What follows belongs to an exercise in optimizing a design on an open flow for small area, a short achievable clock period and few clock cycles; a production flow would make more cautious choices. RTL that was checked went through simulation tests only; none was proved equivalent to the original. The series may have gaps, and a smaller design here may also do less where the tests do not look. Only the layout flow was run in runs 2 to 4 and 6; the RTL was not checked for function there.

$ cat design/flow/design.v
`timescale 1ns/1ps
module Sobel_Stream_mux_eOg #(
parameter
    ID                = 0,
    NUM_STAGE         = 1,
    din0_WIDTH       = 32,
    din1_WIDTH       = 32,
    din2_WIDTH       = 32,
    din3_WIDTH         = 32,
    dout_WIDTH            = 32
)(
    input  [7 : 0]     din0,
    input  [7 : 0]     din1,
    input  [7 : 0]     din2,
    input  [1 : 0]    din3,
    output [7 : 0]   dout);
wire [1 : 0]     sel;
wire [7 : 0]         mux_1_0;
wire [7 : 0]         mux_1_1;
wire [7 : 0]         mux_2_0;
assign sel = din3;
assign mux_1_0 = (sel[0] == 0)? din0 : din1;
assign mux_1_1 = din2;
assign mux_2_0 = (sel[1] == 0)? mux_1_0 : mux_1_1;
assign dout = mux_2_0;
endmodule
`timescale 1 ns / 1 ps 
module xFGradientX3x3_0_0_s (
        ap_ready,
        t0_V,
        t2_V,
        m0_V,
        m2_V,
        b0_V,
        b2_V,
        ap_return
);
output   ap_ready;
input  [7:0] t0_V;
input  [7:0] t2_V;
input  [7:0] m0_V;
input  [7:0] m2_V;
input  [7:0] b0_V;
input  [7:0] b2_V;
output  [7:0] ap_return;
wire   [8:0] M00_fu_70_p3;
wire   [8:0] M01_fu_82_p3;
wire   [8:0] lhs_V_fu_94_p1;
wire   [8:0] rhs_V_fu_98_p1;
wire   [8:0] ret_V_fu_102_p2;
wire   [8:0] lhs_V_2_fu_112_p1;
wire   [8:0] rhs_V_2_fu_116_p1;
wire   [8:0] ret_V_2_fu_120_p2;
wire   [9:0] zext_ln69_fu_90_p1;
wire   [9:0] zext_ln68_fu_78_p1;
wire   [9:0] out_pix_7_fu_130_p2;
wire   [10:0] zext_ln70_fu_108_p1;
wire  signed [10:0] sext_ln74_fu_136_p1;
wire   [10:0] out_pix_8_fu_140_p2;
wire   [10:0] zext_ln71_fu_126_p1;
wire   [10:0] out_pix_fu_146_p2;
wire   [2:0] tmp_2_fu_164_p4;
wire   [0:0] tmp_fu_156_p3;
wire   [0:0] xor_ln82_fu_180_p2;
wire   [0:0] icmp_ln86_fu_174_p2;
wire   [0:0] or_ln82_fu_194_p2;
wire   [7:0] select_ln82_fu_186_p3;
wire   [7:0] g_x_V_fu_152_p1;
assign M00_fu_70_p3 = {{m0_V}, {1'd0}};
assign M01_fu_82_p3 = {{m2_V}, {1'd0}};
assign ap_ready = 1'b1;
assign ap_return = ((or_ln82_fu_194_p2[0:0] === 1'b1) ? select_ln82_fu_186_p3 : g_x_V_fu_152_p1);
assign g_x_V_fu_152_p1 = out_pix_fu_146_p2[7:0];
assign icmp_ln86_fu_174_p2 = (($signed(tmp_2_fu_164_p4) > $signed(3'd0)) ? 1'b1 : 1'b0);
assign lhs_V_2_fu_112_p1 = t0_V;
assign lhs_V_fu_94_p1 = t2_V;
assign or_ln82_fu_194_p2 = (tmp_fu_156_p3 | icmp_ln86_fu_174_p2);
assign out_pix_7_fu_130_p2 = (zext_ln69_fu_90_p1 - zext_ln68_fu_78_p1);
assign out_pix_8_fu_140_p2 = ($signed(zext_ln70_fu_108_p1) + $signed(sext_ln74_fu_136_p1));
assign out_pix_fu_146_p2 = (out_pix_8_fu_140_p2 - zext_ln71_fu_126_p1);
assign ret_V_2_fu_120_p2 = (lhs_V_2_fu_112_p1 + rhs_V_2_fu_116_p1);
assign ret_V_fu_102_p2 = (lhs_V_fu_94_p1 + rhs_V_fu_98_p1);
assign rhs_V_2_fu_116_p1 = b0_V;
assign rhs_V_fu_98_p1 = b2_V;
assign select_ln82_fu_186_p3 = ((xor_ln82_fu_180_p2[0:0] === 1'b1) ? 8'd255 : 8'd0);
assign sext_ln74_fu_136_p1 = $signed(out_pix_7_fu_130_p2);
assign tmp_2_fu_164_p4 = {{out_pix_fu_146_p2[10:8]}};
assign tmp_fu_156_p3 = out_pix_fu_146_p2[32'd10];
assign xor_ln82_fu_180_p2 = (tmp_fu_156_p3 ^ 1'd1);
assign zext_ln68_fu_78_p1 = M00_fu_70_p3;
assign zext_ln69_fu_90_p1 = M01_fu_82_p3;
assign zext_ln70_fu_108_p1 = ret_V_fu_102_p2;
assign zext_ln71_fu_126_p1 = ret_V_2_fu_120_p2;
endmodule  
`timescale 1 ns / 1 ps 
module xFGradientY3x3_0_0_s (
        ap_ready,
        t0_V,
        t1_V,
        t2_V,
        b0_V,
        b1_V,
        b2_V,
        ap_return
);
output   ap_ready;
input  [7:0] t0_V;
input  [7:0] t1_V;
input  [7:0] t2_V;
input  [7:0] b0_V;
input  [7:0] b1_V;
input  [7:0] b2_V;
output  [7:0] ap_return;
wire   [8:0] M00_fu_70_p3;
wire   [8:0] M01_fu_82_p3;
wire   [8:0] lhs_V_fu_94_p1;
wire   [8:0] rhs_V_fu_98_p1;
wire   [8:0] ret_V_fu_102_p2;
wire   [8:0] lhs_V_1_fu_112_p1;
wire   [8:0] rhs_V_1_fu_116_p1;
wire   [8:0] ret_V_1_fu_120_p2;
wire   [9:0] zext_ln116_fu_90_p1;
wire   [9:0] zext_ln115_fu_78_p1;
wire   [9:0] out_pix_3_fu_130_p2;
wire   [10:0] zext_ln117_fu_108_p1;
wire  signed [10:0] sext_ln121_fu_136_p1;
wire   [10:0] out_pix_4_fu_140_p2;
wire   [10:0] zext_ln118_fu_126_p1;
wire   [10:0] out_pix_fu_146_p2;
wire   [2:0] tmp_1_fu_164_p4;
wire   [0:0] tmp_fu_156_p3;
wire   [0:0] xor_ln129_fu_180_p2;
wire   [0:0] icmp_ln133_fu_174_p2;
wire   [0:0] or_ln129_fu_194_p2;
wire   [7:0] select_ln129_fu_186_p3;
wire   [7:0] g_y_V_fu_152_p1;
assign M00_fu_70_p3 = {{t1_V}, {1'd0}};
assign M01_fu_82_p3 = {{b1_V}, {1'd0}};
assign ap_ready = 1'b1;
assign ap_return = ((or_ln129_fu_194_p2[0:0] === 1'b1) ? select_ln129_fu_186_p3 : g_y_V_fu_152_p1);
assign g_y_V_fu_152_p1 = out_pix_fu_146_p2[7:0];
assign icmp_ln133_fu_174_p2 = (($signed(tmp_1_fu_164_p4) > $signed(3'd0)) ? 1'b1 : 1'b0);
assign lhs_V_1_fu_112_p1 = t0_V;
assign lhs_V_fu_94_p1 = b0_V;
assign or_ln129_fu_194_p2 = (tmp_fu_156_p3 | icmp_ln133_fu_174_p2);
assign out_pix_3_fu_130_p2 = (zext_ln116_fu_90_p1 - zext_ln115_fu_78_p1);
assign out_pix_4_fu_140_p2 = ($signed(zext_ln117_fu_108_p1) + $signed(sext_ln121_fu_136_p1));
assign out_pix_fu_146_p2 = (out_pix_4_fu_140_p2 - zext_ln118_fu_126_p1);
assign ret_V_1_fu_120_p2 = (lhs_V_1_fu_112_p1 + rhs_V_1_fu_116_p1);
assign ret_V_fu_102_p2 = (lhs_V_fu_94_p1 + rhs_V_fu_98_p1);
assign rhs_V_1_fu_116_p1 = t2_V;
assign rhs_V_fu_98_p1 = b2_V;
assign select_ln129_fu_186_p3 = ((xor_ln129_fu_180_p2[0:0] === 1'b1) ? 8'd255 : 8'd0);
assign sext_ln121_fu_136_p1 = $signed(out_pix_3_fu_130_p2);
assign tmp_1_fu_164_p4 = {{out_pix_fu_146_p2[10:8]}};
assign tmp_fu_156_p3 = out_pix_fu_146_p2[32'd10];
assign xor_ln129_fu_180_p2 = (tmp_fu_156_p3 ^ 1'd1);
assign zext_ln115_fu_78_p1 = M00_fu_70_p3;
assign zext_ln116_fu_90_p1 = M01_fu_82_p3;
assign zext_ln117_fu_108_p1 = ret_V_fu_102_p2;
assign zext_ln118_fu_126_p1 = ret_V_1_fu_120_p2;
endmodule  
`timescale 1 ns / 1 ps 
module xFSobel3x3 (
        ap_ready,
        src_buf1_0_V_read,
        src_buf1_1_V_read,
        src_buf1_2_V_read,
        src_buf2_0_V_read,
        src_buf2_2_V_read,
        src_buf3_0_V_read,
        src_buf3_1_V_read,
        src_buf3_2_V_read,
        ap_return_0,
        ap_return_1
);
output   ap_ready;
input  [7:0] src_buf1_0_V_read;
input  [7:0] src_buf1_1_V_read;
input  [7:0] src_buf1_2_V_read;
input  [7:0] src_buf2_0_V_read;
input  [7:0] src_buf2_2_V_read;
input  [7:0] src_buf3_0_V_read;
input  [7:0] src_buf3_1_V_read;
input  [7:0] src_buf3_2_V_read;
output  [7:0] ap_return_0;
output  [7:0] ap_return_1;
wire    GradientvaluesX_V_wr_xFGradientX3x3_0_0_s_fu_72_ap_ready;
wire   [7:0] GradientvaluesX_V_wr_xFGradientX3x3_0_0_s_fu_72_ap_return;
wire    GradientvaluesY_V_wr_xFGradientY3x3_0_0_s_fu_88_ap_ready;
wire   [7:0] GradientvaluesY_V_wr_xFGradientY3x3_0_0_s_fu_88_ap_return;
xFGradientX3x3_0_0_s GradientvaluesX_V_wr_xFGradientX3x3_0_0_s_fu_72(
    .ap_ready(GradientvaluesX_V_wr_xFGradientX3x3_0_0_s_fu_72_ap_ready),
    .t0_V(src_buf1_0_V_read),
    .t2_V(src_buf1_2_V_read),
    .m0_V(src_buf2_0_V_read),
    .m2_V(src_buf2_2_V_read),
    .b0_V(src_buf3_0_V_read),
    .b2_V(src_buf3_2_V_read),
    .ap_return(GradientvaluesX_V_wr_xFGradientX3x3_0_0_s_fu_72_ap_return)
);
xFGradientY3x3_0_0_s GradientvaluesY_V_wr_xFGradientY3x3_0_0_s_fu_88(
    .ap_ready(GradientvaluesY_V_wr_xFGradientY3x3_0_0_s_fu_88_ap_ready),
    .t0_V(src_buf1_0_V_read),
    .t1_V(src_buf1_1_V_read),
    .t2_V(src_buf1_2_V_read),
    .b0_V(src_buf3_0_V_read),
    .b1_V(src_buf3_1_V_read),
    .b2_V(src_buf3_2_V_read),
    .ap_return(GradientvaluesY_V_wr_xFGradientY3x3_0_0_s_fu_88_ap_return)
);
assign ap_ready = 1'b1;
assign ap_return_0 = GradientvaluesX_V_wr_xFGradientX3x3_0_0_s_fu_72_ap_return;
assign ap_return_1 = GradientvaluesY_V_wr_xFGradientY3x3_0_0_s_fu_88_ap_return;
endmodule  
`timescale 1 ns / 1 ps
module xFSobelFilter3x3_bkb_ram (addr0, ce0, q0, addr1, ce1, d1, we1,  clk);
parameter DWIDTH = 8;
parameter AWIDTH = 6;
parameter MEM_SIZE = 64;
input[AWIDTH-1:0] addr0;
input ce0;
output reg[DWIDTH-1:0] q0;
input[AWIDTH-1:0] addr1;
input ce1;
input[DWIDTH-1:0] d1;
input we1;
input clk;
(* ram_style = "block" *)reg [DWIDTH-1:0] ram[0:MEM_SIZE-1];
always @(posedge clk)  
begin 
    if (ce0) 
    begin
        q0 <= ram[addr0];
    end
end
always @(posedge clk)  
begin 
    if (ce1) 
    begin
        if (we1) 
        begin 
            ram[addr1] <= d1; 
        end 
    end
end
endmodule
`timescale 1 ns / 1 ps
module xFSobelFilter3x3_bkb(
    reset,
    clk,
    address0,
    ce0,
    q0,
    address1,
    ce1,
    we1,
    d1);
parameter DataWidth = 32'd8;
parameter AddressRange = 32'd64;
parameter AddressWidth = 32'd6;
input reset;
input clk;
input[AddressWidth - 1:0] address0;
input ce0;
output[DataWidth - 1:0] q0;
input[AddressWidth - 1:0] address1;
input ce1;
input we1;
input[DataWidth - 1:0] d1;
xFSobelFilter3x3_bkb_ram xFSobelFilter3x3_bkb_ram_U(
    .clk( clk ),
    .addr0( address0 ),
    .ce0( ce0 ),
    .q0( q0 ),
    .addr1( address1 ),
    .ce1( ce1 ),
    .we1( we1 ),
    .d1( d1 ));
endmodule
`timescale 1 ns / 1 ps 
module xFSobelFilter3x3 (
        ap_clk,
        ap_rst,
        ap_start,
        ap_done,
        ap_idle,
        ap_ready,
        p_src_mat_data_V_address0,
        p_src_mat_data_V_ce0,
        p_src_mat_data_V_q0,
        p_dst_matx_data_V_address0,
        p_dst_matx_data_V_ce0,
        p_dst_matx_data_V_we0,
        p_dst_matx_data_V_d0,
        p_dst_maty_data_V_address0,
        p_dst_maty_data_V_ce0,
        p_dst_maty_data_V_we0,
        p_dst_maty_data_V_d0,
        img_height,
        img_width
);
parameter    ap_ST_fsm_state1 = 7'd1;
parameter    ap_ST_fsm_pp0_stage0 = 7'd2;
parameter    ap_ST_fsm_state4 = 7'd4;
parameter    ap_ST_fsm_state5 = 7'd8;
parameter    ap_ST_fsm_pp1_stage0 = 7'd16;
parameter    ap_ST_fsm_state12 = 7'd32;
parameter    ap_ST_fsm_state13 = 7'd64;
input   ap_clk;
input   ap_rst;
input   ap_start;
output   ap_done;
output   ap_idle;
output   ap_ready;
output  [11:0] p_src_mat_data_V_address0;
output   p_src_mat_data_V_ce0;
input  [7:0] p_src_mat_data_V_q0;
output  [11:0] p_dst_matx_data_V_address0;
output   p_dst_matx_data_V_ce0;
output   p_dst_matx_data_V_we0;
output  [7:0] p_dst_matx_data_V_d0;
output  [11:0] p_dst_maty_data_V_address0;
output   p_dst_maty_data_V_ce0;
output   p_dst_maty_data_V_we0;
output  [7:0] p_dst_maty_data_V_d0;
input  [15:0] img_height;
input  [15:0] img_width;
reg ap_done;
reg ap_idle;
reg ap_ready;
reg[11:0] p_src_mat_data_V_address0;
reg p_src_mat_data_V_ce0;
reg[11:0] p_dst_matx_data_V_address0;
reg p_dst_matx_data_V_ce0;
reg p_dst_matx_data_V_we0;
reg[7:0] p_dst_matx_data_V_d0;
reg[11:0] p_dst_maty_data_V_address0;
reg p_dst_maty_data_V_ce0;
reg p_dst_maty_data_V_we0;
reg[7:0] p_dst_maty_data_V_d0;
(* fsm_encoding = "none" *) reg   [6:0] ap_CS_fsm;
wire    ap_CS_fsm_state1;
reg   [15:0] index_assign_reg_293;
reg   [12:0] t_V_reg_304;
reg   [12:0] t_V_3_reg_351;
reg   [7:0] src_buf3_V_0_0_reg_363;
reg   [7:0] src_buf2_0_V_reg_375;
reg   [7:0] src_buf2_0_V_reg_375_pp1_iter4_reg;
wire    ap_block_state6_pp1_stage0_iter0;
wire    ap_block_state7_pp1_stage0_iter1;
wire    ap_block_state8_pp1_stage0_iter2;
wire    ap_block_state9_pp1_stage0_iter3;
wire    ap_block_state10_pp1_stage0_iter4;
wire    ap_block_state11_pp1_stage0_iter5;
wire    ap_block_pp1_stage0_11001;
reg   [7:0] src_buf2_V_0_0_reg_387;
reg   [7:0] src_buf3_0_V_reg_400;
reg   [7:0] src_buf3_0_V_reg_400_pp1_iter4_reg;
reg   [7:0] src_buf1_0_V_reg_413;
reg   [7:0] src_buf1_0_V_reg_413_pp1_iter4_reg;
reg   [7:0] src_buf1_V_0_0_reg_425;
reg  signed [31:0] index_assign_1_reg_438;
reg  signed [31:0] index_assign_1_reg_438_pp1_iter4_reg;
reg   [31:0] write_index_2_reg_449;
wire   [31:0] read_index_2_fu_518_p1;
reg   [31:0] read_index_2_reg_853;
wire   [0:0] icmp_ln316_fu_522_p2;
reg   [0:0] icmp_ln316_reg_858;
wire    ap_CS_fsm_pp0_stage0;
wire    ap_block_state2_pp0_stage0_iter0;
wire    ap_block_state3_pp0_stage0_iter1;
wire    ap_block_pp0_stage0_11001;
wire   [15:0] read_index_fu_527_p2;
reg    ap_enable_reg_pp0_iter0;
wire   [63:0] zext_ln544_fu_533_p1;
reg   [63:0] zext_ln544_reg_867;
wire   [12:0] col_V_fu_543_p2;
wire   [16:0] add_ln326_fu_552_p2;
reg   [16:0] add_ln326_reg_907;
wire    ap_CS_fsm_state4;
wire   [0:0] icmp_ln887_fu_566_p2;
wire    ap_CS_fsm_state5;
wire   [1:0] select_ln879_fu_648_p3;
reg   [1:0] select_ln879_reg_916;
wire   [1:0] select_ln879_2_fu_664_p3;
reg   [1:0] select_ln879_2_reg_921;
wire   [1:0] select_ln879_4_fu_680_p3;
reg   [1:0] select_ln879_4_reg_926;
wire   [0:0] icmp_ln887_1_fu_688_p2;
reg   [0:0] icmp_ln887_1_reg_931;
wire   [1:0] trunc_ln321_fu_693_p1;
reg   [1:0] trunc_ln321_reg_935;
wire   [0:0] icmp_ln887_2_fu_716_p2;
reg   [0:0] icmp_ln887_2_reg_939;
wire    ap_CS_fsm_pp1_stage0;
reg   [0:0] icmp_ln887_2_reg_939_pp1_iter1_reg;
reg   [0:0] icmp_ln887_2_reg_939_pp1_iter2_reg;
reg   [0:0] icmp_ln887_2_reg_939_pp1_iter3_reg;
reg   [0:0] icmp_ln887_2_reg_939_pp1_iter4_reg;
wire   [12:0] col_V_1_fu_721_p2;
reg   [12:0] col_V_1_reg_943;
reg    ap_enable_reg_pp1_iter0;
wire   [63:0] zext_ln544_1_fu_746_p1;
reg   [63:0] zext_ln544_1_reg_953;
wire   [0:0] icmp_ln879_3_fu_756_p2;
reg   [0:0] icmp_ln879_3_reg_960;
reg   [0:0] icmp_ln879_3_reg_960_pp1_iter2_reg;
reg   [0:0] icmp_ln879_3_reg_960_pp1_iter3_reg;
reg   [0:0] icmp_ln879_3_reg_960_pp1_iter4_reg;
wire   [7:0] buf0_V_fu_762_p5;
reg   [7:0] buf0_V_reg_979;
reg    ap_enable_reg_pp1_iter3;
wire   [7:0] buf1_V_fu_773_p5;
reg   [7:0] buf1_V_reg_985;
wire   [7:0] buf2_V_fu_784_p5;
reg   [7:0] buf2_V_reg_991;
reg   [7:0] GradientValuesX_0_V_reg_997;
reg   [7:0] GradientValuesY_0_V_reg_1002;
wire   [7:0] GradientValuesX_0_V_1_xFGradientX3x3_0_0_s_fu_478_ap_return;
reg   [7:0] GradientValuesX_0_V_1_reg_1007;
wire    ap_CS_fsm_state12;
wire   [7:0] GradientValuesY_0_V_1_xFGradientY3x3_0_0_s_fu_494_ap_return;
reg   [7:0] GradientValuesY_0_V_1_reg_1012;
wire   [12:0] select_ln401_fu_821_p3;
reg   [12:0] select_ln401_reg_1017;
wire   [12:0] row_V_fu_829_p2;
reg   [12:0] row_V_reg_1022;
wire   [31:0] grp_fu_510_p2;
wire    ap_CS_fsm_state13;
wire    ap_block_pp0_stage0_subdone;
reg    ap_condition_pp0_exit_iter0_state2;
reg    ap_enable_reg_pp0_iter1;
wire    ap_block_pp1_stage0_subdone;
reg    ap_enable_reg_pp1_iter1;
reg    ap_enable_reg_pp1_iter2;
reg    ap_enable_reg_pp1_iter4;
reg    ap_condition_pp1_exit_iter3_state9;
reg    ap_enable_reg_pp1_iter5;
wire   [5:0] buf_0_V_address0;
reg    buf_0_V_ce0;
wire   [7:0] buf_0_V_q0;
reg   [5:0] buf_0_V_address1;
reg    buf_0_V_ce1;
reg    buf_0_V_we1;
reg   [7:0] buf_0_V_d1;
wire   [5:0] buf_1_V_address0;
reg    buf_1_V_ce0;
wire   [7:0] buf_1_V_q0;
reg   [5:0] buf_1_V_address1;
reg    buf_1_V_ce1;
reg    buf_1_V_we1;
reg   [7:0] buf_1_V_d1;
wire   [5:0] buf_2_V_address0;
reg    buf_2_V_ce0;
wire   [7:0] buf_2_V_q0;
reg   [5:0] buf_2_V_address1;
reg    buf_2_V_ce1;
reg    buf_2_V_we1;
reg   [7:0] buf_2_V_d1;
wire    call_ret_xFSobel3x3_fu_461_ap_ready;
wire   [7:0] call_ret_xFSobel3x3_fu_461_ap_return_0;
wire   [7:0] call_ret_xFSobel3x3_fu_461_ap_return_1;
wire    GradientValuesX_0_V_1_xFGradientX3x3_0_0_s_fu_478_ap_ready;
wire    GradientValuesY_0_V_1_xFGradientY3x3_0_0_s_fu_494_ap_ready;
reg   [31:0] write_index_0_reg_315;
reg   [12:0] t_V_1_reg_327;
reg   [12:0] t_V_2_reg_339;
reg   [12:0] ap_phi_mux_t_V_3_phi_fu_355_p4;
wire    ap_block_pp1_stage0;
reg   [7:0] ap_phi_mux_src_buf3_V_0_0_phi_fu_367_p4;
reg   [7:0] ap_phi_mux_src_buf2_V_0_0_phi_fu_391_p4;
reg   [7:0] ap_phi_mux_src_buf1_V_0_0_phi_fu_429_p4;
reg  signed [31:0] ap_phi_mux_index_assign_1_phi_fu_441_p4;
wire   [31:0] ap_phi_reg_pp1_iter3_write_index_2_reg_449;
wire    ap_block_pp0_stage0;
wire   [63:0] zext_ln621_fu_538_p1;
wire   [63:0] zext_ln621_1_fu_736_p1;
wire   [5:0] buf_0_V_addr_1_gep_fu_207_p3;
wire   [5:0] buf_1_V_addr_1_gep_fu_213_p3;
wire   [5:0] buf_2_V_addr_gep_fu_219_p3;
wire  signed [63:0] sext_ln650_1_fu_803_p1;
wire  signed [63:0] sext_ln650_fu_835_p1;
reg   [1:0] p_01400_0_fu_92;
reg   [1:0] p_01396_0_fu_96;
reg   [1:0] p_01392_0_fu_100;
reg   [31:0] read_index_1_fu_104;
wire   [31:0] read_index_3_fu_730_p2;
reg  signed [31:0] grp_fu_510_p0;
wire   [16:0] zext_ln326_fu_549_p1;
wire   [16:0] zext_ln887_1_fu_562_p1;
wire   [0:0] icmp_ln879_2_fu_596_p2;
wire   [0:0] icmp_ln879_fu_584_p2;
wire   [0:0] icmp_ln879_1_fu_590_p2;
wire   [0:0] xor_ln879_fu_626_p2;
wire   [0:0] and_ln879_fu_632_p2;
wire   [0:0] or_ln879_fu_642_p2;
wire   [1:0] zext_ln879_fu_638_p1;
wire   [1:0] select_ln337_fu_602_p3;
wire   [1:0] select_ln879_1_fu_656_p3;
wire   [1:0] select_ln337_1_fu_610_p3;
wire   [1:0] select_ln879_3_fu_672_p3;
wire   [1:0] select_ln337_2_fu_618_p3;
wire   [15:0] zext_ln887_fu_580_p1;
wire   [15:0] zext_ln887_2_fu_712_p1;
wire   [12:0] row_ind_V_fu_809_p2;
wire   [0:0] icmp_ln879_4_fu_815_p2;
reg   [6:0] ap_NS_fsm;
reg    ap_idle_pp0;
wire    ap_enable_pp0;
reg    ap_idle_pp1;
wire    ap_enable_pp1;
reg    ap_condition_706;
reg    ap_condition_710;
reg    ap_condition_342;
xFSobelFilter3x3_bkb #(
    .DataWidth( 8 ),
    .AddressRange( 64 ),
    .AddressWidth( 6 ))
buf_0_V_U(
    .clk(ap_clk),
    .reset(ap_rst),
    .address0(buf_0_V_address0),
    .ce0(buf_0_V_ce0),
    .q0(buf_0_V_q0),
    .address1(buf_0_V_address1),
    .ce1(buf_0_V_ce1),
    .we1(buf_0_V_we1),
    .d1(buf_0_V_d1)
);
xFSobelFilter3x3_bkb #(
    .DataWidth( 8 ),
    .AddressRange( 64 ),
    .AddressWidth( 6 ))
buf_1_V_U(
    .clk(ap_clk),
    .reset(ap_rst),
    .address0(buf_1_V_address0),
    .ce0(buf_1_V_ce0),
    .q0(buf_1_V_q0),
    .address1(buf_1_V_address1),
    .ce1(buf_1_V_ce1),
    .we1(buf_1_V_we1),
    .d1(buf_1_V_d1)
);
xFSobelFilter3x3_bkb #(
    .DataWidth( 8 ),
    .AddressRange( 64 ),
    .AddressWidth( 6 ))
buf_2_V_U(
    .clk(ap_clk),
    .reset(ap_rst),
    .address0(buf_2_V_address0),
    .ce0(buf_2_V_ce0),
    .q0(buf_2_V_q0),
    .address1(buf_2_V_address1),
    .ce1(buf_2_V_ce1),
    .we1(buf_2_V_we1),
    .d1(buf_2_V_d1)
);
xFSobel3x3 call_ret_xFSobel3x3_fu_461(
    .ap_ready(call_ret_xFSobel3x3_fu_461_ap_ready),
    .src_buf1_0_V_read(ap_phi_mux_src_buf1_V_0_0_phi_fu_429_p4),
    .src_buf1_1_V_read(src_buf1_0_V_reg_413),
    .src_buf1_2_V_read(buf0_V_reg_979),
    .src_buf2_0_V_read(ap_phi_mux_src_buf2_V_0_0_phi_fu_391_p4),
    .src_buf2_2_V_read(buf1_V_reg_985),
    .src_buf3_0_V_read(ap_phi_mux_src_buf3_V_0_0_phi_fu_367_p4),
    .src_buf3_1_V_read(src_buf3_0_V_reg_400),
    .src_buf3_2_V_read(buf2_V_reg_991),
    .ap_return_0(call_ret_xFSobel3x3_fu_461_ap_return_0),
    .ap_return_1(call_ret_xFSobel3x3_fu_461_ap_return_1)
);
xFGradientX3x3_0_0_s GradientValuesX_0_V_1_xFGradientX3x3_0_0_s_fu_478(
    .ap_ready(GradientValuesX_0_V_1_xFGradientX3x3_0_0_s_fu_478_ap_ready),
    .t0_V(src_buf1_V_0_0_reg_425),
    .t2_V(8'd0),
    .m0_V(src_buf2_V_0_0_reg_387),
    .m2_V(8'd0),
    .b0_V(src_buf3_V_0_0_reg_363),
    .b2_V(8'd0),
    .ap_return(GradientValuesX_0_V_1_xFGradientX3x3_0_0_s_fu_478_ap_return)
);
xFGradientY3x3_0_0_s GradientValuesY_0_V_1_xFGradientY3x3_0_0_s_fu_494(
    .ap_ready(GradientValuesY_0_V_1_xFGradientY3x3_0_0_s_fu_494_ap_ready),
    .t0_V(src_buf1_V_0_0_reg_425),
    .t1_V(src_buf1_0_V_reg_413),
    .t2_V(8'd0),
    .b0_V(src_buf3_V_0_0_reg_363),
    .b1_V(src_buf3_0_V_reg_400),
    .b2_V(8'd0),
    .ap_return(GradientValuesY_0_V_1_xFGradientY3x3_0_0_s_fu_494_ap_return)
);
Sobel_Stream_mux_eOg #(
    .ID( 1 ),
    .NUM_STAGE( 1 ),
    .din0_WIDTH( 8 ),
    .din1_WIDTH( 8 ),
    .din2_WIDTH( 8 ),
    .din3_WIDTH( 2 ),
    .dout_WIDTH( 8 ))
Sobel_Stream_mux_eOg_U31(
    .din0(buf_0_V_q0),
    .din1(buf_1_V_q0),
    .din2(buf_2_V_q0),
    .din3(select_ln879_reg_916),
    .dout(buf0_V_fu_762_p5)
);
Sobel_Stream_mux_eOg #(
    .ID( 1 ),
    .NUM_STAGE( 1 ),
    .din0_WIDTH( 8 ),
    .din1_WIDTH( 8 ),
    .din2_WIDTH( 8 ),
    .din3_WIDTH( 2 ),
    .dout_WIDTH( 8 ))
Sobel_Stream_mux_eOg_U32(
    .din0(buf_0_V_q0),
    .din1(buf_1_V_q0),
    .din2(buf_2_V_q0),
    .din3(select_ln879_2_reg_921),
    .dout(buf1_V_fu_773_p5)
);
Sobel_Stream_mux_eOg #(
    .ID( 1 ),
    .NUM_STAGE( 1 ),
    .din0_WIDTH( 8 ),
    .din1_WIDTH( 8 ),
    .din2_WIDTH( 8 ),
    .din3_WIDTH( 2 ),
    .dout_WIDTH( 8 ))
Sobel_Stream_mux_eOg_U33(
    .din0(buf_0_V_q0),
    .din1(buf_1_V_q0),
    .din2(buf_2_V_q0),
    .din3(select_ln879_4_reg_926),
    .dout(buf2_V_fu_784_p5)
);
always @ (posedge ap_clk) begin
    if (ap_rst == 1'b1) begin
        ap_CS_fsm <= ap_ST_fsm_state1;
    end else begin
        ap_CS_fsm <= ap_NS_fsm;
    end
end
always @ (posedge ap_clk) begin
    if (ap_rst == 1'b1) begin
        ap_enable_reg_pp0_iter0 <= 1'b0;
    end else begin
        if (((1'b0 == ap_block_pp0_stage0_subdone) & (1'b1 == ap_CS_fsm_pp0_stage0) & (1'b1 == ap_condition_pp0_exit_iter0_state2))) begin
            ap_enable_reg_pp0_iter0 <= 1'b0;
        end else if (((1'b1 == ap_CS_fsm_state1) & (ap_start == 1'b1))) begin
            ap_enable_reg_pp0_iter0 <= 1'b1;
        end
    end
end
always @ (posedge ap_clk) begin
    if (ap_rst == 1'b1) begin
        ap_enable_reg_pp0_iter1 <= 1'b0;
    end else begin
        if (((1'b0 == ap_block_pp0_stage0_subdone) & (1'b1 == ap_condition_pp0_exit_iter0_state2))) begin
            ap_enable_reg_pp0_iter1 <= (1'b1 ^ ap_condition_pp0_exit_iter0_state2);
        end else if ((1'b0 == ap_block_pp0_stage0_subdone)) begin
            ap_enable_reg_pp0_iter1 <= ap_enable_reg_pp0_iter0;
        end else if (((1'b1 == ap_CS_fsm_state1) & (ap_start == 1'b1))) begin
            ap_enable_reg_pp0_iter1 <= 1'b0;
        end
    end
end
always @ (posedge ap_clk) begin
    if (ap_rst == 1'b1) begin
        ap_enable_reg_pp1_iter0 <= 1'b0;
    end else begin
        if (((1'b0 == ap_block_pp1_stage0_subdone) & (1'b1 == ap_CS_fsm_pp1_stage0) & (icmp_ln887_2_fu_716_p2 == 1'd0))) begin
            ap_enable_reg_pp1_iter0 <= 1'b0;
        end else if (((1'b1 == ap_CS_fsm_state5) & (icmp_ln887_fu_566_p2 == 1'd1))) begin
            ap_enable_reg_pp1_iter0 <= 1'b1;
        end
    end
end
always @ (posedge ap_clk) begin
    if (ap_rst == 1'b1) begin
        ap_enable_reg_pp1_iter1 <= 1'b0;
    end else begin
        if ((1'b0 == ap_block_pp1_stage0_subdone)) begin
            ap_enable_reg_pp1_iter1 <= ap_enable_reg_pp1_iter0;
        end
    end
end
always @ (posedge ap_clk) begin
    if (ap_rst == 1'b1) begin
        ap_enable_reg_pp1_iter2 <= 1'b0;
    end else begin
        if ((1'b0 == ap_block_pp1_stage0_subdone)) begin
            ap_enable_reg_pp1_iter2 <= ap_enable_reg_pp1_iter1;
        end
    end
end
always @ (posedge ap_clk) begin
    if (ap_rst == 1'b1) begin
        ap_enable_reg_pp1_iter3 <= 1'b0;
    end else begin
        if ((1'b0 == ap_block_pp1_stage0_subdone)) begin
            ap_enable_reg_pp1_iter3 <= ap_enable_reg_pp1_iter2;
        end
    end
end
always @ (posedge ap_clk) begin
    if (ap_rst == 1'b1) begin
        ap_enable_reg_pp1_iter4 <= 1'b0;
    end else begin
        if ((1'b0 == ap_block_pp1_stage0_subdone)) begin
            if ((1'b1 == ap_condition_pp1_exit_iter3_state9)) begin
                ap_enable_reg_pp1_iter4 <= ap_enable_reg_pp1_iter2;
            end else if ((1'b1 == 1'b1)) begin
                ap_enable_reg_pp1_iter4 <= ap_enable_reg_pp1_iter3;
            end
        end
    end
end
always @ (posedge ap_clk) begin
    if (ap_rst == 1'b1) begin
        ap_enable_reg_pp1_iter5 <= 1'b0;
    end else begin
        if ((1'b0 == ap_block_pp1_stage0_subdone)) begin
            ap_enable_reg_pp1_iter5 <= ap_enable_reg_pp1_iter4;
        end else if (((1'b1 == ap_CS_fsm_state5) & (icmp_ln887_fu_566_p2 == 1'd1))) begin
            ap_enable_reg_pp1_iter5 <= 1'b0;
        end
    end
end
always @ (posedge ap_clk) begin
    if (((1'b0 == ap_block_pp1_stage0_11001) & (ap_enable_reg_pp1_iter4 == 1'b1) & (icmp_ln887_2_reg_939_pp1_iter3_reg == 1'd1))) begin
        index_assign_1_reg_438 <= write_index_2_reg_449;
    end else if (((1'b1 == ap_CS_fsm_state5) & (icmp_ln887_fu_566_p2 == 1'd1))) begin
        index_assign_1_reg_438 <= write_index_0_reg_315;
    end
end
always @ (posedge ap_clk) begin
    if (((icmp_ln316_fu_522_p2 == 1'd0) & (1'b1 == ap_CS_fsm_pp0_stage0) & (ap_enable_reg_pp0_iter0 == 1'b1) & (1'b0 == ap_block_pp0_stage0_11001))) begin
        index_assign_reg_293 <= read_index_fu_527_p2;
    end else if (((1'b1 == ap_CS_fsm_state1) & (ap_start == 1'b1))) begin
        index_assign_reg_293 <= 16'd0;
    end
end
always @ (posedge ap_clk) begin
    if (((1'b0 == ap_block_pp1_stage0_11001) & (ap_enable_reg_pp1_iter0 == 1'b1) & (1'b1 == ap_CS_fsm_pp1_stage0) & (icmp_ln887_2_fu_716_p2 == 1'd1) & (icmp_ln887_1_reg_931 == 1'd1))) begin
        read_index_1_fu_104 <= read_index_3_fu_730_p2;
    end else if ((1'b1 == ap_CS_fsm_state4)) begin
        read_index_1_fu_104 <= read_index_2_reg_853;
    end
end
always @ (posedge ap_clk) begin
    if (((1'b0 == ap_block_pp1_stage0_11001) & (ap_enable_reg_pp1_iter4 == 1'b1) & (icmp_ln887_2_reg_939_pp1_iter3_reg == 1'd1))) begin
        src_buf1_0_V_reg_413 <= buf0_V_reg_979;
    end else if (((1'b1 == ap_CS_fsm_state5) & (icmp_ln887_fu_566_p2 == 1'd1))) begin
        src_buf1_0_V_reg_413 <= 8'd0;
    end
end
always @ (posedge ap_clk) begin
    if (((1'b0 == ap_block_pp1_stage0_11001) & (ap_enable_reg_pp1_iter5 == 1'b1) & (icmp_ln887_2_reg_939_pp1_iter4_reg == 1'd1))) begin
        src_buf1_V_0_0_reg_425 <= src_buf1_0_V_reg_413_pp1_iter4_reg;
    end else if (((1'b1 == ap_CS_fsm_state5) & (icmp_ln887_fu_566_p2 == 1'd1))) begin
        src_buf1_V_0_0_reg_425 <= 8'd0;
    end
end
always @ (posedge ap_clk) begin
    if (((1'b0 == ap_block_pp1_stage0_11001) & (ap_enable_reg_pp1_iter4 == 1'b1) & (icmp_ln887_2_reg_939_pp1_iter3_reg == 1'd1))) begin
        src_buf2_0_V_reg_375 <= buf1_V_reg_985;
    end else if (((1'b1 == ap_CS_fsm_state5) & (icmp_ln887_fu_566_p2 == 1'd1))) begin
        src_buf2_0_V_reg_375 <= 8'd0;
    end
end
always @ (posedge ap_clk) begin
    if (((1'b0 == ap_block_pp1_stage0_11001) & (ap_enable_reg_pp1_iter5 == 1'b1) & (icmp_ln887_2_reg_939_pp1_iter4_reg == 1'd1))) begin
        src_buf2_V_0_0_reg_387 <= src_buf2_0_V_reg_375_pp1_iter4_reg;
    end else if (((1'b1 == ap_CS_fsm_state5) & (icmp_ln887_fu_566_p2 == 1'd1))) begin
        src_buf2_V_0_0_reg_387 <= 8'd0;
    end
end
always @ (posedge ap_clk) begin
    if (((1'b0 == ap_block_pp1_stage0_11001) & (ap_enable_reg_pp1_iter4 == 1'b1) & (icmp_ln887_2_reg_939_pp1_iter3_reg == 1'd1))) begin
        src_buf3_0_V_reg_400 <= buf2_V_reg_991;
    end else if (((1'b1 == ap_CS_fsm_state5) & (icmp_ln887_fu_566_p2 == 1'd1))) begin
        src_buf3_0_V_reg_400 <= 8'd0;
    end
end
always @ (posedge ap_clk) begin
    if (((1'b0 == ap_block_pp1_stage0_11001) & (ap_enable_reg_pp1_iter5 == 1'b1) & (icmp_ln887_2_reg_939_pp1_iter4_reg == 1'd1))) begin
        src_buf3_V_0_0_reg_363 <= src_buf3_0_V_reg_400_pp1_iter4_reg;
    end else if (((1'b1 == ap_CS_fsm_state5) & (icmp_ln887_fu_566_p2 == 1'd1))) begin
        src_buf3_V_0_0_reg_363 <= 8'd0;
    end
end
always @ (posedge ap_clk) begin
    if ((1'b1 == ap_CS_fsm_state13)) begin
        t_V_1_reg_327 <= select_ln401_reg_1017;
    end else if ((1'b1 == ap_CS_fsm_state4)) begin
        t_V_1_reg_327 <= 13'd2;
    end
end
always @ (posedge ap_clk) begin
    if ((1'b1 == ap_CS_fsm_state13)) begin
        t_V_2_reg_339 <= row_V_reg_1022;
    end else if ((1'b1 == ap_CS_fsm_state4)) begin
        t_V_2_reg_339 <= 13'd1;
    end
end
always @ (posedge ap_clk) begin
    if (((1'b0 == ap_block_pp1_stage0_11001) & (ap_enable_reg_pp1_iter1 == 1'b1) & (1'b1 == ap_CS_fsm_pp1_stage0) & (icmp_ln887_2_reg_939 == 1'd1))) begin
        t_V_3_reg_351 <= col_V_1_reg_943;
    end else if (((1'b1 == ap_CS_fsm_state5) & (icmp_ln887_fu_566_p2 == 1'd1))) begin
        t_V_3_reg_351 <= 13'd0;
    end
end
always @ (posedge ap_clk) begin
    if (((icmp_ln316_fu_522_p2 == 1'd0) & (1'b1 == ap_CS_fsm_pp0_stage0) & (ap_enable_reg_pp0_iter0 == 1'b1) & (1'b0 == ap_block_pp0_stage0_11001))) begin
        t_V_reg_304 <= col_V_fu_543_p2;
    end else if (((1'b1 == ap_CS_fsm_state1) & (ap_start == 1'b1))) begin
        t_V_reg_304 <= 13'd0;
    end
end
always @ (posedge ap_clk) begin
    if ((1'b1 == ap_CS_fsm_state13)) begin
        write_index_0_reg_315 <= grp_fu_510_p2;
    end else if ((1'b1 == ap_CS_fsm_state4)) begin
        write_index_0_reg_315 <= 32'd0;
    end
end
always @ (posedge ap_clk) begin
    if (((1'b0 == ap_block_pp1_stage0_11001) & (ap_enable_reg_pp1_iter3 == 1'b1))) begin
        if (((icmp_ln879_3_reg_960_pp1_iter2_reg == 1'd1) & (icmp_ln887_2_reg_939_pp1_iter2_reg == 1'd1))) begin
            write_index_2_reg_449 <= ap_phi_mux_index_assign_1_phi_fu_441_p4;
        end else if (((icmp_ln887_2_reg_939_pp1_iter2_reg == 1'd1) & (icmp_ln879_3_reg_960_pp1_iter2_reg == 1'd0))) begin
            write_index_2_reg_449 <= grp_fu_510_p2;
        end else if ((1'b1 == 1'b1)) begin
            write_index_2_reg_449 <= ap_phi_reg_pp1_iter3_write_index_2_reg_449;
        end
    end
end
always @ (posedge ap_clk) begin
    if ((1'b1 == ap_CS_fsm_state12)) begin
        GradientValuesX_0_V_1_reg_1007 <= GradientValuesX_0_V_1_xFGradientX3x3_0_0_s_fu_478_ap_return;
        GradientValuesY_0_V_1_reg_1012 <= GradientValuesY_0_V_1_xFGradientY3x3_0_0_s_fu_494_ap_return;
        row_V_reg_1022 <= row_V_fu_829_p2;
        select_ln401_reg_1017 <= select_ln401_fu_821_p3;
    end
end
always @ (posedge ap_clk) begin
    if (((1'b0 == ap_block_pp1_stage0_11001) & (icmp_ln887_2_reg_939_pp1_iter3_reg == 1'd1))) begin
        GradientValuesX_0_V_reg_997 <= call_ret_xFSobel3x3_fu_461_ap_return_0;
        GradientValuesY_0_V_reg_1002 <= call_ret_xFSobel3x3_fu_461_ap_return_1;
    end
end
always @ (posedge ap_clk) begin
    if ((1'b1 == ap_CS_fsm_state4)) begin
        add_ln326_reg_907 <= add_ln326_fu_552_p2;
    end
end
always @ (posedge ap_clk) begin
    if (((1'b0 == ap_block_pp1_stage0_11001) & (ap_enable_reg_pp1_iter3 == 1'b1) & (icmp_ln887_2_reg_939_pp1_iter2_reg == 1'd1))) begin
        buf0_V_reg_979 <= buf0_V_fu_762_p5;
        buf1_V_reg_985 <= buf1_V_fu_773_p5;
        buf2_V_reg_991 <= buf2_V_fu_784_p5;
    end
end
always @ (posedge ap_clk) begin
    if (((1'b0 == ap_block_pp1_stage0_11001) & (ap_enable_reg_pp1_iter0 == 1'b1) & (1'b1 == ap_CS_fsm_pp1_stage0))) begin
        col_V_1_reg_943 <= col_V_1_fu_721_p2;
    end
end
always @ (posedge ap_clk) begin
    if (((1'b1 == ap_CS_fsm_pp0_stage0) & (1'b0 == ap_block_pp0_stage0_11001))) begin
        icmp_ln316_reg_858 <= icmp_ln316_fu_522_p2;
    end
end
always @ (posedge ap_clk) begin
    if (((1'b0 == ap_block_pp1_stage0_11001) & (1'b1 == ap_CS_fsm_pp1_stage0) & (icmp_ln887_2_reg_939 == 1'd1))) begin
        icmp_ln879_3_reg_960 <= icmp_ln879_3_fu_756_p2;
        zext_ln544_1_reg_953[12 : 0] <= zext_ln544_1_fu_746_p1[12 : 0];
    end
end
always @ (posedge ap_clk) begin
    if ((1'b0 == ap_block_pp1_stage0_11001)) begin
        icmp_ln879_3_reg_960_pp1_iter2_reg <= icmp_ln879_3_reg_960;
        icmp_ln879_3_reg_960_pp1_iter3_reg <= icmp_ln879_3_reg_960_pp1_iter2_reg;
        icmp_ln879_3_reg_960_pp1_iter4_reg <= icmp_ln879_3_reg_960_pp1_iter3_reg;
        icmp_ln887_2_reg_939_pp1_iter2_reg <= icmp_ln887_2_reg_939_pp1_iter1_reg;
        icmp_ln887_2_reg_939_pp1_iter3_reg <= icmp_ln887_2_reg_939_pp1_iter2_reg;
        icmp_ln887_2_reg_939_pp1_iter4_reg <= icmp_ln887_2_reg_939_pp1_iter3_reg;
        index_assign_1_reg_438_pp1_iter4_reg <= index_assign_1_reg_438;
        src_buf1_0_V_reg_413_pp1_iter4_reg <= src_buf1_0_V_reg_413;
        src_buf2_0_V_reg_375_pp1_iter4_reg <= src_buf2_0_V_reg_375;
        src_buf3_0_V_reg_400_pp1_iter4_reg <= src_buf3_0_V_reg_400;
    end
end
always @ (posedge ap_clk) begin
    if (((1'b1 == ap_CS_fsm_state5) & (icmp_ln887_fu_566_p2 == 1'd1))) begin
        icmp_ln887_1_reg_931 <= icmp_ln887_1_fu_688_p2;
        p_01392_0_fu_100 <= select_ln879_fu_648_p3;
        p_01396_0_fu_96 <= select_ln879_2_fu_664_p3;
        p_01400_0_fu_92 <= select_ln879_4_fu_680_p3;
        select_ln879_2_reg_921 <= select_ln879_2_fu_664_p3;
        select_ln879_4_reg_926 <= select_ln879_4_fu_680_p3;
        select_ln879_reg_916 <= select_ln879_fu_648_p3;
        trunc_ln321_reg_935 <= trunc_ln321_fu_693_p1;
    end
end
always @ (posedge ap_clk) begin
    if (((1'b0 == ap_block_pp1_stage0_11001) & (1'b1 == ap_CS_fsm_pp1_stage0))) begin
        icmp_ln887_2_reg_939 <= icmp_ln887_2_fu_716_p2;
        icmp_ln887_2_reg_939_pp1_iter1_reg <= icmp_ln887_2_reg_939;
    end
end
always @ (posedge ap_clk) begin
    if (((1'b1 == ap_CS_fsm_state1) & (ap_start == 1'b1))) begin
        read_index_2_reg_853[15 : 0] <= read_index_2_fu_518_p1[15 : 0];
    end
end
always @ (posedge ap_clk) begin
    if (((icmp_ln316_fu_522_p2 == 1'd0) & (1'b1 == ap_CS_fsm_pp0_stage0) & (1'b0 == ap_block_pp0_stage0_11001))) begin
        zext_ln544_reg_867[12 : 0] <= zext_ln544_fu_533_p1[12 : 0];
    end
end
always @ (*) begin
    if ((icmp_ln316_fu_522_p2 == 1'd1)) begin
        ap_condition_pp0_exit_iter0_state2 = 1'b1;
    end else begin
        ap_condition_pp0_exit_iter0_state2 = 1'b0;
    end
end
always @ (*) begin
    if (((ap_enable_reg_pp1_iter2 == 1'b0) & (ap_enable_reg_pp1_iter3 == 1'b1))) begin
        ap_condition_pp1_exit_iter3_state9 = 1'b1;
    end else begin
        ap_condition_pp1_exit_iter3_state9 = 1'b0;
    end
end
always @ (*) begin
    if ((((ap_start == 1'b0) & (1'b1 == ap_CS_fsm_state1)) | ((1'b1 == ap_CS_fsm_state5) & (icmp_ln887_fu_566_p2 == 1'd0)))) begin
        ap_done = 1'b1;
    end else begin
        ap_done = 1'b0;
    end
end
always @ (*) begin
    if (((ap_start == 1'b0) & (1'b1 == ap_CS_fsm_state1))) begin
        ap_idle = 1'b1;
    end else begin
        ap_idle = 1'b0;
    end
end
always @ (*) begin
    if (((ap_enable_reg_pp0_iter1 == 1'b0) & (ap_enable_reg_pp0_iter0 == 1'b0))) begin
        ap_idle_pp0 = 1'b1;
    end else begin
        ap_idle_pp0 = 1'b0;
    end
end
always @ (*) begin
    if (((ap_enable_reg_pp1_iter5 == 1'b0) & (ap_enable_reg_pp1_iter4 == 1'b0) & (ap_enable_reg_pp1_iter2 == 1'b0) & (ap_enable_reg_pp1_iter1 == 1'b0) & (ap_enable_reg_pp1_iter3 == 1'b0) & (ap_enable_reg_pp1_iter0 == 1'b0))) begin
        ap_idle_pp1 = 1'b1;
    end else begin
        ap_idle_pp1 = 1'b0;
    end
end
always @ (*) begin
    if (((1'b0 == ap_block_pp1_stage0) & (ap_enable_reg_pp1_iter4 == 1'b1) & (icmp_ln887_2_reg_939_pp1_iter3_reg == 1'd1))) begin
        ap_phi_mux_index_assign_1_phi_fu_441_p4 = write_index_2_reg_449;
    end else begin
        ap_phi_mux_index_assign_1_phi_fu_441_p4 = index_assign_1_reg_438;
    end
end
always @ (*) begin
    if (((1'b0 == ap_block_pp1_stage0) & (ap_enable_reg_pp1_iter5 == 1'b1) & (icmp_ln887_2_reg_939_pp1_iter4_reg == 1'd1))) begin
        ap_phi_mux_src_buf1_V_0_0_phi_fu_429_p4 = src_buf1_0_V_reg_413_pp1_iter4_reg;
    end else begin
        ap_phi_mux_src_buf1_V_0_0_phi_fu_429_p4 = src_buf1_V_0_0_reg_425;
    end
end
always @ (*) begin
    if (((1'b0 == ap_block_pp1_stage0) & (ap_enable_reg_pp1_iter5 == 1'b1) & (icmp_ln887_2_reg_939_pp1_iter4_reg == 1'd1))) begin
        ap_phi_mux_src_buf2_V_0_0_phi_fu_391_p4 = src_buf2_0_V_reg_375_pp1_iter4_reg;
    end else begin
        ap_phi_mux_src_buf2_V_0_0_phi_fu_391_p4 = src_buf2_V_0_0_reg_387;
    end
end
always @ (*) begin
    if (((1'b0 == ap_block_pp1_stage0) & (ap_enable_reg_pp1_iter5 == 1'b1) & (icmp_ln887_2_reg_939_pp1_iter4_reg == 1'd1))) begin
        ap_phi_mux_src_buf3_V_0_0_phi_fu_367_p4 = src_buf3_0_V_reg_400_pp1_iter4_reg;
    end else begin
        ap_phi_mux_src_buf3_V_0_0_phi_fu_367_p4 = src_buf3_V_0_0_reg_363;
    end
end
always @ (*) begin
    if (((1'b0 == ap_block_pp1_stage0) & (ap_enable_reg_pp1_iter1 == 1'b1) & (1'b1 == ap_CS_fsm_pp1_stage0) & (icmp_ln887_2_reg_939 == 1'd1))) begin
        ap_phi_mux_t_V_3_phi_fu_355_p4 = col_V_1_reg_943;
    end else begin
        ap_phi_mux_t_V_3_phi_fu_355_p4 = t_V_3_reg_351;
    end
end
always @ (*) begin
    if (((1'b1 == ap_CS_fsm_state5) & (icmp_ln887_fu_566_p2 == 1'd0))) begin
        ap_ready = 1'b1;
    end else begin
        ap_ready = 1'b0;
    end
end
always @ (*) begin
    if (((1'b0 == ap_block_pp1_stage0) & (ap_enable_reg_pp1_iter1 == 1'b1) & (1'b1 == ap_CS_fsm_pp1_stage0) & (trunc_ln321_reg_935 == 2'd0) & (icmp_ln887_2_reg_939 == 1'd1) & (icmp_ln887_1_reg_931 == 1'd1))) begin
        buf_0_V_address1 = buf_0_V_addr_1_gep_fu_207_p3;
    end else if (((1'b0 == ap_block_pp1_stage0) & (ap_enable_reg_pp1_iter1 == 1'b1) & (1'b1 == ap_CS_fsm_pp1_stage0) & (select_ln879_4_reg_926 == 2'd0) & (icmp_ln887_2_reg_939 == 1'd1) & (icmp_ln887_1_reg_931 == 1'd0))) begin
        buf_0_V_address1 = zext_ln544_1_fu_746_p1;
    end else if (((1'b0 == ap_block_pp0_stage0) & (1'b1 == ap_CS_fsm_pp0_stage0) & (ap_enable_reg_pp0_iter0 == 1'b1))) begin
        buf_0_V_address1 = zext_ln544_fu_533_p1;
    end else begin
        buf_0_V_address1 = 'bx;
    end
end
always @ (*) begin
    if (((1'b0 == ap_block_pp1_stage0_11001) & (ap_enable_reg_pp1_iter2 == 1'b1))) begin
        buf_0_V_ce0 = 1'b1;
    end else begin
        buf_0_V_ce0 = 1'b0;
    end
end
always @ (*) begin
    if ((((1'b1 == ap_CS_fsm_pp0_stage0) & (ap_enable_reg_pp0_iter0 == 1'b1) & (1'b0 == ap_block_pp0_stage0_11001)) | ((1'b0 == ap_block_pp1_stage0_11001) & (ap_enable_reg_pp1_iter1 == 1'b1) & (1'b1 == ap_CS_fsm_pp1_stage0) & (select_ln879_4_reg_926 == 2'd0) & (icmp_ln887_2_reg_939 == 1'd1) & (icmp_ln887_1_reg_931 == 1'd0)) | ((1'b0 == ap_block_pp1_stage0_11001) & (ap_enable_reg_pp1_iter1 == 1'b1) & (1'b1 == ap_CS_fsm_pp1_stage0) & (trunc_ln321_reg_935 == 2'd0) & (icmp_ln887_2_reg_939 == 1'd1) & (icmp_ln887_1_reg_931 == 1'd1)))) begin
        buf_0_V_ce1 = 1'b1;
    end else begin
        buf_0_V_ce1 = 1'b0;
    end
end
always @ (*) begin
    if (((1'b0 == ap_block_pp1_stage0) & (ap_enable_reg_pp1_iter1 == 1'b1) & (1'b1 == ap_CS_fsm_pp1_stage0) & (trunc_ln321_reg_935 == 2'd0) & (icmp_ln887_2_reg_939 == 1'd1) & (icmp_ln887_1_reg_931 == 1'd1))) begin
        buf_0_V_d1 = p_src_mat_data_V_q0;
    end else if ((((1'b0 == ap_block_pp0_stage0) & (1'b1 == ap_CS_fsm_pp0_stage0) & (ap_enable_reg_pp0_iter0 == 1'b1)) | ((1'b0 == ap_block_pp1_stage0) & (ap_enable_reg_pp1_iter1 == 1'b1) & (1'b1 == ap_CS_fsm_pp1_stage0) & (select_ln879_4_reg_926 == 2'd0) & (icmp_ln887_2_reg_939 == 1'd1) & (icmp_ln887_1_reg_931 == 1'd0)))) begin
        buf_0_V_d1 = 8'd0;
    end else begin
        buf_0_V_d1 = 'bx;
    end
end
always @ (*) begin
    if ((((icmp_ln316_fu_522_p2 == 1'd0) & (1'b1 == ap_CS_fsm_pp0_stage0) & (ap_enable_reg_pp0_iter0 == 1'b1) & (1'b0 == ap_block_pp0_stage0_11001)) | ((1'b0 == ap_block_pp1_stage0_11001) & (ap_enable_reg_pp1_iter1 == 1'b1) & (1'b1 == ap_CS_fsm_pp1_stage0) & (select_ln879_4_reg_926 == 2'd0) & (icmp_ln887_2_reg_939 == 1'd1) & (icmp_ln887_1_reg_931 == 1'd0)) | ((1'b0 == ap_block_pp1_stage0_11001) & (ap_enable_reg_pp1_iter1 == 1'b1) & (1'b1 == ap_CS_fsm_pp1_stage0) & (trunc_ln321_reg_935 == 2'd0) & (icmp_ln887_2_reg_939 == 1'd1) & (icmp_ln887_1_reg_931 == 1'd1)))) begin
        buf_0_V_we1 = 1'b1;
    end else begin
        buf_0_V_we1 = 1'b0;
    end
end
always @ (*) begin
    if (((1'b0 == ap_block_pp1_stage0) & (ap_enable_reg_pp1_iter1 == 1'b1) & (1'b1 == ap_CS_fsm_pp1_stage0) & (trunc_ln321_reg_935 == 2'd1) & (icmp_ln887_2_reg_939 == 1'd1) & (icmp_ln887_1_reg_931 == 1'd1))) begin
        buf_1_V_address1 = buf_1_V_addr_1_gep_fu_213_p3;
    end else if (((1'b0 == ap_block_pp1_stage0) & (ap_enable_reg_pp1_iter1 == 1'b1) & (1'b1 == ap_CS_fsm_pp1_stage0) & (select_ln879_4_reg_926 == 2'd1) & (icmp_ln887_2_reg_939 == 1'd1) & (icmp_ln887_1_reg_931 == 1'd0))) begin
        buf_1_V_address1 = zext_ln544_1_fu_746_p1;
    end else if (((1'b0 == ap_block_pp0_stage0) & (1'b1 == ap_CS_fsm_pp0_stage0) & (ap_enable_reg_pp0_iter1 == 1'b1))) begin
        buf_1_V_address1 = zext_ln544_reg_867;
    end else begin
        buf_1_V_address1 = 'bx;
    end
end
always @ (*) begin
    if (((1'b0 == ap_block_pp1_stage0_11001) & (ap_enable_reg_pp1_iter2 == 1'b1))) begin
        buf_1_V_ce0 = 1'b1;
    end else begin
        buf_1_V_ce0 = 1'b0;
    end
end
always @ (*) begin
    if ((((1'b1 == ap_CS_fsm_pp0_stage0) & (ap_enable_reg_pp0_iter1 == 1'b1) & (1'b0 == ap_block_pp0_stage0_11001)) | ((1'b0 == ap_block_pp1_stage0_11001) & (ap_enable_reg_pp1_iter1 == 1'b1) & (1'b1 == ap_CS_fsm_pp1_stage0) & (select_ln879_4_reg_926 == 2'd1) & (icmp_ln887_2_reg_939 == 1'd1) & (icmp_ln887_1_reg_931 == 1'd0)) | ((1'b0 == ap_block_pp1_stage0_11001) & (ap_enable_reg_pp1_iter1 == 1'b1) & (1'b1 == ap_CS_fsm_pp1_stage0) & (trunc_ln321_reg_935 == 2'd1) & (icmp_ln887_2_reg_939 == 1'd1) & (icmp_ln887_1_reg_931 == 1'd1)))) begin
        buf_1_V_ce1 = 1'b1;
    end else begin
        buf_1_V_ce1 = 1'b0;
    end
end
always @ (*) begin
    if (((1'b0 == ap_block_pp1_stage0) & (ap_enable_reg_pp1_iter1 == 1'b1) & (1'b1 == ap_CS_fsm_pp1_stage0) & (select_ln879_4_reg_926 == 2'd1) & (icmp_ln887_2_reg_939 == 1'd1) & (icmp_ln887_1_reg_931 == 1'd0))) begin
        buf_1_V_d1 = 8'd0;
    end else if ((((1'b0 == ap_block_pp0_stage0) & (1'b1 == ap_CS_fsm_pp0_stage0) & (ap_enable_reg_pp0_iter1 == 1'b1)) | ((1'b0 == ap_block_pp1_stage0) & (ap_enable_reg_pp1_iter1 == 1'b1) & (1'b1 == ap_CS_fsm_pp1_stage0) & (trunc_ln321_reg_935 == 2'd1) & (icmp_ln887_2_reg_939 == 1'd1) & (icmp_ln887_1_reg_931 == 1'd1)))) begin
        buf_1_V_d1 = p_src_mat_data_V_q0;
    end else begin
        buf_1_V_d1 = 'bx;
    end
end
always @ (*) begin
    if ((((icmp_ln316_reg_858 == 1'd0) & (1'b1 == ap_CS_fsm_pp0_stage0) & (ap_enable_reg_pp0_iter1 == 1'b1) & (1'b0 == ap_block_pp0_stage0_11001)) | ((1'b0 == ap_block_pp1_stage0_11001) & (ap_enable_reg_pp1_iter1 == 1'b1) & (1'b1 == ap_CS_fsm_pp1_stage0) & (select_ln879_4_reg_926 == 2'd1) & (icmp_ln887_2_reg_939 == 1'd1) & (icmp_ln887_1_reg_931 == 1'd0)) | ((1'b0 == ap_block_pp1_stage0_11001) & (ap_enable_reg_pp1_iter1 == 1'b1) & (1'b1 == ap_CS_fsm_pp1_stage0) & (trunc_ln321_reg_935 == 2'd1) & (icmp_ln887_2_reg_939 == 1'd1) & (icmp_ln887_1_reg_931 == 1'd1)))) begin
        buf_1_V_we1 = 1'b1;
    end else begin
        buf_1_V_we1 = 1'b0;
    end
end
always @ (*) begin
    if ((1'b1 == ap_condition_342)) begin
        if ((1'b1 == ap_condition_710)) begin
            buf_2_V_address1 = buf_2_V_addr_gep_fu_219_p3;
        end else if ((1'b1 == ap_condition_706)) begin
            buf_2_V_address1 = zext_ln544_1_fu_746_p1;
        end else begin
            buf_2_V_address1 = 'bx;
        end
    end else begin
        buf_2_V_address1 = 'bx;
    end
end
always @ (*) begin
    if (((1'b0 == ap_block_pp1_stage0_11001) & (ap_enable_reg_pp1_iter2 == 1'b1))) begin
        buf_2_V_ce0 = 1'b1;
    end else begin
        buf_2_V_ce0 = 1'b0;
    end
end
always @ (*) begin
    if (((~(select_ln879_4_reg_926 == 2'd1) & ~(select_ln879_4_reg_926 == 2'd0) & (1'b0 == ap_block_pp1_stage0_11001) & (ap_enable_reg_pp1_iter1 == 1'b1) & (1'b1 == ap_CS_fsm_pp1_stage0) & (icmp_ln887_2_reg_939 == 1'd1) & (icmp_ln887_1_reg_931 == 1'd0)) | (~(trunc_ln321_reg_935 == 2'd1) & ~(trunc_ln321_reg_935 == 2'd0) & (1'b0 == ap_block_pp1_stage0_11001) & (ap_enable_reg_pp1_iter1 == 1'b1) & (1'b1 == ap_CS_fsm_pp1_stage0) & (icmp_ln887_2_reg_939 == 1'd1) & (icmp_ln887_1_reg_931 == 1'd1)))) begin
        buf_2_V_ce1 = 1'b1;
    end else begin
        buf_2_V_ce1 = 1'b0;
    end
end
always @ (*) begin
    if ((1'b1 == ap_condition_342)) begin
        if ((1'b1 == ap_condition_710)) begin
            buf_2_V_d1 = p_src_mat_data_V_q0;
        end else if ((1'b1 == ap_condition_706)) begin
            buf_2_V_d1 = 8'd0;
        end else begin
            buf_2_V_d1 = 'bx;
        end
    end else begin
        buf_2_V_d1 = 'bx;
    end
end
always @ (*) begin
    if (((~(select_ln879_4_reg_926 == 2'd1) & ~(select_ln879_4_reg_926 == 2'd0) & (1'b0 == ap_block_pp1_stage0_11001) & (ap_enable_reg_pp1_iter1 == 1'b1) & (1'b1 == ap_CS_fsm_pp1_stage0) & (icmp_ln887_2_reg_939 == 1'd1) & (icmp_ln887_1_reg_931 == 1'd0)) | (~(trunc_ln321_reg_935 == 2'd1) & ~(trunc_ln321_reg_935 == 2'd0) & (1'b0 == ap_block_pp1_stage0_11001) & (ap_enable_reg_pp1_iter1 == 1'b1) & (1'b1 == ap_CS_fsm_pp1_stage0) & (icmp_ln887_2_reg_939 == 1'd1) & (icmp_ln887_1_reg_931 == 1'd1)))) begin
        buf_2_V_we1 = 1'b1;
    end else begin
        buf_2_V_we1 = 1'b0;
    end
end
always @ (*) begin
    if ((1'b1 == ap_CS_fsm_state13)) begin
        grp_fu_510_p0 = index_assign_1_reg_438;
    end else if (((1'b0 == ap_block_pp1_stage0) & (ap_enable_reg_pp1_iter3 == 1'b1))) begin
        grp_fu_510_p0 = ap_phi_mux_index_assign_1_phi_fu_441_p4;
    end else begin
        grp_fu_510_p0 = 'bx;
    end
end
always @ (*) begin
    if ((1'b1 == ap_CS_fsm_state13)) begin
        p_dst_matx_data_V_address0 = sext_ln650_fu_835_p1;
    end else if (((1'b0 == ap_block_pp1_stage0) & (ap_enable_reg_pp1_iter5 == 1'b1))) begin
        p_dst_matx_data_V_address0 = sext_ln650_1_fu_803_p1;
    end else begin
        p_dst_matx_data_V_address0 = 'bx;
    end
end
always @ (*) begin
    if (((1'b1 == ap_CS_fsm_state13) | ((1'b0 == ap_block_pp1_stage0_11001) & (ap_enable_reg_pp1_iter5 == 1'b1)))) begin
        p_dst_matx_data_V_ce0 = 1'b1;
    end else begin
        p_dst_matx_data_V_ce0 = 1'b0;
    end
end
always @ (*) begin
    if ((1'b1 == ap_CS_fsm_state13)) begin
        p_dst_matx_data_V_d0 = GradientValuesX_0_V_1_reg_1007;
    end else if (((1'b0 == ap_block_pp1_stage0) & (ap_enable_reg_pp1_iter5 == 1'b1))) begin
        p_dst_matx_data_V_d0 = GradientValuesX_0_V_reg_997;
    end else begin
        p_dst_matx_data_V_d0 = 'bx;
    end
end
always @ (*) begin
    if (((1'b1 == ap_CS_fsm_state13) | ((1'b0 == ap_block_pp1_stage0_11001) & (ap_enable_reg_pp1_iter5 == 1'b1) & (icmp_ln887_2_reg_939_pp1_iter4_reg == 1'd1) & (icmp_ln879_3_reg_960_pp1_iter4_reg == 1'd0)))) begin
        p_dst_matx_data_V_we0 = 1'b1;
    end else begin
        p_dst_matx_data_V_we0 = 1'b0;
    end
end
always @ (*) begin
    if ((1'b1 == ap_CS_fsm_state13)) begin
        p_dst_maty_data_V_address0 = sext_ln650_fu_835_p1;
    end else if (((1'b0 == ap_block_pp1_stage0) & (ap_enable_reg_pp1_iter5 == 1'b1))) begin
        p_dst_maty_data_V_address0 = sext_ln650_1_fu_803_p1;
    end else begin
        p_dst_maty_data_V_address0 = 'bx;
    end
end
always @ (*) begin
    if (((1'b1 == ap_CS_fsm_state13) | ((1'b0 == ap_block_pp1_stage0_11001) & (ap_enable_reg_pp1_iter5 == 1'b1)))) begin
        p_dst_maty_data_V_ce0 = 1'b1;
    end else begin
        p_dst_maty_data_V_ce0 = 1'b0;
    end
end
always @ (*) begin
    if ((1'b1 == ap_CS_fsm_state13)) begin
        p_dst_maty_data_V_d0 = GradientValuesY_0_V_1_reg_1012;
    end else if (((1'b0 == ap_block_pp1_stage0) & (ap_enable_reg_pp1_iter5 == 1'b1))) begin
        p_dst_maty_data_V_d0 = GradientValuesY_0_V_reg_1002;
    end else begin
        p_dst_maty_data_V_d0 = 'bx;
    end
end
always @ (*) begin
    if (((1'b1 == ap_CS_fsm_state13) | ((1'b0 == ap_block_pp1_stage0_11001) & (ap_enable_reg_pp1_iter5 == 1'b1) & (icmp_ln887_2_reg_939_pp1_iter4_reg == 1'd1) & (icmp_ln879_3_reg_960_pp1_iter4_reg == 1'd0)))) begin
        p_dst_maty_data_V_we0 = 1'b1;
    end else begin
        p_dst_maty_data_V_we0 = 1'b0;
    end
end
always @ (*) begin
    if (((1'b0 == ap_block_pp1_stage0) & (ap_enable_reg_pp1_iter0 == 1'b1) & (1'b1 == ap_CS_fsm_pp1_stage0))) begin
        p_src_mat_data_V_address0 = zext_ln621_1_fu_736_p1;
    end else if (((1'b0 == ap_block_pp0_stage0) & (1'b1 == ap_CS_fsm_pp0_stage0) & (ap_enable_reg_pp0_iter0 == 1'b1))) begin
        p_src_mat_data_V_address0 = zext_ln621_fu_538_p1;
    end else begin
        p_src_mat_data_V_address0 = 'bx;
    end
end
always @ (*) begin
    if ((((1'b1 == ap_CS_fsm_pp0_stage0) & (ap_enable_reg_pp0_iter0 == 1'b1) & (1'b0 == ap_block_pp0_stage0_11001)) | ((1'b0 == ap_block_pp1_stage0_11001) & (ap_enable_reg_pp1_iter0 == 1'b1) & (1'b1 == ap_CS_fsm_pp1_stage0)))) begin
        p_src_mat_data_V_ce0 = 1'b1;
    end else begin
        p_src_mat_data_V_ce0 = 1'b0;
    end
end
always @ (*) begin
    case (ap_CS_fsm)
        ap_ST_fsm_state1 : begin
            if (((1'b1 == ap_CS_fsm_state1) & (ap_start == 1'b1))) begin
                ap_NS_fsm = ap_ST_fsm_pp0_stage0;
            end else begin
                ap_NS_fsm = ap_ST_fsm_state1;
            end
        end
        ap_ST_fsm_pp0_stage0 : begin
            if (~((icmp_ln316_fu_522_p2 == 1'd1) & (1'b0 == ap_block_pp0_stage0_subdone) & (ap_enable_reg_pp0_iter0 == 1'b1))) begin
                ap_NS_fsm = ap_ST_fsm_pp0_stage0;
            end else if (((icmp_ln316_fu_522_p2 == 1'd1) & (1'b0 == ap_block_pp0_stage0_subdone) & (ap_enable_reg_pp0_iter0 == 1'b1))) begin
                ap_NS_fsm = ap_ST_fsm_state4;
            end else begin
                ap_NS_fsm = ap_ST_fsm_pp0_stage0;
            end
        end
        ap_ST_fsm_state4 : begin
            ap_NS_fsm = ap_ST_fsm_state5;
        end
        ap_ST_fsm_state5 : begin
            if (((1'b1 == ap_CS_fsm_state5) & (icmp_ln887_fu_566_p2 == 1'd0))) begin
                ap_NS_fsm = ap_ST_fsm_state1;
            end else begin
                ap_NS_fsm = ap_ST_fsm_pp1_stage0;
            end
        end
        ap_ST_fsm_pp1_stage0 : begin
            if ((~((ap_enable_reg_pp1_iter4 == 1'b0) & (ap_enable_reg_pp1_iter2 == 1'b0) & (1'b0 == ap_block_pp1_stage0_subdone) & (ap_enable_reg_pp1_iter3 == 1'b1)) & ~((ap_enable_reg_pp1_iter4 == 1'b0) & (1'b0 == ap_block_pp1_stage0_subdone) & (ap_enable_reg_pp1_iter5 == 1'b1)))) begin
                ap_NS_fsm = ap_ST_fsm_pp1_stage0;
            end else if ((((ap_enable_reg_pp1_iter4 == 1'b0) & (1'b0 == ap_block_pp1_stage0_subdone) & (ap_enable_reg_pp1_iter5 == 1'b1)) | ((ap_enable_reg_pp1_iter4 == 1'b0) & (ap_enable_reg_pp1_iter2 == 1'b0) & (1'b0 == ap_block_pp1_stage0_subdone) & (ap_enable_reg_pp1_iter3 == 1'b1)))) begin
                ap_NS_fsm = ap_ST_fsm_state12;
            end else begin
                ap_NS_fsm = ap_ST_fsm_pp1_stage0;
            end
        end
        ap_ST_fsm_state12 : begin
            ap_NS_fsm = ap_ST_fsm_state13;
        end
        ap_ST_fsm_state13 : begin
            ap_NS_fsm = ap_ST_fsm_state5;
        end
        default : begin
            ap_NS_fsm = 'bx;
        end
    endcase
end
assign add_ln326_fu_552_p2 = (zext_ln326_fu_549_p1 + 17'd1);
assign and_ln879_fu_632_p2 = (xor_ln879_fu_626_p2 & icmp_ln879_1_fu_590_p2);
assign ap_CS_fsm_pp0_stage0 = ap_CS_fsm[32'd1];
assign ap_CS_fsm_pp1_stage0 = ap_CS_fsm[32'd4];
assign ap_CS_fsm_state1 = ap_CS_fsm[32'd0];
assign ap_CS_fsm_state12 = ap_CS_fsm[32'd5];
assign ap_CS_fsm_state13 = ap_CS_fsm[32'd6];
assign ap_CS_fsm_state4 = ap_CS_fsm[32'd2];
assign ap_CS_fsm_state5 = ap_CS_fsm[32'd3];
assign ap_block_pp0_stage0 = ~(1'b1 == 1'b1);
assign ap_block_pp0_stage0_11001 = ~(1'b1 == 1'b1);
assign ap_block_pp0_stage0_subdone = ~(1'b1 == 1'b1);
assign ap_block_pp1_stage0 = ~(1'b1 == 1'b1);
assign ap_block_pp1_stage0_11001 = ~(1'b1 == 1'b1);
assign ap_block_pp1_stage0_subdone = ~(1'b1 == 1'b1);
assign ap_block_state10_pp1_stage0_iter4 = ~(1'b1 == 1'b1);
assign ap_block_state11_pp1_stage0_iter5 = ~(1'b1 == 1'b1);
assign ap_block_state2_pp0_stage0_iter0 = ~(1'b1 == 1'b1);
assign ap_block_state3_pp0_stage0_iter1 = ~(1'b1 == 1'b1);
assign ap_block_state6_pp1_stage0_iter0 = ~(1'b1 == 1'b1);
assign ap_block_state7_pp1_stage0_iter1 = ~(1'b1 == 1'b1);
assign ap_block_state8_pp1_stage0_iter2 = ~(1'b1 == 1'b1);
assign ap_block_state9_pp1_stage0_iter3 = ~(1'b1 == 1'b1);
always @ (*) begin
    ap_condition_342 = ((1'b0 == ap_block_pp1_stage0) & (ap_enable_reg_pp1_iter1 == 1'b1) & (1'b1 == ap_CS_fsm_pp1_stage0) & (icmp_ln887_2_reg_939 == 1'd1));
end
always @ (*) begin
    ap_condition_706 = (~(select_ln879_4_reg_926 == 2'd1) & ~(select_ln879_4_reg_926 == 2'd0) & (icmp_ln887_1_reg_931 == 1'd0));
end
always @ (*) begin
    ap_condition_710 = (~(trunc_ln321_reg_935 == 2'd1) & ~(trunc_ln321_reg_935 == 2'd0) & (icmp_ln887_1_reg_931 == 1'd1));
end
assign ap_enable_pp0 = (ap_idle_pp0 ^ 1'b1);
assign ap_enable_pp1 = (ap_idle_pp1 ^ 1'b1);
assign ap_phi_reg_pp1_iter3_write_index_2_reg_449 = 'bx;
assign buf_0_V_addr_1_gep_fu_207_p3 = zext_ln544_1_fu_746_p1;
assign buf_0_V_address0 = zext_ln544_1_reg_953;
assign buf_1_V_addr_1_gep_fu_213_p3 = zext_ln544_1_fu_746_p1;
assign buf_1_V_address0 = zext_ln544_1_reg_953;
assign buf_2_V_addr_gep_fu_219_p3 = zext_ln544_1_fu_746_p1;
assign buf_2_V_address0 = zext_ln544_1_reg_953;
assign col_V_1_fu_721_p2 = (ap_phi_mux_t_V_3_phi_fu_355_p4 + 13'd1);
assign col_V_fu_543_p2 = (t_V_reg_304 + 13'd1);
assign grp_fu_510_p2 = ($signed(grp_fu_510_p0) + $signed(32'd1));
assign icmp_ln316_fu_522_p2 = ((index_assign_reg_293 == img_width) ? 1'b1 : 1'b0);
assign icmp_ln879_1_fu_590_p2 = ((t_V_1_reg_327 == 13'd0) ? 1'b1 : 1'b0);
assign icmp_ln879_2_fu_596_p2 = ((t_V_1_reg_327 == 13'd1) ? 1'b1 : 1'b0);
assign icmp_ln879_3_fu_756_p2 = ((t_V_3_reg_351 == 13'd0) ? 1'b1 : 1'b0);
assign icmp_ln879_4_fu_815_p2 = ((row_ind_V_fu_809_p2 == 13'd3) ? 1'b1 : 1'b0);
assign icmp_ln879_fu_584_p2 = ((t_V_1_reg_327 == 13'd2) ? 1'b1 : 1'b0);
assign icmp_ln887_1_fu_688_p2 = ((zext_ln887_fu_580_p1 < img_height) ? 1'b1 : 1'b0);
assign icmp_ln887_2_fu_716_p2 = ((zext_ln887_2_fu_712_p1 < img_width) ? 1'b1 : 1'b0);
assign icmp_ln887_fu_566_p2 = ((zext_ln887_1_fu_562_p1 < add_ln326_reg_907) ? 1'b1 : 1'b0);
assign or_ln879_fu_642_p2 = (icmp_ln879_fu_584_p2 | and_ln879_fu_632_p2);
assign read_index_2_fu_518_p1 = img_width;
assign read_index_3_fu_730_p2 = (32'd1 + read_index_1_fu_104);
assign read_index_fu_527_p2 = (index_assign_reg_293 + 16'd1);
assign row_V_fu_829_p2 = (t_V_2_reg_339 + 13'd1);
assign row_ind_V_fu_809_p2 = (t_V_1_reg_327 + 13'd1);
assign select_ln337_1_fu_610_p3 = ((icmp_ln879_2_fu_596_p2[0:0] === 1'b1) ? 2'd0 : p_01396_0_fu_96);
assign select_ln337_2_fu_618_p3 = ((icmp_ln879_2_fu_596_p2[0:0] === 1'b1) ? 2'd1 : p_01400_0_fu_92);
assign select_ln337_fu_602_p3 = ((icmp_ln879_2_fu_596_p2[0:0] === 1'b1) ? 2'd2 : p_01392_0_fu_100);
assign select_ln401_fu_821_p3 = ((icmp_ln879_4_fu_815_p2[0:0] === 1'b1) ? 13'd0 : row_ind_V_fu_809_p2);
assign select_ln879_1_fu_656_p3 = ((and_ln879_fu_632_p2[0:0] === 1'b1) ? 2'd2 : 2'd1);
assign select_ln879_2_fu_664_p3 = ((or_ln879_fu_642_p2[0:0] === 1'b1) ? select_ln879_1_fu_656_p3 : select_ln337_1_fu_610_p3);
assign select_ln879_3_fu_672_p3 = ((and_ln879_fu_632_p2[0:0] === 1'b1) ? 2'd0 : 2'd2);
assign select_ln879_4_fu_680_p3 = ((or_ln879_fu_642_p2[0:0] === 1'b1) ? select_ln879_3_fu_672_p3 : select_ln337_2_fu_618_p3);
assign select_ln879_fu_648_p3 = ((or_ln879_fu_642_p2[0:0] === 1'b1) ? zext_ln879_fu_638_p1 : select_ln337_fu_602_p3);
assign sext_ln650_1_fu_803_p1 = index_assign_1_reg_438_pp1_iter4_reg;
assign sext_ln650_fu_835_p1 = index_assign_1_reg_438;
assign trunc_ln321_fu_693_p1 = t_V_1_reg_327[1:0];
assign xor_ln879_fu_626_p2 = (icmp_ln879_fu_584_p2 ^ 1'd1);
assign zext_ln326_fu_549_p1 = img_height;
assign zext_ln544_1_fu_746_p1 = t_V_3_reg_351;
assign zext_ln544_fu_533_p1 = t_V_reg_304;
assign zext_ln621_1_fu_736_p1 = read_index_1_fu_104;
assign zext_ln621_fu_538_p1 = index_assign_reg_293;
assign zext_ln879_fu_638_p1 = and_ln879_fu_632_p2;
assign zext_ln887_1_fu_562_p1 = t_V_2_reg_339;
assign zext_ln887_2_fu_712_p1 = ap_phi_mux_t_V_3_phi_fu_355_p4;
assign zext_ln887_fu_580_p1 = t_V_2_reg_339;
always @ (posedge ap_clk) begin
    read_index_2_reg_853[31:16] <= 16'b0000000000000000;
    zext_ln544_reg_867[63:13] <= 51'b000000000000000000000000000000000000000000000000000;
    zext_ln544_1_reg_953[63:13] <= 51'b000000000000000000000000000000000000000000000000000;
end
endmodule  
`timescale 1 ns / 1 ps 
module Sobel (
        ap_clk,
        ap_rst,
        ap_start,
        ap_done,
        ap_idle,
        ap_ready,
        p_src_mat_rows_read,
        p_src_mat_cols_read,
        p_src_mat_data_V_address0,
        p_src_mat_data_V_ce0,
        p_src_mat_data_V_q0,
        p_dst_matx_data_V_address0,
        p_dst_matx_data_V_ce0,
        p_dst_matx_data_V_we0,
        p_dst_matx_data_V_d0,
        p_dst_maty_data_V_address0,
        p_dst_maty_data_V_ce0,
        p_dst_maty_data_V_we0,
        p_dst_maty_data_V_d0
);
parameter    ap_ST_fsm_state1 = 2'd1;
parameter    ap_ST_fsm_state2 = 2'd2;
input   ap_clk;
input   ap_rst;
input   ap_start;
output   ap_done;
output   ap_idle;
output   ap_ready;
input  [31:0] p_src_mat_rows_read;
input  [31:0] p_src_mat_cols_read;
output  [11:0] p_src_mat_data_V_address0;
output   p_src_mat_data_V_ce0;
input  [7:0] p_src_mat_data_V_q0;
output  [11:0] p_dst_matx_data_V_address0;
output   p_dst_matx_data_V_ce0;
output   p_dst_matx_data_V_we0;
output  [7:0] p_dst_matx_data_V_d0;
output  [11:0] p_dst_maty_data_V_address0;
output   p_dst_maty_data_V_ce0;
output   p_dst_maty_data_V_we0;
output  [7:0] p_dst_maty_data_V_d0;
reg ap_done;
reg ap_idle;
reg ap_ready;
(* fsm_encoding = "none" *) reg   [1:0] ap_CS_fsm;
wire    ap_CS_fsm_state1;
wire   [15:0] width_fu_38_p1;
reg   [15:0] width_reg_48;
wire   [15:0] height_fu_43_p1;
reg   [15:0] height_reg_53;
wire    grp_xFSobelFilter3x3_fu_26_ap_start;
wire    grp_xFSobelFilter3x3_fu_26_ap_done;
wire    grp_xFSobelFilter3x3_fu_26_ap_idle;
wire    grp_xFSobelFilter3x3_fu_26_ap_ready;
wire   [11:0] grp_xFSobelFilter3x3_fu_26_p_src_mat_data_V_address0;
wire    grp_xFSobelFilter3x3_fu_26_p_src_mat_data_V_ce0;
wire   [11:0] grp_xFSobelFilter3x3_fu_26_p_dst_matx_data_V_address0;
wire    grp_xFSobelFilter3x3_fu_26_p_dst_matx_data_V_ce0;
wire    grp_xFSobelFilter3x3_fu_26_p_dst_matx_data_V_we0;
wire   [7:0] grp_xFSobelFilter3x3_fu_26_p_dst_matx_data_V_d0;
wire   [11:0] grp_xFSobelFilter3x3_fu_26_p_dst_maty_data_V_address0;
wire    grp_xFSobelFilter3x3_fu_26_p_dst_maty_data_V_ce0;
wire    grp_xFSobelFilter3x3_fu_26_p_dst_maty_data_V_we0;
wire   [7:0] grp_xFSobelFilter3x3_fu_26_p_dst_maty_data_V_d0;
reg    grp_xFSobelFilter3x3_fu_26_ap_start_reg;
wire    ap_CS_fsm_state2;
reg   [1:0] ap_NS_fsm;
xFSobelFilter3x3 grp_xFSobelFilter3x3_fu_26(
    .ap_clk(ap_clk),
    .ap_rst(ap_rst),
    .ap_start(grp_xFSobelFilter3x3_fu_26_ap_start),
    .ap_done(grp_xFSobelFilter3x3_fu_26_ap_done),
    .ap_idle(grp_xFSobelFilter3x3_fu_26_ap_idle),
    .ap_ready(grp_xFSobelFilter3x3_fu_26_ap_ready),
    .p_src_mat_data_V_address0(grp_xFSobelFilter3x3_fu_26_p_src_mat_data_V_address0),
    .p_src_mat_data_V_ce0(grp_xFSobelFilter3x3_fu_26_p_src_mat_data_V_ce0),
    .p_src_mat_data_V_q0(p_src_mat_data_V_q0),
    .p_dst_matx_data_V_address0(grp_xFSobelFilter3x3_fu_26_p_dst_matx_data_V_address0),
    .p_dst_matx_data_V_ce0(grp_xFSobelFilter3x3_fu_26_p_dst_matx_data_V_ce0),
    .p_dst_matx_data_V_we0(grp_xFSobelFilter3x3_fu_26_p_dst_matx_data_V_we0),
    .p_dst_matx_data_V_d0(grp_xFSobelFilter3x3_fu_26_p_dst_matx_data_V_d0),
    .p_dst_maty_data_V_address0(grp_xFSobelFilter3x3_fu_26_p_dst_maty_data_V_address0),
    .p_dst_maty_data_V_ce0(grp_xFSobelFilter3x3_fu_26_p_dst_maty_data_V_ce0),
    .p_dst_maty_data_V_we0(grp_xFSobelFilter3x3_fu_26_p_dst_maty_data_V_we0),
    .p_dst_maty_data_V_d0(grp_xFSobelFilter3x3_fu_26_p_dst_maty_data_V_d0),
    .img_height(height_reg_53),
    .img_width(width_reg_48)
);
always @ (posedge ap_clk) begin
    if (ap_rst == 1'b1) begin
        ap_CS_fsm <= ap_ST_fsm_state1;
    end else begin
        ap_CS_fsm <= ap_NS_fsm;
    end
end
always @ (posedge ap_clk) begin
    if (ap_rst == 1'b1) begin
        grp_xFSobelFilter3x3_fu_26_ap_start_reg <= 1'b0;
    end else begin
        if (((ap_start == 1'b1) & (1'b1 == ap_CS_fsm_state1))) begin
            grp_xFSobelFilter3x3_fu_26_ap_start_reg <= 1'b1;
        end else if ((grp_xFSobelFilter3x3_fu_26_ap_ready == 1'b1)) begin
            grp_xFSobelFilter3x3_fu_26_ap_start_reg <= 1'b0;
        end
    end
end
always @ (posedge ap_clk) begin
    if (((ap_start == 1'b1) & (1'b1 == ap_CS_fsm_state1))) begin
        height_reg_53 <= height_fu_43_p1;
        width_reg_48 <= width_fu_38_p1;
    end
end
always @ (*) begin
    if ((((ap_start == 1'b0) & (1'b1 == ap_CS_fsm_state1)) | ((grp_xFSobelFilter3x3_fu_26_ap_done == 1'b1) & (1'b1 == ap_CS_fsm_state2)))) begin
        ap_done = 1'b1;
    end else begin
        ap_done = 1'b0;
    end
end
always @ (*) begin
    if (((ap_start == 1'b0) & (1'b1 == ap_CS_fsm_state1))) begin
        ap_idle = 1'b1;
    end else begin
        ap_idle = 1'b0;
    end
end
always @ (*) begin
    if (((grp_xFSobelFilter3x3_fu_26_ap_done == 1'b1) & (1'b1 == ap_CS_fsm_state2))) begin
        ap_ready = 1'b1;
    end else begin
        ap_ready = 1'b0;
    end
end
always @ (*) begin
    case (ap_CS_fsm)
        ap_ST_fsm_state1 : begin
            if (((ap_start == 1'b1) & (1'b1 == ap_CS_fsm_state1))) begin
                ap_NS_fsm = ap_ST_fsm_state2;
            end else begin
                ap_NS_fsm = ap_ST_fsm_state1;
            end
        end
        ap_ST_fsm_state2 : begin
            if (((grp_xFSobelFilter3x3_fu_26_ap_done == 1'b1) & (1'b1 == ap_CS_fsm_state2))) begin
                ap_NS_fsm = ap_ST_fsm_state1;
            end else begin
                ap_NS_fsm = ap_ST_fsm_state2;
            end
        end
        default : begin
            ap_NS_fsm = 'bx;
        end
    endcase
end
assign ap_CS_fsm_state1 = ap_CS_fsm[32'd0];
assign ap_CS_fsm_state2 = ap_CS_fsm[32'd1];
assign grp_xFSobelFilter3x3_fu_26_ap_start = grp_xFSobelFilter3x3_fu_26_ap_start_reg;
assign height_fu_43_p1 = p_src_mat_rows_read[15:0];
assign p_dst_matx_data_V_address0 = grp_xFSobelFilter3x3_fu_26_p_dst_matx_data_V_address0;
assign p_dst_matx_data_V_ce0 = grp_xFSobelFilter3x3_fu_26_p_dst_matx_data_V_ce0;
assign p_dst_matx_data_V_d0 = grp_xFSobelFilter3x3_fu_26_p_dst_matx_data_V_d0;
assign p_dst_matx_data_V_we0 = grp_xFSobelFilter3x3_fu_26_p_dst_matx_data_V_we0;
assign p_dst_maty_data_V_address0 = grp_xFSobelFilter3x3_fu_26_p_dst_maty_data_V_address0;
assign p_dst_maty_data_V_ce0 = grp_xFSobelFilter3x3_fu_26_p_dst_maty_data_V_ce0;
assign p_dst_maty_data_V_d0 = grp_xFSobelFilter3x3_fu_26_p_dst_maty_data_V_d0;
assign p_dst_maty_data_V_we0 = grp_xFSobelFilter3x3_fu_26_p_dst_maty_data_V_we0;
assign p_src_mat_data_V_address0 = grp_xFSobelFilter3x3_fu_26_p_src_mat_data_V_address0;
assign p_src_mat_data_V_ce0 = grp_xFSobelFilter3x3_fu_26_p_src_mat_data_V_ce0;
assign width_fu_38_p1 = p_src_mat_cols_read[15:0];
endmodule  
$ cat design/flow/run.sh
#!/bin/bash
# synth_recipe.tcl (not shown) runs the flow's synth.tcl, then flattens the netlist and writes it again
# the make line also repeats each setting of config.mk as NAME=value (left out here)
make -C /OpenROAD-flow-scripts/flow DESIGN_CONFIG=/design/flow/config.mk WORK_HOME=/design/flow/orfs CLKGATE_MAP_FILE= SYNTH_SCRIPT=/design/flow/synth_recipe.tcl finish
$ cat design/flow/config.mk
export PLATFORM = sky130hd
export DESIGN_NAME = Sobel
export DESIGN_NICKNAME = Sobel
export VERILOG_FILES = /design/flow/design.v
export SDC_FILE = /design/flow/constraint.sdc
export NUM_CORES = 4
export LEC_CHECK = 0
export CAP_MARGIN = 20
export CORE_MARGIN = 2
export CORE_UTILIZATION = 40
export SLEW_MARGIN = 20
$ cat design/flow/constraint.sdc
create_clock -name core_clock -period 5.0 [get_ports {ap_clk}]
set_input_delay 1.0000 -clock core_clock [delete_from_list [all_inputs] [get_ports {ap_clk}]]
set_output_delay 1.0000 -clock core_clock [all_outputs]
set_load 0.01 [all_outputs]
Figure 1. Path with the least slack (run 1).
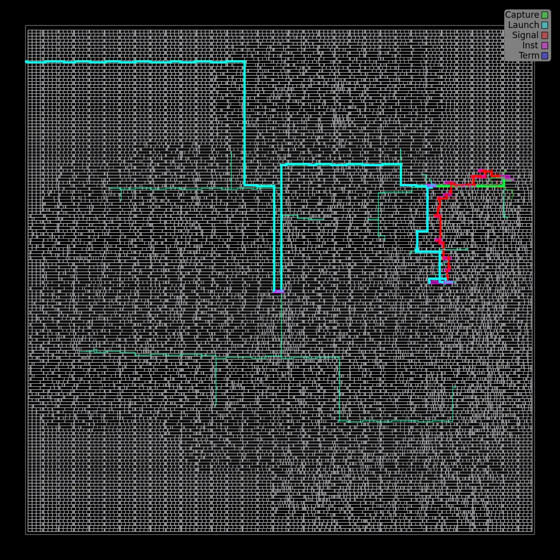
Final min period: 4770 ps
non-filler instance count after layout: 7670
Worst Slack Setup Final: 230 ps

Figure 2. The whole layout, all layers (run 1).
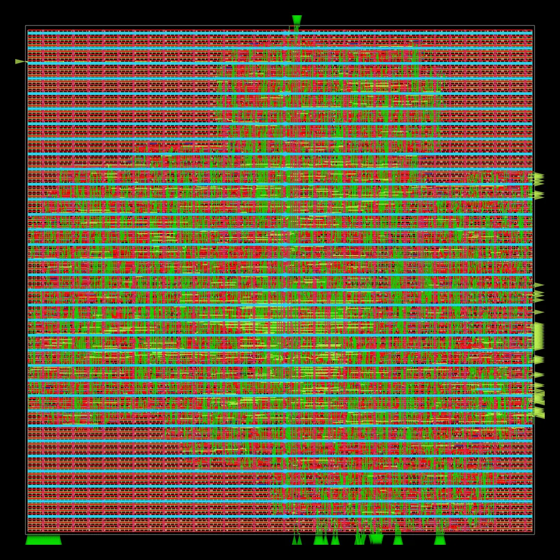
I/O pins: 135
Total Wirelength: 191 mm
die height: 458 µm
Die X: 458 µm

Figure 3. Placement by cell class (run 1).
Scale: 1 px per µm. Fill, decap, tap and diode cells in gray.
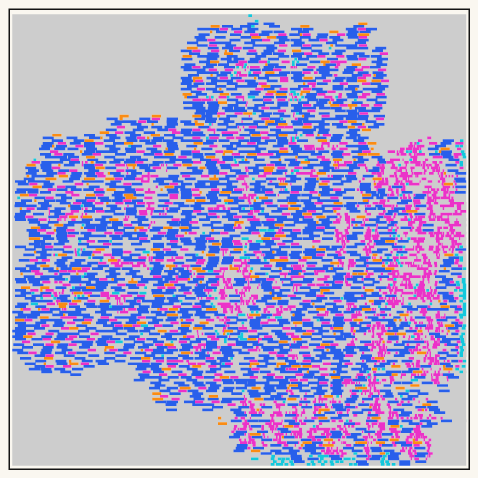
- other buffers and delay cells: cyan (cells 274)
- flip-flops: blue (cells 1957)
- clock drivers and dummy loads: orange (cells 369)
- all other logic: magenta (cells 2380)

==> flow_summary_export.csv, run 1 <==
group,metric,value,unit
die,taps,2688,
synthesis,synth_common_cells,"1897 x edfxtp_1, 477 x mux4_2, 281 x nor2_1, 198 x nand2_1, 159 x inv_1",
clocking,cts_hold_buf,0,
setup_path,crit_top_cell,"inv_1",
cells_and_area,largest_cell_class,"registers",
synthesis,synth_top_family_by_area,"multiplexers",
cells_and_area,seq_cells,1957,
sta,finalCritPeriodShare,0.954,
synthesis,yosysUniqueCellTypes,87,
synthesis,syn_avg_cell_area,18.2,µm²
cells_and_area,multi_input_cells,2219,
cells_and_area,syn_to_final_growth,14.0,%
outcome,status,"timing/DRC/antenna clean",
clocking,cts_resized,6,
detailed_routing,drc_errors,0,
setup_path,cp_num_cells,19,
sta,max_clock_freq,210,MHz
placement,dp_hpwl,125,mm
clocking,clock_tree.root_cell,"clkbuf_16",
clocking,cts_tree,"yes",
run,maxCapViolations,0,
setup_path,worstSetupEndpointType,"flop",
synthesis,yosys_warnings,3,
sta,finClkSkew,55.3,ps
detailed_routing,postRouteAntennaNets,0,
die,core_area,205000,µm²
setup_path,crit_slowest_cell,"fa_1",
detailed_routing,dr_total_vias,41890,
placement,portBuffers,102,
global_route,top_usage_layer,"met2",
detailed_routing,drt_iter0_drc,3962,
detailed_routing,highest_layer,"met5",
synthesis,synthMuxAreaShare,0.145,
synthesis,synthXorXnorAreaFrac,0.0173,
clocking,cts_num_sinks,1957,
cells_and_area,n_all_inverters,161,
cells_and_area,nonClkBufAreaFrac,0.0266,
Testbench counts for the RTL of run 1, summed over its fixed seeds: cycles 88,217.
--- run 2 (changed files replaced; the others as in run 1) ---
==> design/flow/design.v <==
`timescale 1 ns / 1 ps
module Sobel (
    input         ap_clk,
    input         ap_rst,
    input         ap_start,
    output        ap_done,
    output        ap_idle,
    output        ap_ready,
    input  [31:0] p_src_mat_rows_read,
    input  [31:0] p_src_mat_cols_read,
    output [11:0] p_src_mat_data_V_address0,
    output        p_src_mat_data_V_ce0,
    input  [7:0]  p_src_mat_data_V_q0,
    output [11:0] p_dst_matx_data_V_address0,
    output        p_dst_matx_data_V_ce0,
    output        p_dst_matx_data_V_we0,
    output [7:0]  p_dst_matx_data_V_d0,
    output [11:0] p_dst_maty_data_V_address0,
    output        p_dst_maty_data_V_ce0,
    output        p_dst_maty_data_V_we0,
    output [7:0]  p_dst_maty_data_V_d0
);
localparam H  = 8;             
localparam LH = 3;             
localparam PW = 4;             
localparam NS = LH + 1;        
reg        busy;               
reg        run;                
reg [6:0]  C;                  
reg [12:0] rem;                
reg        last;               
reg [PW-1:0] lm1;              
reg [PW-1:0] p;                
reg [6:0]  c;                  
reg        flush;              
reg        ovl;                
reg        s0;                 
reg        t0;                 
reg [11:0] rd;                 
reg [11:0] cb;                 
reg        rdce;
wire accept = !busy && ap_start;
wire colend = (p == lm1);
wire [12:0] remn = rem - H;
wire nfull  = (rem >= 2*H + 1);         
wire nlast  = (remn <= H + 1);
wire [4:0] lm1_init = (p_src_mat_rows_read[12:0] <= H + 1) ? p_src_mat_rows_read[PW-1:0] : H + 1;
reg  [PW-1:0] n_p;
reg  [6:0]  n_c;
reg         n_flush, n_ovl, n_s0, n_t0, n_run, n_last;
reg  [12:0] n_rem;
reg  [PW-1:0] n_lm1;
reg  [11:0] n_rd, n_cb;
always @(*) begin
    n_p = p + 1'b1; n_c = c; n_flush = flush; n_ovl = ovl; n_s0 = s0; n_t0 = t0;
    n_run = run; n_last = last; n_rem = rem; n_lm1 = lm1;
    n_rd = rd + C; n_cb = cb;
    if (colend) begin
        n_p = 0;
        if (flush) begin
            if (last) begin
                n_run = 1'b0;
            end else begin
                n_c = 0; n_flush = 1'b0; n_ovl = 1'b0; n_s0 = 1'b0;
                n_rem = remn; n_last = nlast; n_lm1 = nlast ? remn[PW-1:0] : H + 1;
                n_rd = rd - {C, 1'b0};
                n_cb = n_rd;
            end
        end else if (c == C - 1) begin
            if (!last && nfull) begin
                n_c = 0; n_ovl = 1'b1; n_s0 = 1'b0; n_t0 = s0;
                n_rem = remn; n_last = nlast; n_lm1 = H + 1;
                n_rd = rd - {C, 1'b0} + 1'b1;
                n_cb = n_rd;
            end else begin
                n_c = C; n_flush = 1'b1; n_ovl = 1'b0; n_t0 = s0;
                n_rd = cb + 1'b1; n_cb = n_rd;
            end
        end else begin
            n_c = c + 1'b1; n_ovl = 1'b0; n_t0 = s0;
            n_rd = cb + 1'b1; n_cb = n_rd;
        end
    end
end
always @(posedge ap_clk) begin
    if (ap_rst) begin
        busy <= 1'b0;
        run  <= 1'b0;
        rdce <= 1'b0;
    end else if (accept) begin
        busy <= 1'b1;
        run  <= 1'b1;
        rdce <= 1'b1;
    end else begin
        if (ap_done) busy <= 1'b0;
        run  <= run & n_run;
        rdce <= run & n_run & !n_flush & !(n_last && n_p >= n_rem[PW:0]);
    end
end
always @(posedge ap_clk) begin
    if (accept) begin
        C    <= p_src_mat_cols_read[6:0];
        rem  <= p_src_mat_rows_read[12:0];
        last <= (p_src_mat_rows_read[12:0] <= H + 1);
        lm1  <= lm1_init[PW-1:0];
        p    <= 0;
        c    <= 0;
        flush <= 1'b0;
        ovl  <= 1'b0;
        s0   <= 1'b1;
        t0   <= 1'b1;
        rd   <= 12'd0;
        cb   <= 12'd0;
    end else if (run) begin
        C    <= C;
        rem  <= n_rem;
        last <= n_last;
        lm1  <= n_lm1;
        p    <= n_p;
        c    <= n_c;
        flush <= n_flush;
        ovl  <= n_ovl;
        s0   <= n_s0;
        t0   <= n_t0;
        rd   <= n_rd;
        cb   <= n_cb;
    end
end
assign p_src_mat_data_V_address0 = rd;
assign p_src_mat_data_V_ce0      = rdce;
wire m_ocol  = (c != 0) || ovl;
wire m_valid = run && m_ocol && ((p >= 2) || (p == 1 && t0));
wire m_top   = t0 && (p == 1);
wire m_left  = ovl ? (C == 1) : (c == 1);
wire m_right = ovl;
wire m_last  = run && flush && last && colend;
wire [11:0] m_offh = {{(5-LH){1'b0}}, C, {LH{1'b0}}};
wire [11:0] m_off1 = {5'd0, C};
wire [11:0] m_addr = rd + ~(ovl ? m_offh : m_off1);
reg        m1_valid, m1_top, m1_left, m1_right, m1_last;
reg [11:0] m1_addr;
reg        m2_valid, m2_top, m2_left, m2_right, m2_last;
reg [11:0] m2_addr;
reg        ce_d1;
always @(posedge ap_clk) begin
    if (ap_rst) begin
        m1_valid <= 1'b0; m1_last <= 1'b0;
        m2_valid <= 1'b0; m2_last <= 1'b0;
        ce_d1 <= 1'b0;
    end else begin
        m1_valid <= m_valid; m1_last <= m_last;
        m2_valid <= m1_valid; m2_last <= m1_last;
        ce_d1 <= rdce;
    end
end
always @(posedge ap_clk) begin
    m1_top <= m_top; m1_left <= m_left; m1_right <= m_right; m1_addr <= m_addr;
    m2_top <= m1_top; m2_left <= m1_left; m2_right <= m1_right; m2_addr <= m1_addr;
end
wire [PW-1:0] vlen = lm1 - 1'b1;
reg  [NS-1:0] sen;    
always @(posedge ap_clk) begin
    if (vlen[LH]) sen <= {NS{1'b1}};
    else          sen <= {1'b0, vlen[0 +: LH]};
end
reg [7:0] e0, e1, e2, f0, f1, f2, g0, g1, g2;
reg [8*H-1:0] va, vb;
wire [7:0] ca [0:NS];    
wire [7:0] cv [0:NS];    
assign ca[0] = e1;
assign cv[0] = f1;
genvar gi, gj;
generate
    for (gi = 0; gi < NS; gi = gi + 1) begin : seg
        localparam integer LEN  = (gi < LH) ? (1 << gi) : 1;
        localparam integer BASE = (gi < LH) ? ((1 << gi) - 1) : (H - 1);
        always @(posedge ap_clk) begin
            va[8*BASE +: 8] <= ca[gi];
            vb[8*BASE +: 8] <= cv[gi];
        end
        for (gj = 1; gj < LEN; gj = gj + 1) begin : st
            always @(posedge ap_clk) begin
                va[8*(BASE+gj) +: 8] <= va[8*(BASE+gj-1) +: 8];
                vb[8*(BASE+gj) +: 8] <= vb[8*(BASE+gj-1) +: 8];
            end
        end
        assign ca[gi+1] = sen[gi] ? va[8*(BASE+LEN-1) +: 8] : ca[gi];
        assign cv[gi+1] = sen[gi] ? vb[8*(BASE+LEN-1) +: 8] : cv[gi];
    end
endgenerate
always @(posedge ap_clk) begin
    e0 <= ce_d1 ? p_src_mat_data_V_q0 : 8'd0;
    e1 <= e0;
    e2 <= e1;
    f0 <= ca[NS];
    f1 <= f0;
    f2 <= f1;
    g0 <= cv[NS];
    g1 <= g0;
    g2 <= g1;
end
wire [7:0] a0 = m2_left ? 8'd0 : g0;
wire [7:0] a1 = m2_left ? 8'd0 : g1;
wire [7:0] a2 = (m2_left | m2_top) ? 8'd0 : g2;
wire [7:0] b0 = f0;
wire [7:0] b2 = m2_top ? 8'd0 : f2;
wire [7:0] d0 = m2_right ? 8'd0 : e0;
wire [7:0] d1 = m2_right ? 8'd0 : e1;
wire [7:0] d2 = (m2_right | m2_top) ? 8'd0 : e2;
wire [11:0] sxp = {4'd0, d2} + {3'd0, d1, 1'b0} + {4'd0, d0};
wire [11:0] sxm = {4'd0, a2} + {3'd0, a1, 1'b0} + {4'd0, a0};
wire [11:0] syp = {4'd0, a0} + {3'd0, b0, 1'b0} + {4'd0, d0};
wire [11:0] sym = {4'd0, a2} + {3'd0, b2, 1'b0} + {4'd0, d2};
wire [11:0] gx = sxp - sxm;
wire [11:0] gy = syp - sym;
wire [7:0] cx = gx[11] ? 8'd0 : (|gx[10:8]) ? 8'd255 : gx[7:0];
wire [7:0] cy = gy[11] ? 8'd0 : (|gy[10:8]) ? 8'd255 : gy[7:0];
reg [7:0]  ox, oy;
reg [11:0] oa;
reg        owe, odone;
always @(posedge ap_clk) begin
    ox <= cx;
    oy <= cy;
    oa <= m2_addr;
end
always @(posedge ap_clk) begin
    if (ap_rst) begin
        owe   <= 1'b0;
        odone <= 1'b0;
    end else begin
        owe   <= m2_valid;
        odone <= m2_last & !odone;
    end
end
assign p_dst_matx_data_V_address0 = oa;
assign p_dst_matx_data_V_ce0      = owe;
assign p_dst_matx_data_V_we0      = owe;
assign p_dst_matx_data_V_d0       = ox;
assign p_dst_maty_data_V_address0 = oa;
assign p_dst_maty_data_V_ce0      = owe;
assign p_dst_maty_data_V_we0      = owe;
assign p_dst_maty_data_V_d0       = oy;
assign ap_done  = odone;
assign ap_ready = odone;
assign ap_idle  = !busy && !ap_start;
endmodule
Figure 4. Path with the least slack (run 2).
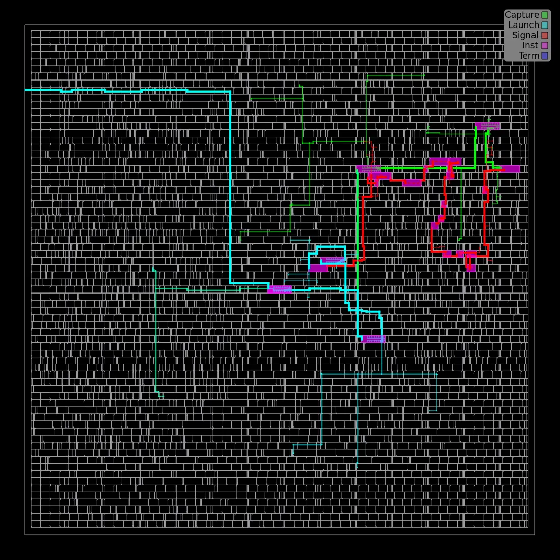
non-filler instance count after layout: 1977
Worst Slack Setup Final: 271 ps
Setup TNS: 0 ps
Final min period: 4730 ps
post-layout util: 0.471

==> run 2 against run 1 <==
Effect of this change: still clean; non-clock buffer count fell by 168; area after synthesis shrank 82%; critical path depth down 2; via count is 77% lower; first-iteration DRC count down 87%; clock-buffer cell count decreased by 208; worst hold slack worse by 25 ps; worst setup slack improved by 41 ps; flip-flop and latch count down 1637; largest cell class is now multi-input gates.
==> flow_summary_export.csv, run 2 <==
group,metric,value,unit
die,initial_utilization,0.403,
sta,finalCritPeriodShare,0.946,
min_path,hold_end,"va[35]",
outcome,status,"timing/DRC/antenna clean",
cells_and_area,multi_input_cells,877,
detailed_routing,postRouteAntennaNets,0,
synthesis,synth_edf_count,25,
cells_and_area,syn_to_final_growth,16.8,%
clocking,cts_resized,0,
detailed_routing,wl,30.5,mm
die,taps,468,
placement,dp_hpwl,22.2,mm
synthesis,synth_common_cells,"295 x dfxtp_1, 141 x inv_1, 81 x nand2_1, 70 x ha_1, 66 x mux2_2",
die,core_area,36300,µm²
die,dieWidth,195,µm
detailed_routing,highest_layer,"met4",
cells_and_area,n_all_inverters,142,
detailed_routing,drc_errors,0,
synthesis,synthMuxAreaShare,0.0608,
synthesis,synth_top_family_by_area,"adder cells",
sta,max_clock_freq,211,MHz
global_route,grt_pass1_wl,50.7,mm
detailed_routing,avgRoutedWirePerCell,15.4,µm
sta,finClkSkew,22.2,ps
placement,portBuffers,90,
global_route,antenna_found_initial,0,
min_path,hold_depth,0,
synthesis,yosysUniqueCellTypes,80,
setup_path,worstSetupEndpointType,"flop",
synthesis,synthXorXnorAreaFrac,0.0461,
clocking,clock_tree.root_cell,"clkbuf_16",
synthesis,syn_avg_cell_area,10.4,µm²
clocking,cts_hold_buf,0,
die,io_pins,135,
setup_path,crit_top_cell,"fa_1",
synthesis,synth-seq-area-share,0.455,
clocking,cts_num_sinks,320,
run,maxCapViolations,0,
detailed_routing,routed_via_density,4.95,
die,die_h,195,µm
detailed_routing,drt_iter0_drc,506,
cells_and_area,nonClkBufAreaFrac,0.0598,
sta,rsz0062_at_grt,"no",
cells_and_area,largest_cell_class,"multi-input gates",
setup_path,crit_path_start_kind,"flop",
setup_path,crit_slowest_cell,"fa_1",
clocking,htree_levels,2,
cells_and_area,seq_cells,320,
Figure 5. Logic cells by family (run 2).
Scale: 2 px per µm.
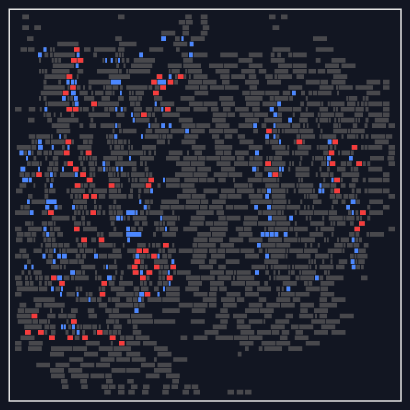
- NOR gates: blue (cells 157)
- XOR/XNOR gates: red (cells 77; where spread over the die)
commonest non-fill, non-tap cell in the layout: dfxtp_1
multi-input gate share of total cell area: 0.414

--- run 3 (changed files replaced; the others as in run 2) ---
==> design/flow/design.v <==
`timescale 1 ns / 1 ps
module Sobel (
    input         ap_clk,
    input         ap_rst,
    input         ap_start,
    output        ap_done,
    output        ap_idle,
    output        ap_ready,
    input  [31:0] p_src_mat_rows_read,
    input  [31:0] p_src_mat_cols_read,
    output [11:0] p_src_mat_data_V_address0,
    output        p_src_mat_data_V_ce0,
    input  [7:0]  p_src_mat_data_V_q0,
    output [11:0] p_dst_matx_data_V_address0,
    output        p_dst_matx_data_V_ce0,
    output        p_dst_matx_data_V_we0,
    output [7:0]  p_dst_matx_data_V_d0,
    output [11:0] p_dst_maty_data_V_address0,
    output        p_dst_maty_data_V_ce0,
    output        p_dst_maty_data_V_we0,
    output [7:0]  p_dst_maty_data_V_d0
);
localparam LH = 3;             
localparam H  = 1 << LH;       
localparam PW = LH + 1;        
localparam NS = LH + 1;        
wire [12:0] R_in = p_src_mat_rows_read[12:0];
wire [6:0]  C_in = p_src_mat_cols_read[6:0];
reg          busy;             
reg          run;              
reg  [5:0]   cm1;              
reg  [12:0]  rem;              
reg          nfull;            
reg          nlast;            
reg  [PW-1:0] nvlen;           
reg          last;             
reg  [PW-1:0] vlen;            
reg  [PW-1:0] p;               
reg          colend;           
reg  [6:0]   c;                
reg          flush;            
reg          ovl;              
reg          s0;               
reg          t0;               
reg  [11:0]  rd;               
reg  [11:0]  cb;               
reg          rdce;
wire accept  = !busy && ap_start;
wire lastcol = (c[5:0] == cm1) && !c[6];
wire st_new  = colend && (flush ? !last : (lastcol && !last && nfull));   
wire st_fl   = colend && !flush && lastcol && (last || !nfull);            
wire st_col  = colend && !flush && !lastcol;                               
wire st_end  = colend && flush && last;
wire        sel_cb = st_fl || st_col;
wire [11:0] ad_a = sel_cb ? cb : rd;
wire [11:0] ad_b = st_new ? ~{5'd0, cm1, 1'b1} : sel_cb ? 12'd0 : {6'd0, cm1};
wire        ad_ci = !(st_new && flush);
wire [11:0] ad_s = ad_a + ad_b + ad_ci;
wire         n_run    = run && !st_end;
wire         n_flush  = st_fl ? 1'b1 : st_new ? 1'b0 : flush;
wire         n_last   = st_new ? nlast : last;
wire [PW-1:0] n_p     = colend ? {PW{1'b0}} : p + 1'b1;
wire         n_colend = !colend && (p == vlen);
always @(posedge ap_clk) begin
    if (ap_rst) begin
        busy <= 1'b0;
        run  <= 1'b0;
        rdce <= 1'b0;
    end else if (accept) begin
        busy <= 1'b1;
        run  <= 1'b1;
        rdce <= 1'b1;
    end else begin
        if (ap_done) busy <= 1'b0;
        run  <= n_run;
        rdce <= n_run && !n_flush && !(n_last && n_colend);
    end
end
always @(posedge ap_clk) begin
    nfull <= (rem >= 2*H + 1);
    nlast <= (rem <= 2*H + 1);
    nvlen <= (rem <= 2*H + 1) ? rem[PW-1:0] - (H + 1) : H;
    if (accept) begin
        cm1    <= C_in[5:0] - 1'b1;
        rem    <= R_in;
        last   <= (R_in <= H + 1);
        vlen   <= (R_in <= H + 1) ? R_in[PW-1:0] - 1'b1 : H;
        p      <= 0;
        colend <= 1'b0;
        c      <= 0;
        flush  <= 1'b0;
        ovl    <= 1'b0;
        s0     <= 1'b1;
        t0     <= 1'b1;
        rd     <= 12'd0;
        cb     <= 12'd0;
    end else begin
        p      <= n_p;
        colend <= n_colend;
        flush  <= n_flush;
        last   <= n_last;
        if (colend) begin
            rd <= ad_s;
            if (st_new || st_fl || st_col) cb <= ad_s;
        end else begin
            rd <= ad_s;
        end
        if (st_new) begin
            rem  <= rem - H;
            vlen <= nvlen;
            s0   <= 1'b0;
            c    <= 0;
            ovl  <= !flush;
            t0   <= s0;
        end
        if (st_fl || st_col) begin
            c   <= c + 1'b1;
            ovl <= 1'b0;
            t0  <= s0;
        end
    end
end
assign p_src_mat_data_V_address0 = rd;
assign p_src_mat_data_V_ce0      = rdce;
wire m_valid  = run && ((c != 0) || ovl) && ((p >= 2) || (p == 1 && t0));
wire m_top    = t0 && (p == 1);
wire m_left   = ovl ? (cm1 == 0) : (c == 1);
wire m_last   = run && st_end;
wire m_fcol   = t0 ? (p == 1) : (p == 2);
wire m_fstrip = m_left && !t0;
reg m1_valid, m1_top, m1_left, m1_right, m1_last, m1_fcol, m1_fstrip;
reg m2_valid, m2_right, m2_last, m2_fcol, m2_fstrip;
reg m3_valid, m3_right, m3_last, m3_fcol, m3_fstrip;
reg ce_d1;
always @(posedge ap_clk) begin
    if (ap_rst) begin
        m1_valid <= 1'b0; m1_last <= 1'b0;
        m2_valid <= 1'b0; m2_last <= 1'b0;
        m3_valid <= 1'b0; m3_last <= 1'b0;
        ce_d1 <= 1'b0;
    end else begin
        m1_valid <= m_valid;  m1_last <= m_last;
        m2_valid <= m1_valid; m2_last <= m1_last;
        m3_valid <= m2_valid; m3_last <= m2_last;
        ce_d1 <= rdce;
    end
end
always @(posedge ap_clk) begin
    m1_top <= m_top; m1_left <= m_left; m1_right <= ovl; m1_fcol <= m_fcol; m1_fstrip <= m_fstrip;
    m2_right <= m1_right; m2_fcol <= m1_fcol; m2_fstrip <= m1_fstrip;
    m3_right <= m2_right; m3_fcol <= m2_fcol; m3_fstrip <= m2_fstrip;
end
reg  [NS-1:0] sen;
always @(posedge ap_clk) begin
    if (vlen[LH]) sen <= {NS{1'b1}};
    else          sen <= {1'b0, vlen[LH-1:0]};
end
reg [7:0] e0, e1, e2, f0, f1, f2, g0, g1, g2;
reg [8*H-1:0] va, vb;
wire [7:0] ca [0:NS];
wire [7:0] cv [0:NS];
assign ca[0] = e1;
assign cv[0] = f1;
genvar gi, gj;
generate
    for (gi = 0; gi < NS; gi = gi + 1) begin : seg
        localparam integer LEN  = (gi < LH) ? (1 << gi) : 1;
        localparam integer BASE = (gi < LH) ? ((1 << gi) - 1) : (H - 1);
        always @(posedge ap_clk) begin
            va[8*BASE +: 8] <= ca[gi];
            vb[8*BASE +: 8] <= cv[gi];
        end
        for (gj = 1; gj < LEN; gj = gj + 1) begin : st
            always @(posedge ap_clk) begin
                va[8*(BASE+gj) +: 8] <= va[8*(BASE+gj-1) +: 8];
                vb[8*(BASE+gj) +: 8] <= vb[8*(BASE+gj-1) +: 8];
            end
        end
        assign ca[gi+1] = sen[gi] ? va[8*(BASE+LEN-1) +: 8] : ca[gi];
        assign cv[gi+1] = sen[gi] ? vb[8*(BASE+LEN-1) +: 8] : cv[gi];
    end
endgenerate
always @(posedge ap_clk) begin
    e0 <= ce_d1 ? p_src_mat_data_V_q0 : 8'd0;
    e1 <= e0;
    e2 <= (m1_top || m1_right) ? 8'd0 : e1;
    f0 <= ca[NS];
    f1 <= f0;
    f2 <= m1_top ? 8'd0 : f1;
    g0 <= m1_left ? 8'd0 : cv[NS];
    g1 <= g0;
    g2 <= m1_top ? 8'd0 : g1;
end
wire [7:0] d0y = m2_right ? 8'd0 : e0;
reg [9:0] sxp, sxm, syp, sym;
always @(posedge ap_clk) begin
    sxp <= {2'd0, e2} + {1'd0, e1, 1'b0} + {2'd0, e0};
    sxm <= {2'd0, g2} + {1'd0, g1, 1'b0} + {2'd0, g0};
    syp <= {2'd0, g0} + {1'd0, f0, 1'b0} + {2'd0, d0y};
    sym <= {2'd0, g2} + {1'd0, f2, 1'b0} + {2'd0, e2};
end
wire [10:0] gx = {1'b0, sxp} - {1'b0, sxm};
wire [10:0] gy = {1'b0, syp} - {1'b0, sym};
wire [7:0] cx = (gx[10] || m3_right) ? 8'd0 : (|gx[9:8]) ? 8'd255 : gx[7:0];
wire [7:0] cy = gy[10] ? 8'd0 : (|gy[9:8]) ? 8'd255 : gy[7:0];
reg [7:0]  ox, oy;
reg [11:0] oa, wcb;
reg        owe, odone;
wire [11:0] wa_a = (m3_fcol && !m3_fstrip) ? wcb : oa;
wire [11:0] wa_n = wa_a + (m3_fcol ? 12'd0 : {6'd0, cm1}) + 1'b1;
always @(posedge ap_clk) begin
    ox <= cx;
    oy <= cy;
    if (accept) wcb <= 12'hfff;
    else if (m3_valid && m3_fcol) wcb <= wa_n;
    if (m3_valid) oa <= wa_n;
end
always @(posedge ap_clk) begin
    if (ap_rst) begin
        owe   <= 1'b0;
        odone <= 1'b0;
    end else begin
        owe   <= m3_valid;
        odone <= m3_last;
    end
end
assign p_dst_matx_data_V_address0 = oa;
assign p_dst_matx_data_V_ce0      = owe;
assign p_dst_matx_data_V_we0      = owe;
assign p_dst_matx_data_V_d0       = ox;
assign p_dst_maty_data_V_address0 = oa;
assign p_dst_maty_data_V_ce0      = owe;
assign p_dst_maty_data_V_we0      = owe;
assign p_dst_maty_data_V_d0       = oy;
assign ap_done  = odone;
assign ap_ready = odone;
assign ap_idle  = !busy && !ap_start;
endmodule
==> design/flow/config.mk <==
export PLATFORM = sky130hd
export DESIGN_NAME = Sobel
export DESIGN_NICKNAME = Sobel
export VERILOG_FILES = /design/flow/design.v
export SDC_FILE = /design/flow/constraint.sdc
export NUM_CORES = 4
export LEC_CHECK = 0
export ABC_CLOCK_PERIOD_IN_PS = 2500
export CAP_MARGIN = 20
export CORE_MARGIN = 2
export CORE_UTILIZATION = 55
export SETUP_SLACK_MARGIN = 2.5
export SLEW_MARGIN = 20
Figure 6. The whole layout, all layers (run 3).
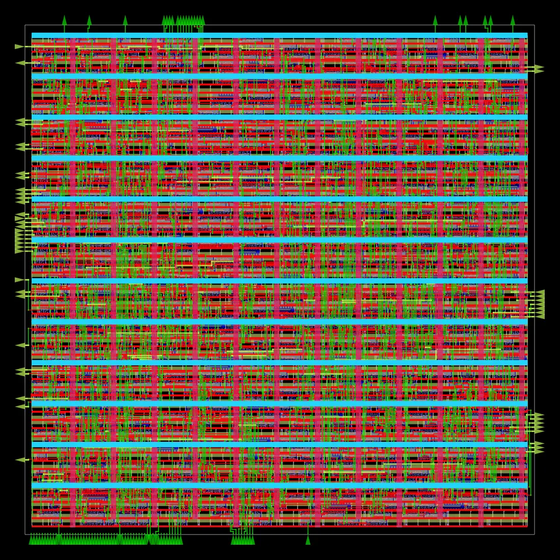
Total Wirelength: 29.3 mm
post-layout util: 0.678
Site Rows: 60
non-filler instance count after layout: 1837

==> run 3 against run 2 <==
Effect of this change: final area increased by 6.7%; register-to-register slack improved by 1300 ps; non-clock buffer count increased by 22; final cell count decreased by 7.1%; flip-flop and latch count increased by 57; worst setup slack improved by 1300 ps; maximum frequency increased by 38%; first-iteration DRC count decreased by 34%; global-route usage increased by 4.3 points; sequential share of layout area increased by 4.5 points; die area decreased by 25%; clock skew decreased by 10 ps.
==> flow_summary_export.csv, run 3 <==
group,metric,value,unit
placement,portBuffers,89,
clocking,htree_levels,2,
run,maxCapViolations,0,
cells_and_area,multi_input_area_share,0.383,
clocking,cts_num_sinks,377,
die,dieWidth,169,µm
clocking,cts_resized,42,
synthesis,synthXorXnorAreaFrac,0.0443,
sta,finClkSkew,11.9,ps
detailed_routing,dr_total_vias,9597,
synthesis,yosysUniqueCellTypes,71,
synthesis,synth_common_cells,"342 x dfxtp_1, 86 x ha_1, 79 x nand2_1, 77 x nor2_1, 74 x inv_1",
sta,tns,0,ps
detailed_routing,avgRoutedWirePerCell,15.9,µm
cells_and_area,nonClkBufAreaFrac,0.0683,
min_path,hold_end,"va[47]",
synthesis,yosys_warnings,1,
cells_and_area,seq_cells,377,
setup_path,cp_num_cells,12,
die,initial_utilization,0.560,
detailed_routing,postRouteAntennaNets,0,
cells_and_area,syn_to_final_growth,21.1,%
outcome,status,"timing/DRC/antenna clean",
synthesis,synth_edf_count,35,
global_route,antenna_found_initial,0,
sta,rsz0062_at_grt,"yes",
global_route,top_usage_layer,"met2",
setup_path,crit_path_start_kind,"flop",
sta,period_needed,3420,ps
Figure 7. Placement by cell class (run 3).
Scale: 2 px per µm. Fill, decap, tap and diode cells in gray.
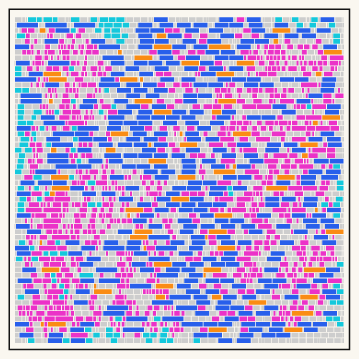
- other buffers and delay cells: cyan (cells 128)
- clock drivers and dummy loads: orange (cells 72)
- all other logic: magenta (cells 919)
- flip-flops: blue (cells 377)
post-route cell area: 18200 µm²
area of the core: 26900 µm²
fraction of area in registers: 0.435

==> run 3 -> run 4 <==
--- a/design/flow/config.mk
+++ b/design/flow/config.mk
@@ -5,7 +5,6 @@
 export SDC_FILE = /design/flow/constraint.sdc
 export NUM_CORES = 4
 export LEC_CHECK = 0
-export ABC_CLOCK_PERIOD_IN_PS = 2500
 export CAP_MARGIN = 20
 export CORE_MARGIN = 2
 export CORE_UTILIZATION = 55
Figure 8. Zoomed window (run 4).
Window x 115 to 140, y 30 to 55 µm. Cells in gray, sequential cells in the stronger gray; small squares are vias.
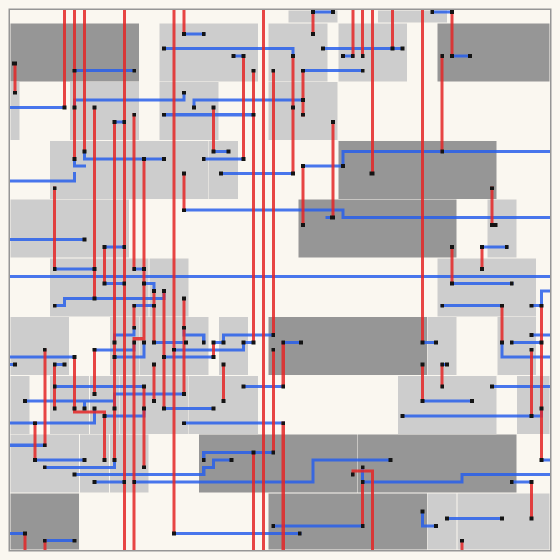
- met2: red
- met1: blue
- most frequent: dfxtp_1 (8), ha_1 (6)
- cells with their middle in the window: 37
- netlist names of flops here include: `sxp` (5), `sxm` (2)
- sequential cells in the window: 8

==> run 4 against run 3 <==
Effect of this change: utilization stayed put; global-route usage stayed put; synthesized cell count stayed put; worst hold slack stayed put; sequential share of layout area stayed put; flip-flop and latch count stayed put; final cell count stayed put; clock skew stayed put; critical path depth stayed put; critical path type unchanged; critical endpoint unchanged; largest cell class unchanged.
==> flow_summary_export.csv, run 4 <==
group,metric,value,unit
die,dieWidth,169,µm
cells_and_area,seq_share,0.435,
detailed_routing,postRouteAntennaNets,0,
clocking,cts_num_sinks,377,
clocking,htree_levels,2,
synthesis,synth_common_cells,"342 x dfxtp_1, 86 x ha_1, 79 x nand2_1, 77 x nor2_1, 74 x inv_1",
detailed_routing,dr_total_vias,9597,
global_route,grt_pass1_wl,47.7,mm
global_route,top_usage_layer,"met2",
min_path,hold_end,"va[47]",
clocking,cts_hold_buf,0,
clocking,cts_resized,42,
die,taps,341,
detailed_routing,highest_layer,"met4",
global_route,antenna_found_initial,0,
detailed_routing,avgRoutedWirePerCell,15.9,µm
synthesis,syn_avg_cell_area,11.2,µm²
synthesis,synthXorXnorAreaFrac,0.0443,
sta,rsz0062_at_grt,"yes",
outcome,status,"timing/DRC/antenna clean",
cells_and_area,multi_input_area_share,0.383,
detailed_routing,drt_iter0_drc,335,
clocking,cts_tree,"yes",
detailed_routing,wl,29.3,mm
synthesis,yosys_warnings,1,
run,maxCapViolations,0,
placement,portBuffers,89,
Figure 9. Logic cells by family (run 4).
Scale: 2 px per µm.
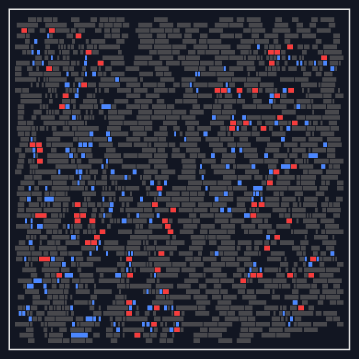
- NOR gates: blue (cells 184; where spread over the die)
- XOR/XNOR gates: red (cells 76; where spread over the die)

==> run 4 -> run 5 <==
--- a/design/flow/design.v
+++ b/design/flow/design.v
@@ -37,7 +37,12 @@
 reg  [PW-1:0] vlen;            
 reg  [PW-1:0] p;               
 reg          colend;           
-reg  [6:0]   c;                
+reg  [5:0]   cr;               
+reg          lastcol;          
+reg          col0, col1;       
+reg          c1;               
+reg          k_col, k_new;     
+reg          k_ci;             
 reg          flush;            
 reg          ovl;              
 reg          s0;               
@@ -46,21 +51,20 @@
 reg  [11:0]  cb;               
 reg          rdce;
 wire accept  = !busy && ap_start;
-wire lastcol = (c[5:0] == cm1) && !c[6];
 wire st_new  = colend && (flush ? !last : (lastcol && !last && nfull));   
 wire st_fl   = colend && !flush && lastcol && (last || !nfull);            
 wire st_col  = colend && !flush && !lastcol;                               
 wire st_end  = colend && flush && last;
-wire        sel_cb = st_fl || st_col;
-wire [11:0] ad_a = sel_cb ? cb : rd;
-wire [11:0] ad_b = st_new ? ~{5'd0, cm1, 1'b1} : sel_cb ? 12'd0 : {6'd0, cm1};
-wire        ad_ci = !(st_new && flush);
-wire [11:0] ad_s = ad_a + ad_b + ad_ci;
+wire [11:0] ad_a = k_col ? cb : rd;
+wire [11:0] ad_b = k_new ? ~{5'd0, cm1, 1'b1} : k_col ? 12'd0 : {6'd0, cm1};
+wire [11:0] ad_s = ad_a + ad_b + k_ci;
 wire         n_run    = run && !st_end;
 wire         n_flush  = st_fl ? 1'b1 : st_new ? 1'b0 : flush;
 wire         n_last   = st_new ? nlast : last;
 wire [PW-1:0] n_p     = colend ? {PW{1'b0}} : p + 1'b1;
 wire         n_colend = !colend && (p == vlen);
+wire         n_kcol   = n_colend && !flush && (!lastcol || last || !nfull);
+wire         n_knew   = n_colend && (flush ? !last : (lastcol && !last && nfull));
 always @(posedge ap_clk) begin
     if (ap_rst) begin
         busy <= 1'b0;
@@ -87,44 +91,56 @@
         vlen   <= (R_in <= H + 1) ? R_in[PW-1:0] - 1'b1 : H;
         p      <= 0;
         colend <= 1'b0;
-        c      <= 0;
         flush  <= 1'b0;
         ovl    <= 1'b0;
         s0     <= 1'b1;
         t0     <= 1'b1;
         rd     <= 12'd0;
         cb     <= 12'd0;
-    end else begin
+        cr     <= C_in[5:0] - 1'b1;
+        lastcol <= (C_in[5:0] == 6'd1);
+        c1     <= (C_in[5:0] == 6'd1);
+        col0   <= 1'b1;
+        col1   <= 1'b0;
+        k_col  <= 1'b0;
+        k_new  <= 1'b0;
+        k_ci   <= 1'b1;
+    end else begin
+        k_col  <= n_kcol;
+        k_new  <= n_knew;
+        k_ci   <= !(n_knew && flush);
         p      <= n_p;
         colend <= n_colend;
         flush  <= n_flush;
         last   <= n_last;
-        if (colend) begin
-            rd <= ad_s;
-            if (st_new || st_fl || st_col) cb <= ad_s;
-        end else begin
-            rd <= ad_s;
-        end
+        rd <= ad_s;
+        if (k_col || k_new) cb <= ad_s;
         if (st_new) begin
             rem  <= rem - H;
             vlen <= nvlen;
             s0   <= 1'b0;
-            c    <= 0;
+            cr   <= cm1;
+            lastcol <= c1;
+            col0 <= 1'b1;
+            col1 <= 1'b0;
             ovl  <= !flush;
             t0   <= s0;
         end
         if (st_fl || st_col) begin
-            c   <= c + 1'b1;
-            ovl <= 1'b0;
-            t0  <= s0;
+            cr   <= cr - 1'b1;
+            lastcol <= (cr == 6'd1);
+            col0 <= 1'b0;
+            col1 <= col0;
+            ovl  <= 1'b0;
+            t0   <= s0;
         end
     end
 end
 assign p_src_mat_data_V_address0 = rd;
 assign p_src_mat_data_V_ce0      = rdce;
-wire m_valid  = run && ((c != 0) || ovl) && ((p >= 2) || (p == 1 && t0));
+wire m_valid  = run && (!col0 || ovl) && ((p >= 2) || (p == 1 && t0));
 wire m_top    = t0 && (p == 1);
-wire m_left   = ovl ? (cm1 == 0) : (c == 1);
+wire m_left   = ovl ? c1 : col1;
 wire m_last   = run && st_end;
 wire m_fcol   = t0 ? (p == 1) : (p == 2);
 wire m_fstrip = m_left && !t0;
Figure 10. I/O nets highlighted (run 5).
Scale: 2 px per µm.
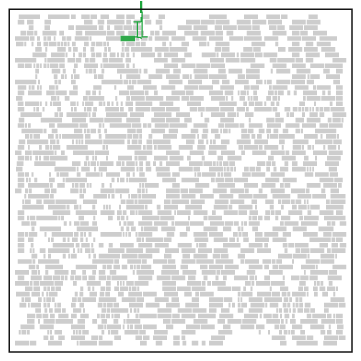
- `p_dst_maty_data_V_ce0`: green (bits 1; direction output; edge top; end cells 1; buffers 1; wire 34.1 µm)
port buffer count: 89

==> run 5 against run 4 <==
Effect of this change: critical path type unchanged; worst hold slack better by 5.1 ps; clock-buffer cell count up 1; flip-flop and latch count up 6.
==> flow_summary_export.csv, run 5 <==
group,metric,value,unit
setup_path,crit_path_start_kind,"flop",
clocking,cts_tree,"yes",
placement,dp_hpwl,20.0,mm
die,dieWidth,171,µm
setup_path,worstSetupEndpointType,"flop",
die,io_pins,135,
clocking,clock_tree.root_cell,"clkbuf_16",
sta,finClkSkew,9.47,ps
cells_and_area,n_all_inverters,70,
min_path,hold_depth,0,
synthesis,yosys_warnings,1,
clocking,cts_resized,36,
synthesis,synth_edf_count,43,
clocking,cts_hold_buf,0,
setup_path,crit_slowest_cell,"fa_2",
sta,rsz0062_at_grt,"yes",
detailed_routing,dr_total_vias,9533,
run,maxCapViolations,0,
detailed_routing,drc_errors,0,
die,initial_utilization,0.554,
synthesis,synthMuxAreaShare,0.0647,
global_route,antenna_found_initial,1,
synthesis,synth_common_cells,"340 x dfxtp_1, 89 x nor2_1, 86 x ha_1, 80 x nand2_1",
synthesis,synth-seq-area-share,0.530,
detailed_routing,drt_iter0_drc,361,
cells_and_area,layout.cells.non_filler,1895,
cells_and_area,largest_cell_class,"registers",
cells_and_area,nonClkBufAreaFrac,0.0681,
sta,period_needed,2490,ps
cells_and_area,syn_to_final_growth,20.1,%
detailed_routing,wl,29.0,mm
cells_and_area,multi_input_cells,860,
die,die_h,171,µm
sta,finalCritPeriodShare,0.497,
cells_and_area,seq_cells,383,
outcome,status,"timing/DRC/antenna clean",
synthesis,syn_avg_cell_area,11.2,µm²
setup_path,cp_num_cells,10,
synthesis,synthXorXnorAreaFrac,0.0464,
cells_and_area,layout_commonest_cell,"dfxtp_1",
clocking,cts_num_sinks,383,
sta,max_clock_freq,402,MHz
clocking,htree_levels,2,
setup_path,crit_top_cell,"fa_2",
synthesis,yosysUniqueCellTypes,65,
Testbench counts for the RTL of run 5, summed over its fixed seeds: cycles 92,522.
Figure 11. Placement by cell class (run 5).
Scale: 2 px per µm. Fill, decap, tap and diode cells in gray.
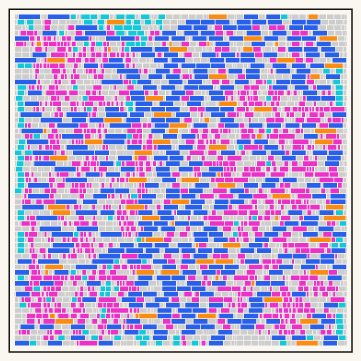
- all other logic: magenta (cells 930)
- other buffers and delay cells: cyan (cells 133)
- flip-flops: blue (cells 383)
- clock drivers and dummy loads: orange (cells 71)
post-layout util: 0.666
post-route cell area: 18300 µm²
Site Rows: 61
area of the core: 27600 µm²
fraction of area in registers: 0.443

## Run 6: large edit since run 5, in outline
design/flow/design.v: 254 -> 266 lines; modules unchanged: 0
  Sobel: edited, 253 -> 265 lines
--- a/design/flow/config.mk
+++ b/design/flow/config.mk
@@ -9,4 +9,6 @@
 export CORE_MARGIN = 2
 export CORE_UTILIZATION = 55
+export CTS_CLUSTER_DIAMETER = 60
+export CTS_CLUSTER_SIZE = 24
 export SETUP_SLACK_MARGIN = 2.5
 export SLEW_MARGIN = 20
Figure 12. Placement by cell class (run 6).
Scale: 2 px per µm. Fill, decap, tap and diode cells in gray.
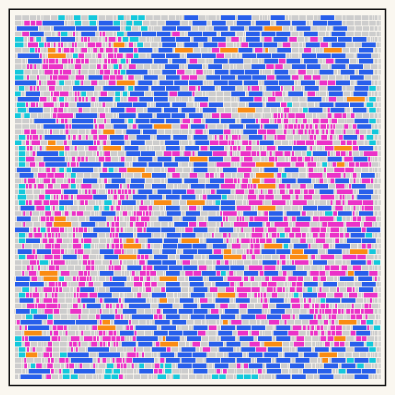
- other buffers and delay cells: cyan (cells 138)
- clock drivers and dummy loads: orange (cells 58)
- flip-flops: blue (cells 519)
- all other logic: magenta (cells 1009)
Site Rows: 67
area of the core: 33400 µm²
post-layout util: 0.645

==> run 6 against run 5 <==
Effect of this change: still clean; utilization down 2.1 points; routed wire length up 15%; global-route usage fell by 0.64 points; clock-buffer cell count decreased by 13; die area increased by 21%; worst setup slack worse by 100 ps; register-to-register slack lost 100 ps; critical path type unchanged.
==> flow_summary_export.csv, run 6 <==
group,metric,value,unit
clocking,htree_levels,2,
cells_and_area,seq_share,0.505,
die,initial_utilization,0.555,
setup_path,crit_slowest_cell,"fa_1",
detailed_routing,dr_total_vias,10881,
detailed_routing,routed_via_density,5.01,
sta,max_clock_freq,386,MHz
synthesis,synth_common_cells,"473 x dfxtp_1, 107 x nor2_1, 99 x nand2_1, 86 x inv_1, 84 x ha_1",
cells_and_area,layout_commonest_cell,"dfxtp_1",
cells_and_area,largest_cell_class,"registers",
synthesis,synth_top_family_by_area,"simple AND/OR/NAND/NOR gates",
sta,rsz0062_at_grt,"yes",
outcome,status,"timing/DRC/antenna clean",
global_route,antenna_found_initial,0,
sta,finalCritPeriodShare,0.518,
cells_and_area,multi_input_cells,923,
placement,portBuffers,89,
cells_and_area,multi_input_area_share,0.339,
synthesis,syn_avg_cell_area,11.7,µm²
synthesis,synth-seq-area-share,0.586,
clocking,cts_tree,"yes",
clocking,clock_tree.root_cell,"clkbuf_16",
synthesis,synthMuxAreaShare,0.0681,
run,maxCapViolations,0,
sta,finClkSkew,15.6,ps
sta,period_needed,2590,ps
setup_path,crit_path_start_kind,"flop",
sta,timing.final.ws_setup,2410,ps
detailed_routing,avgRoutedWirePerCell,15.4,µm
setup_path,cp_num_cells,10,
die,io_pins,135,
detailed_routing,postRouteAntennaNets,0,
detailed_routing,drc_errors,0,
detailed_routing,drt_iter0_drc,388,
Figure 13. I/O nets highlighted (run 6).
Scale: 2 px per µm.
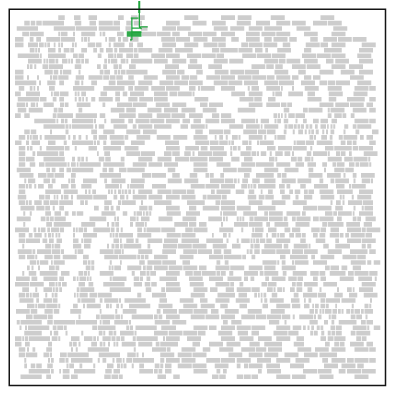
- `p_dst_maty_data_V_ce0`: green (bits 1; direction output; edge top; end cells 1; buffers 1; wire 37.3 µm)

==> re-timing with driven ports <==
How much do the figures lean on ideal ports? The routed layouts below were timed once more, with nothing changed but the port constraints.
Step 1, drivers: a clkbuf_16 drives ap_clk and a buf_2 each remaining input, both assumed.
Step 2 also shifts input and output timing later by t, the mid clock arrival at the registers, as if the neighbouring blocks saw the same clock.
a / b / c = ideal ports / drivers / drivers and shift; a / b = the first two.
| run | shift t [ns] | slack for setup (ns) | clock arrival spread, ns | worst slew at a driven data input, ns | pins driven straight from the clock port |
|---|---|---|---|---|---|
| run 1 | 0.885 | 0.230 / 0.184 / 0.230 | 0.059 / 0.059 | 0.10 | 1 |
| run 2 | 0.571 | 0.271 / 0.271 / 0.271 | 0.023 / 0.023 | 0.05 | 1 |
| run 3 | 0.565 | 1.576 / 1.576 / 1.576 | 0.016 / 0.015 | 0.04 | 1 |
| run 4 | 0.565 | 1.576 / 1.576 / 1.576 | 0.016 / 0.015 | 0.04 | 1 |
| run 5 | 0.561 | 2.513 / 2.510 / 2.053 | 0.011 / 0.010 | 0.07 | 1 |
| run 6 | 0.572 | 2.409 / 2.409 / 2.104 | 0.016 / 0.016 | 0.05 | 1 |
After both steps setup and hold are still met in every run listed. For run 5, which loses most, drivers alone change the setup slack by -0.003 ns; drivers and shift together by -0.460 ns.
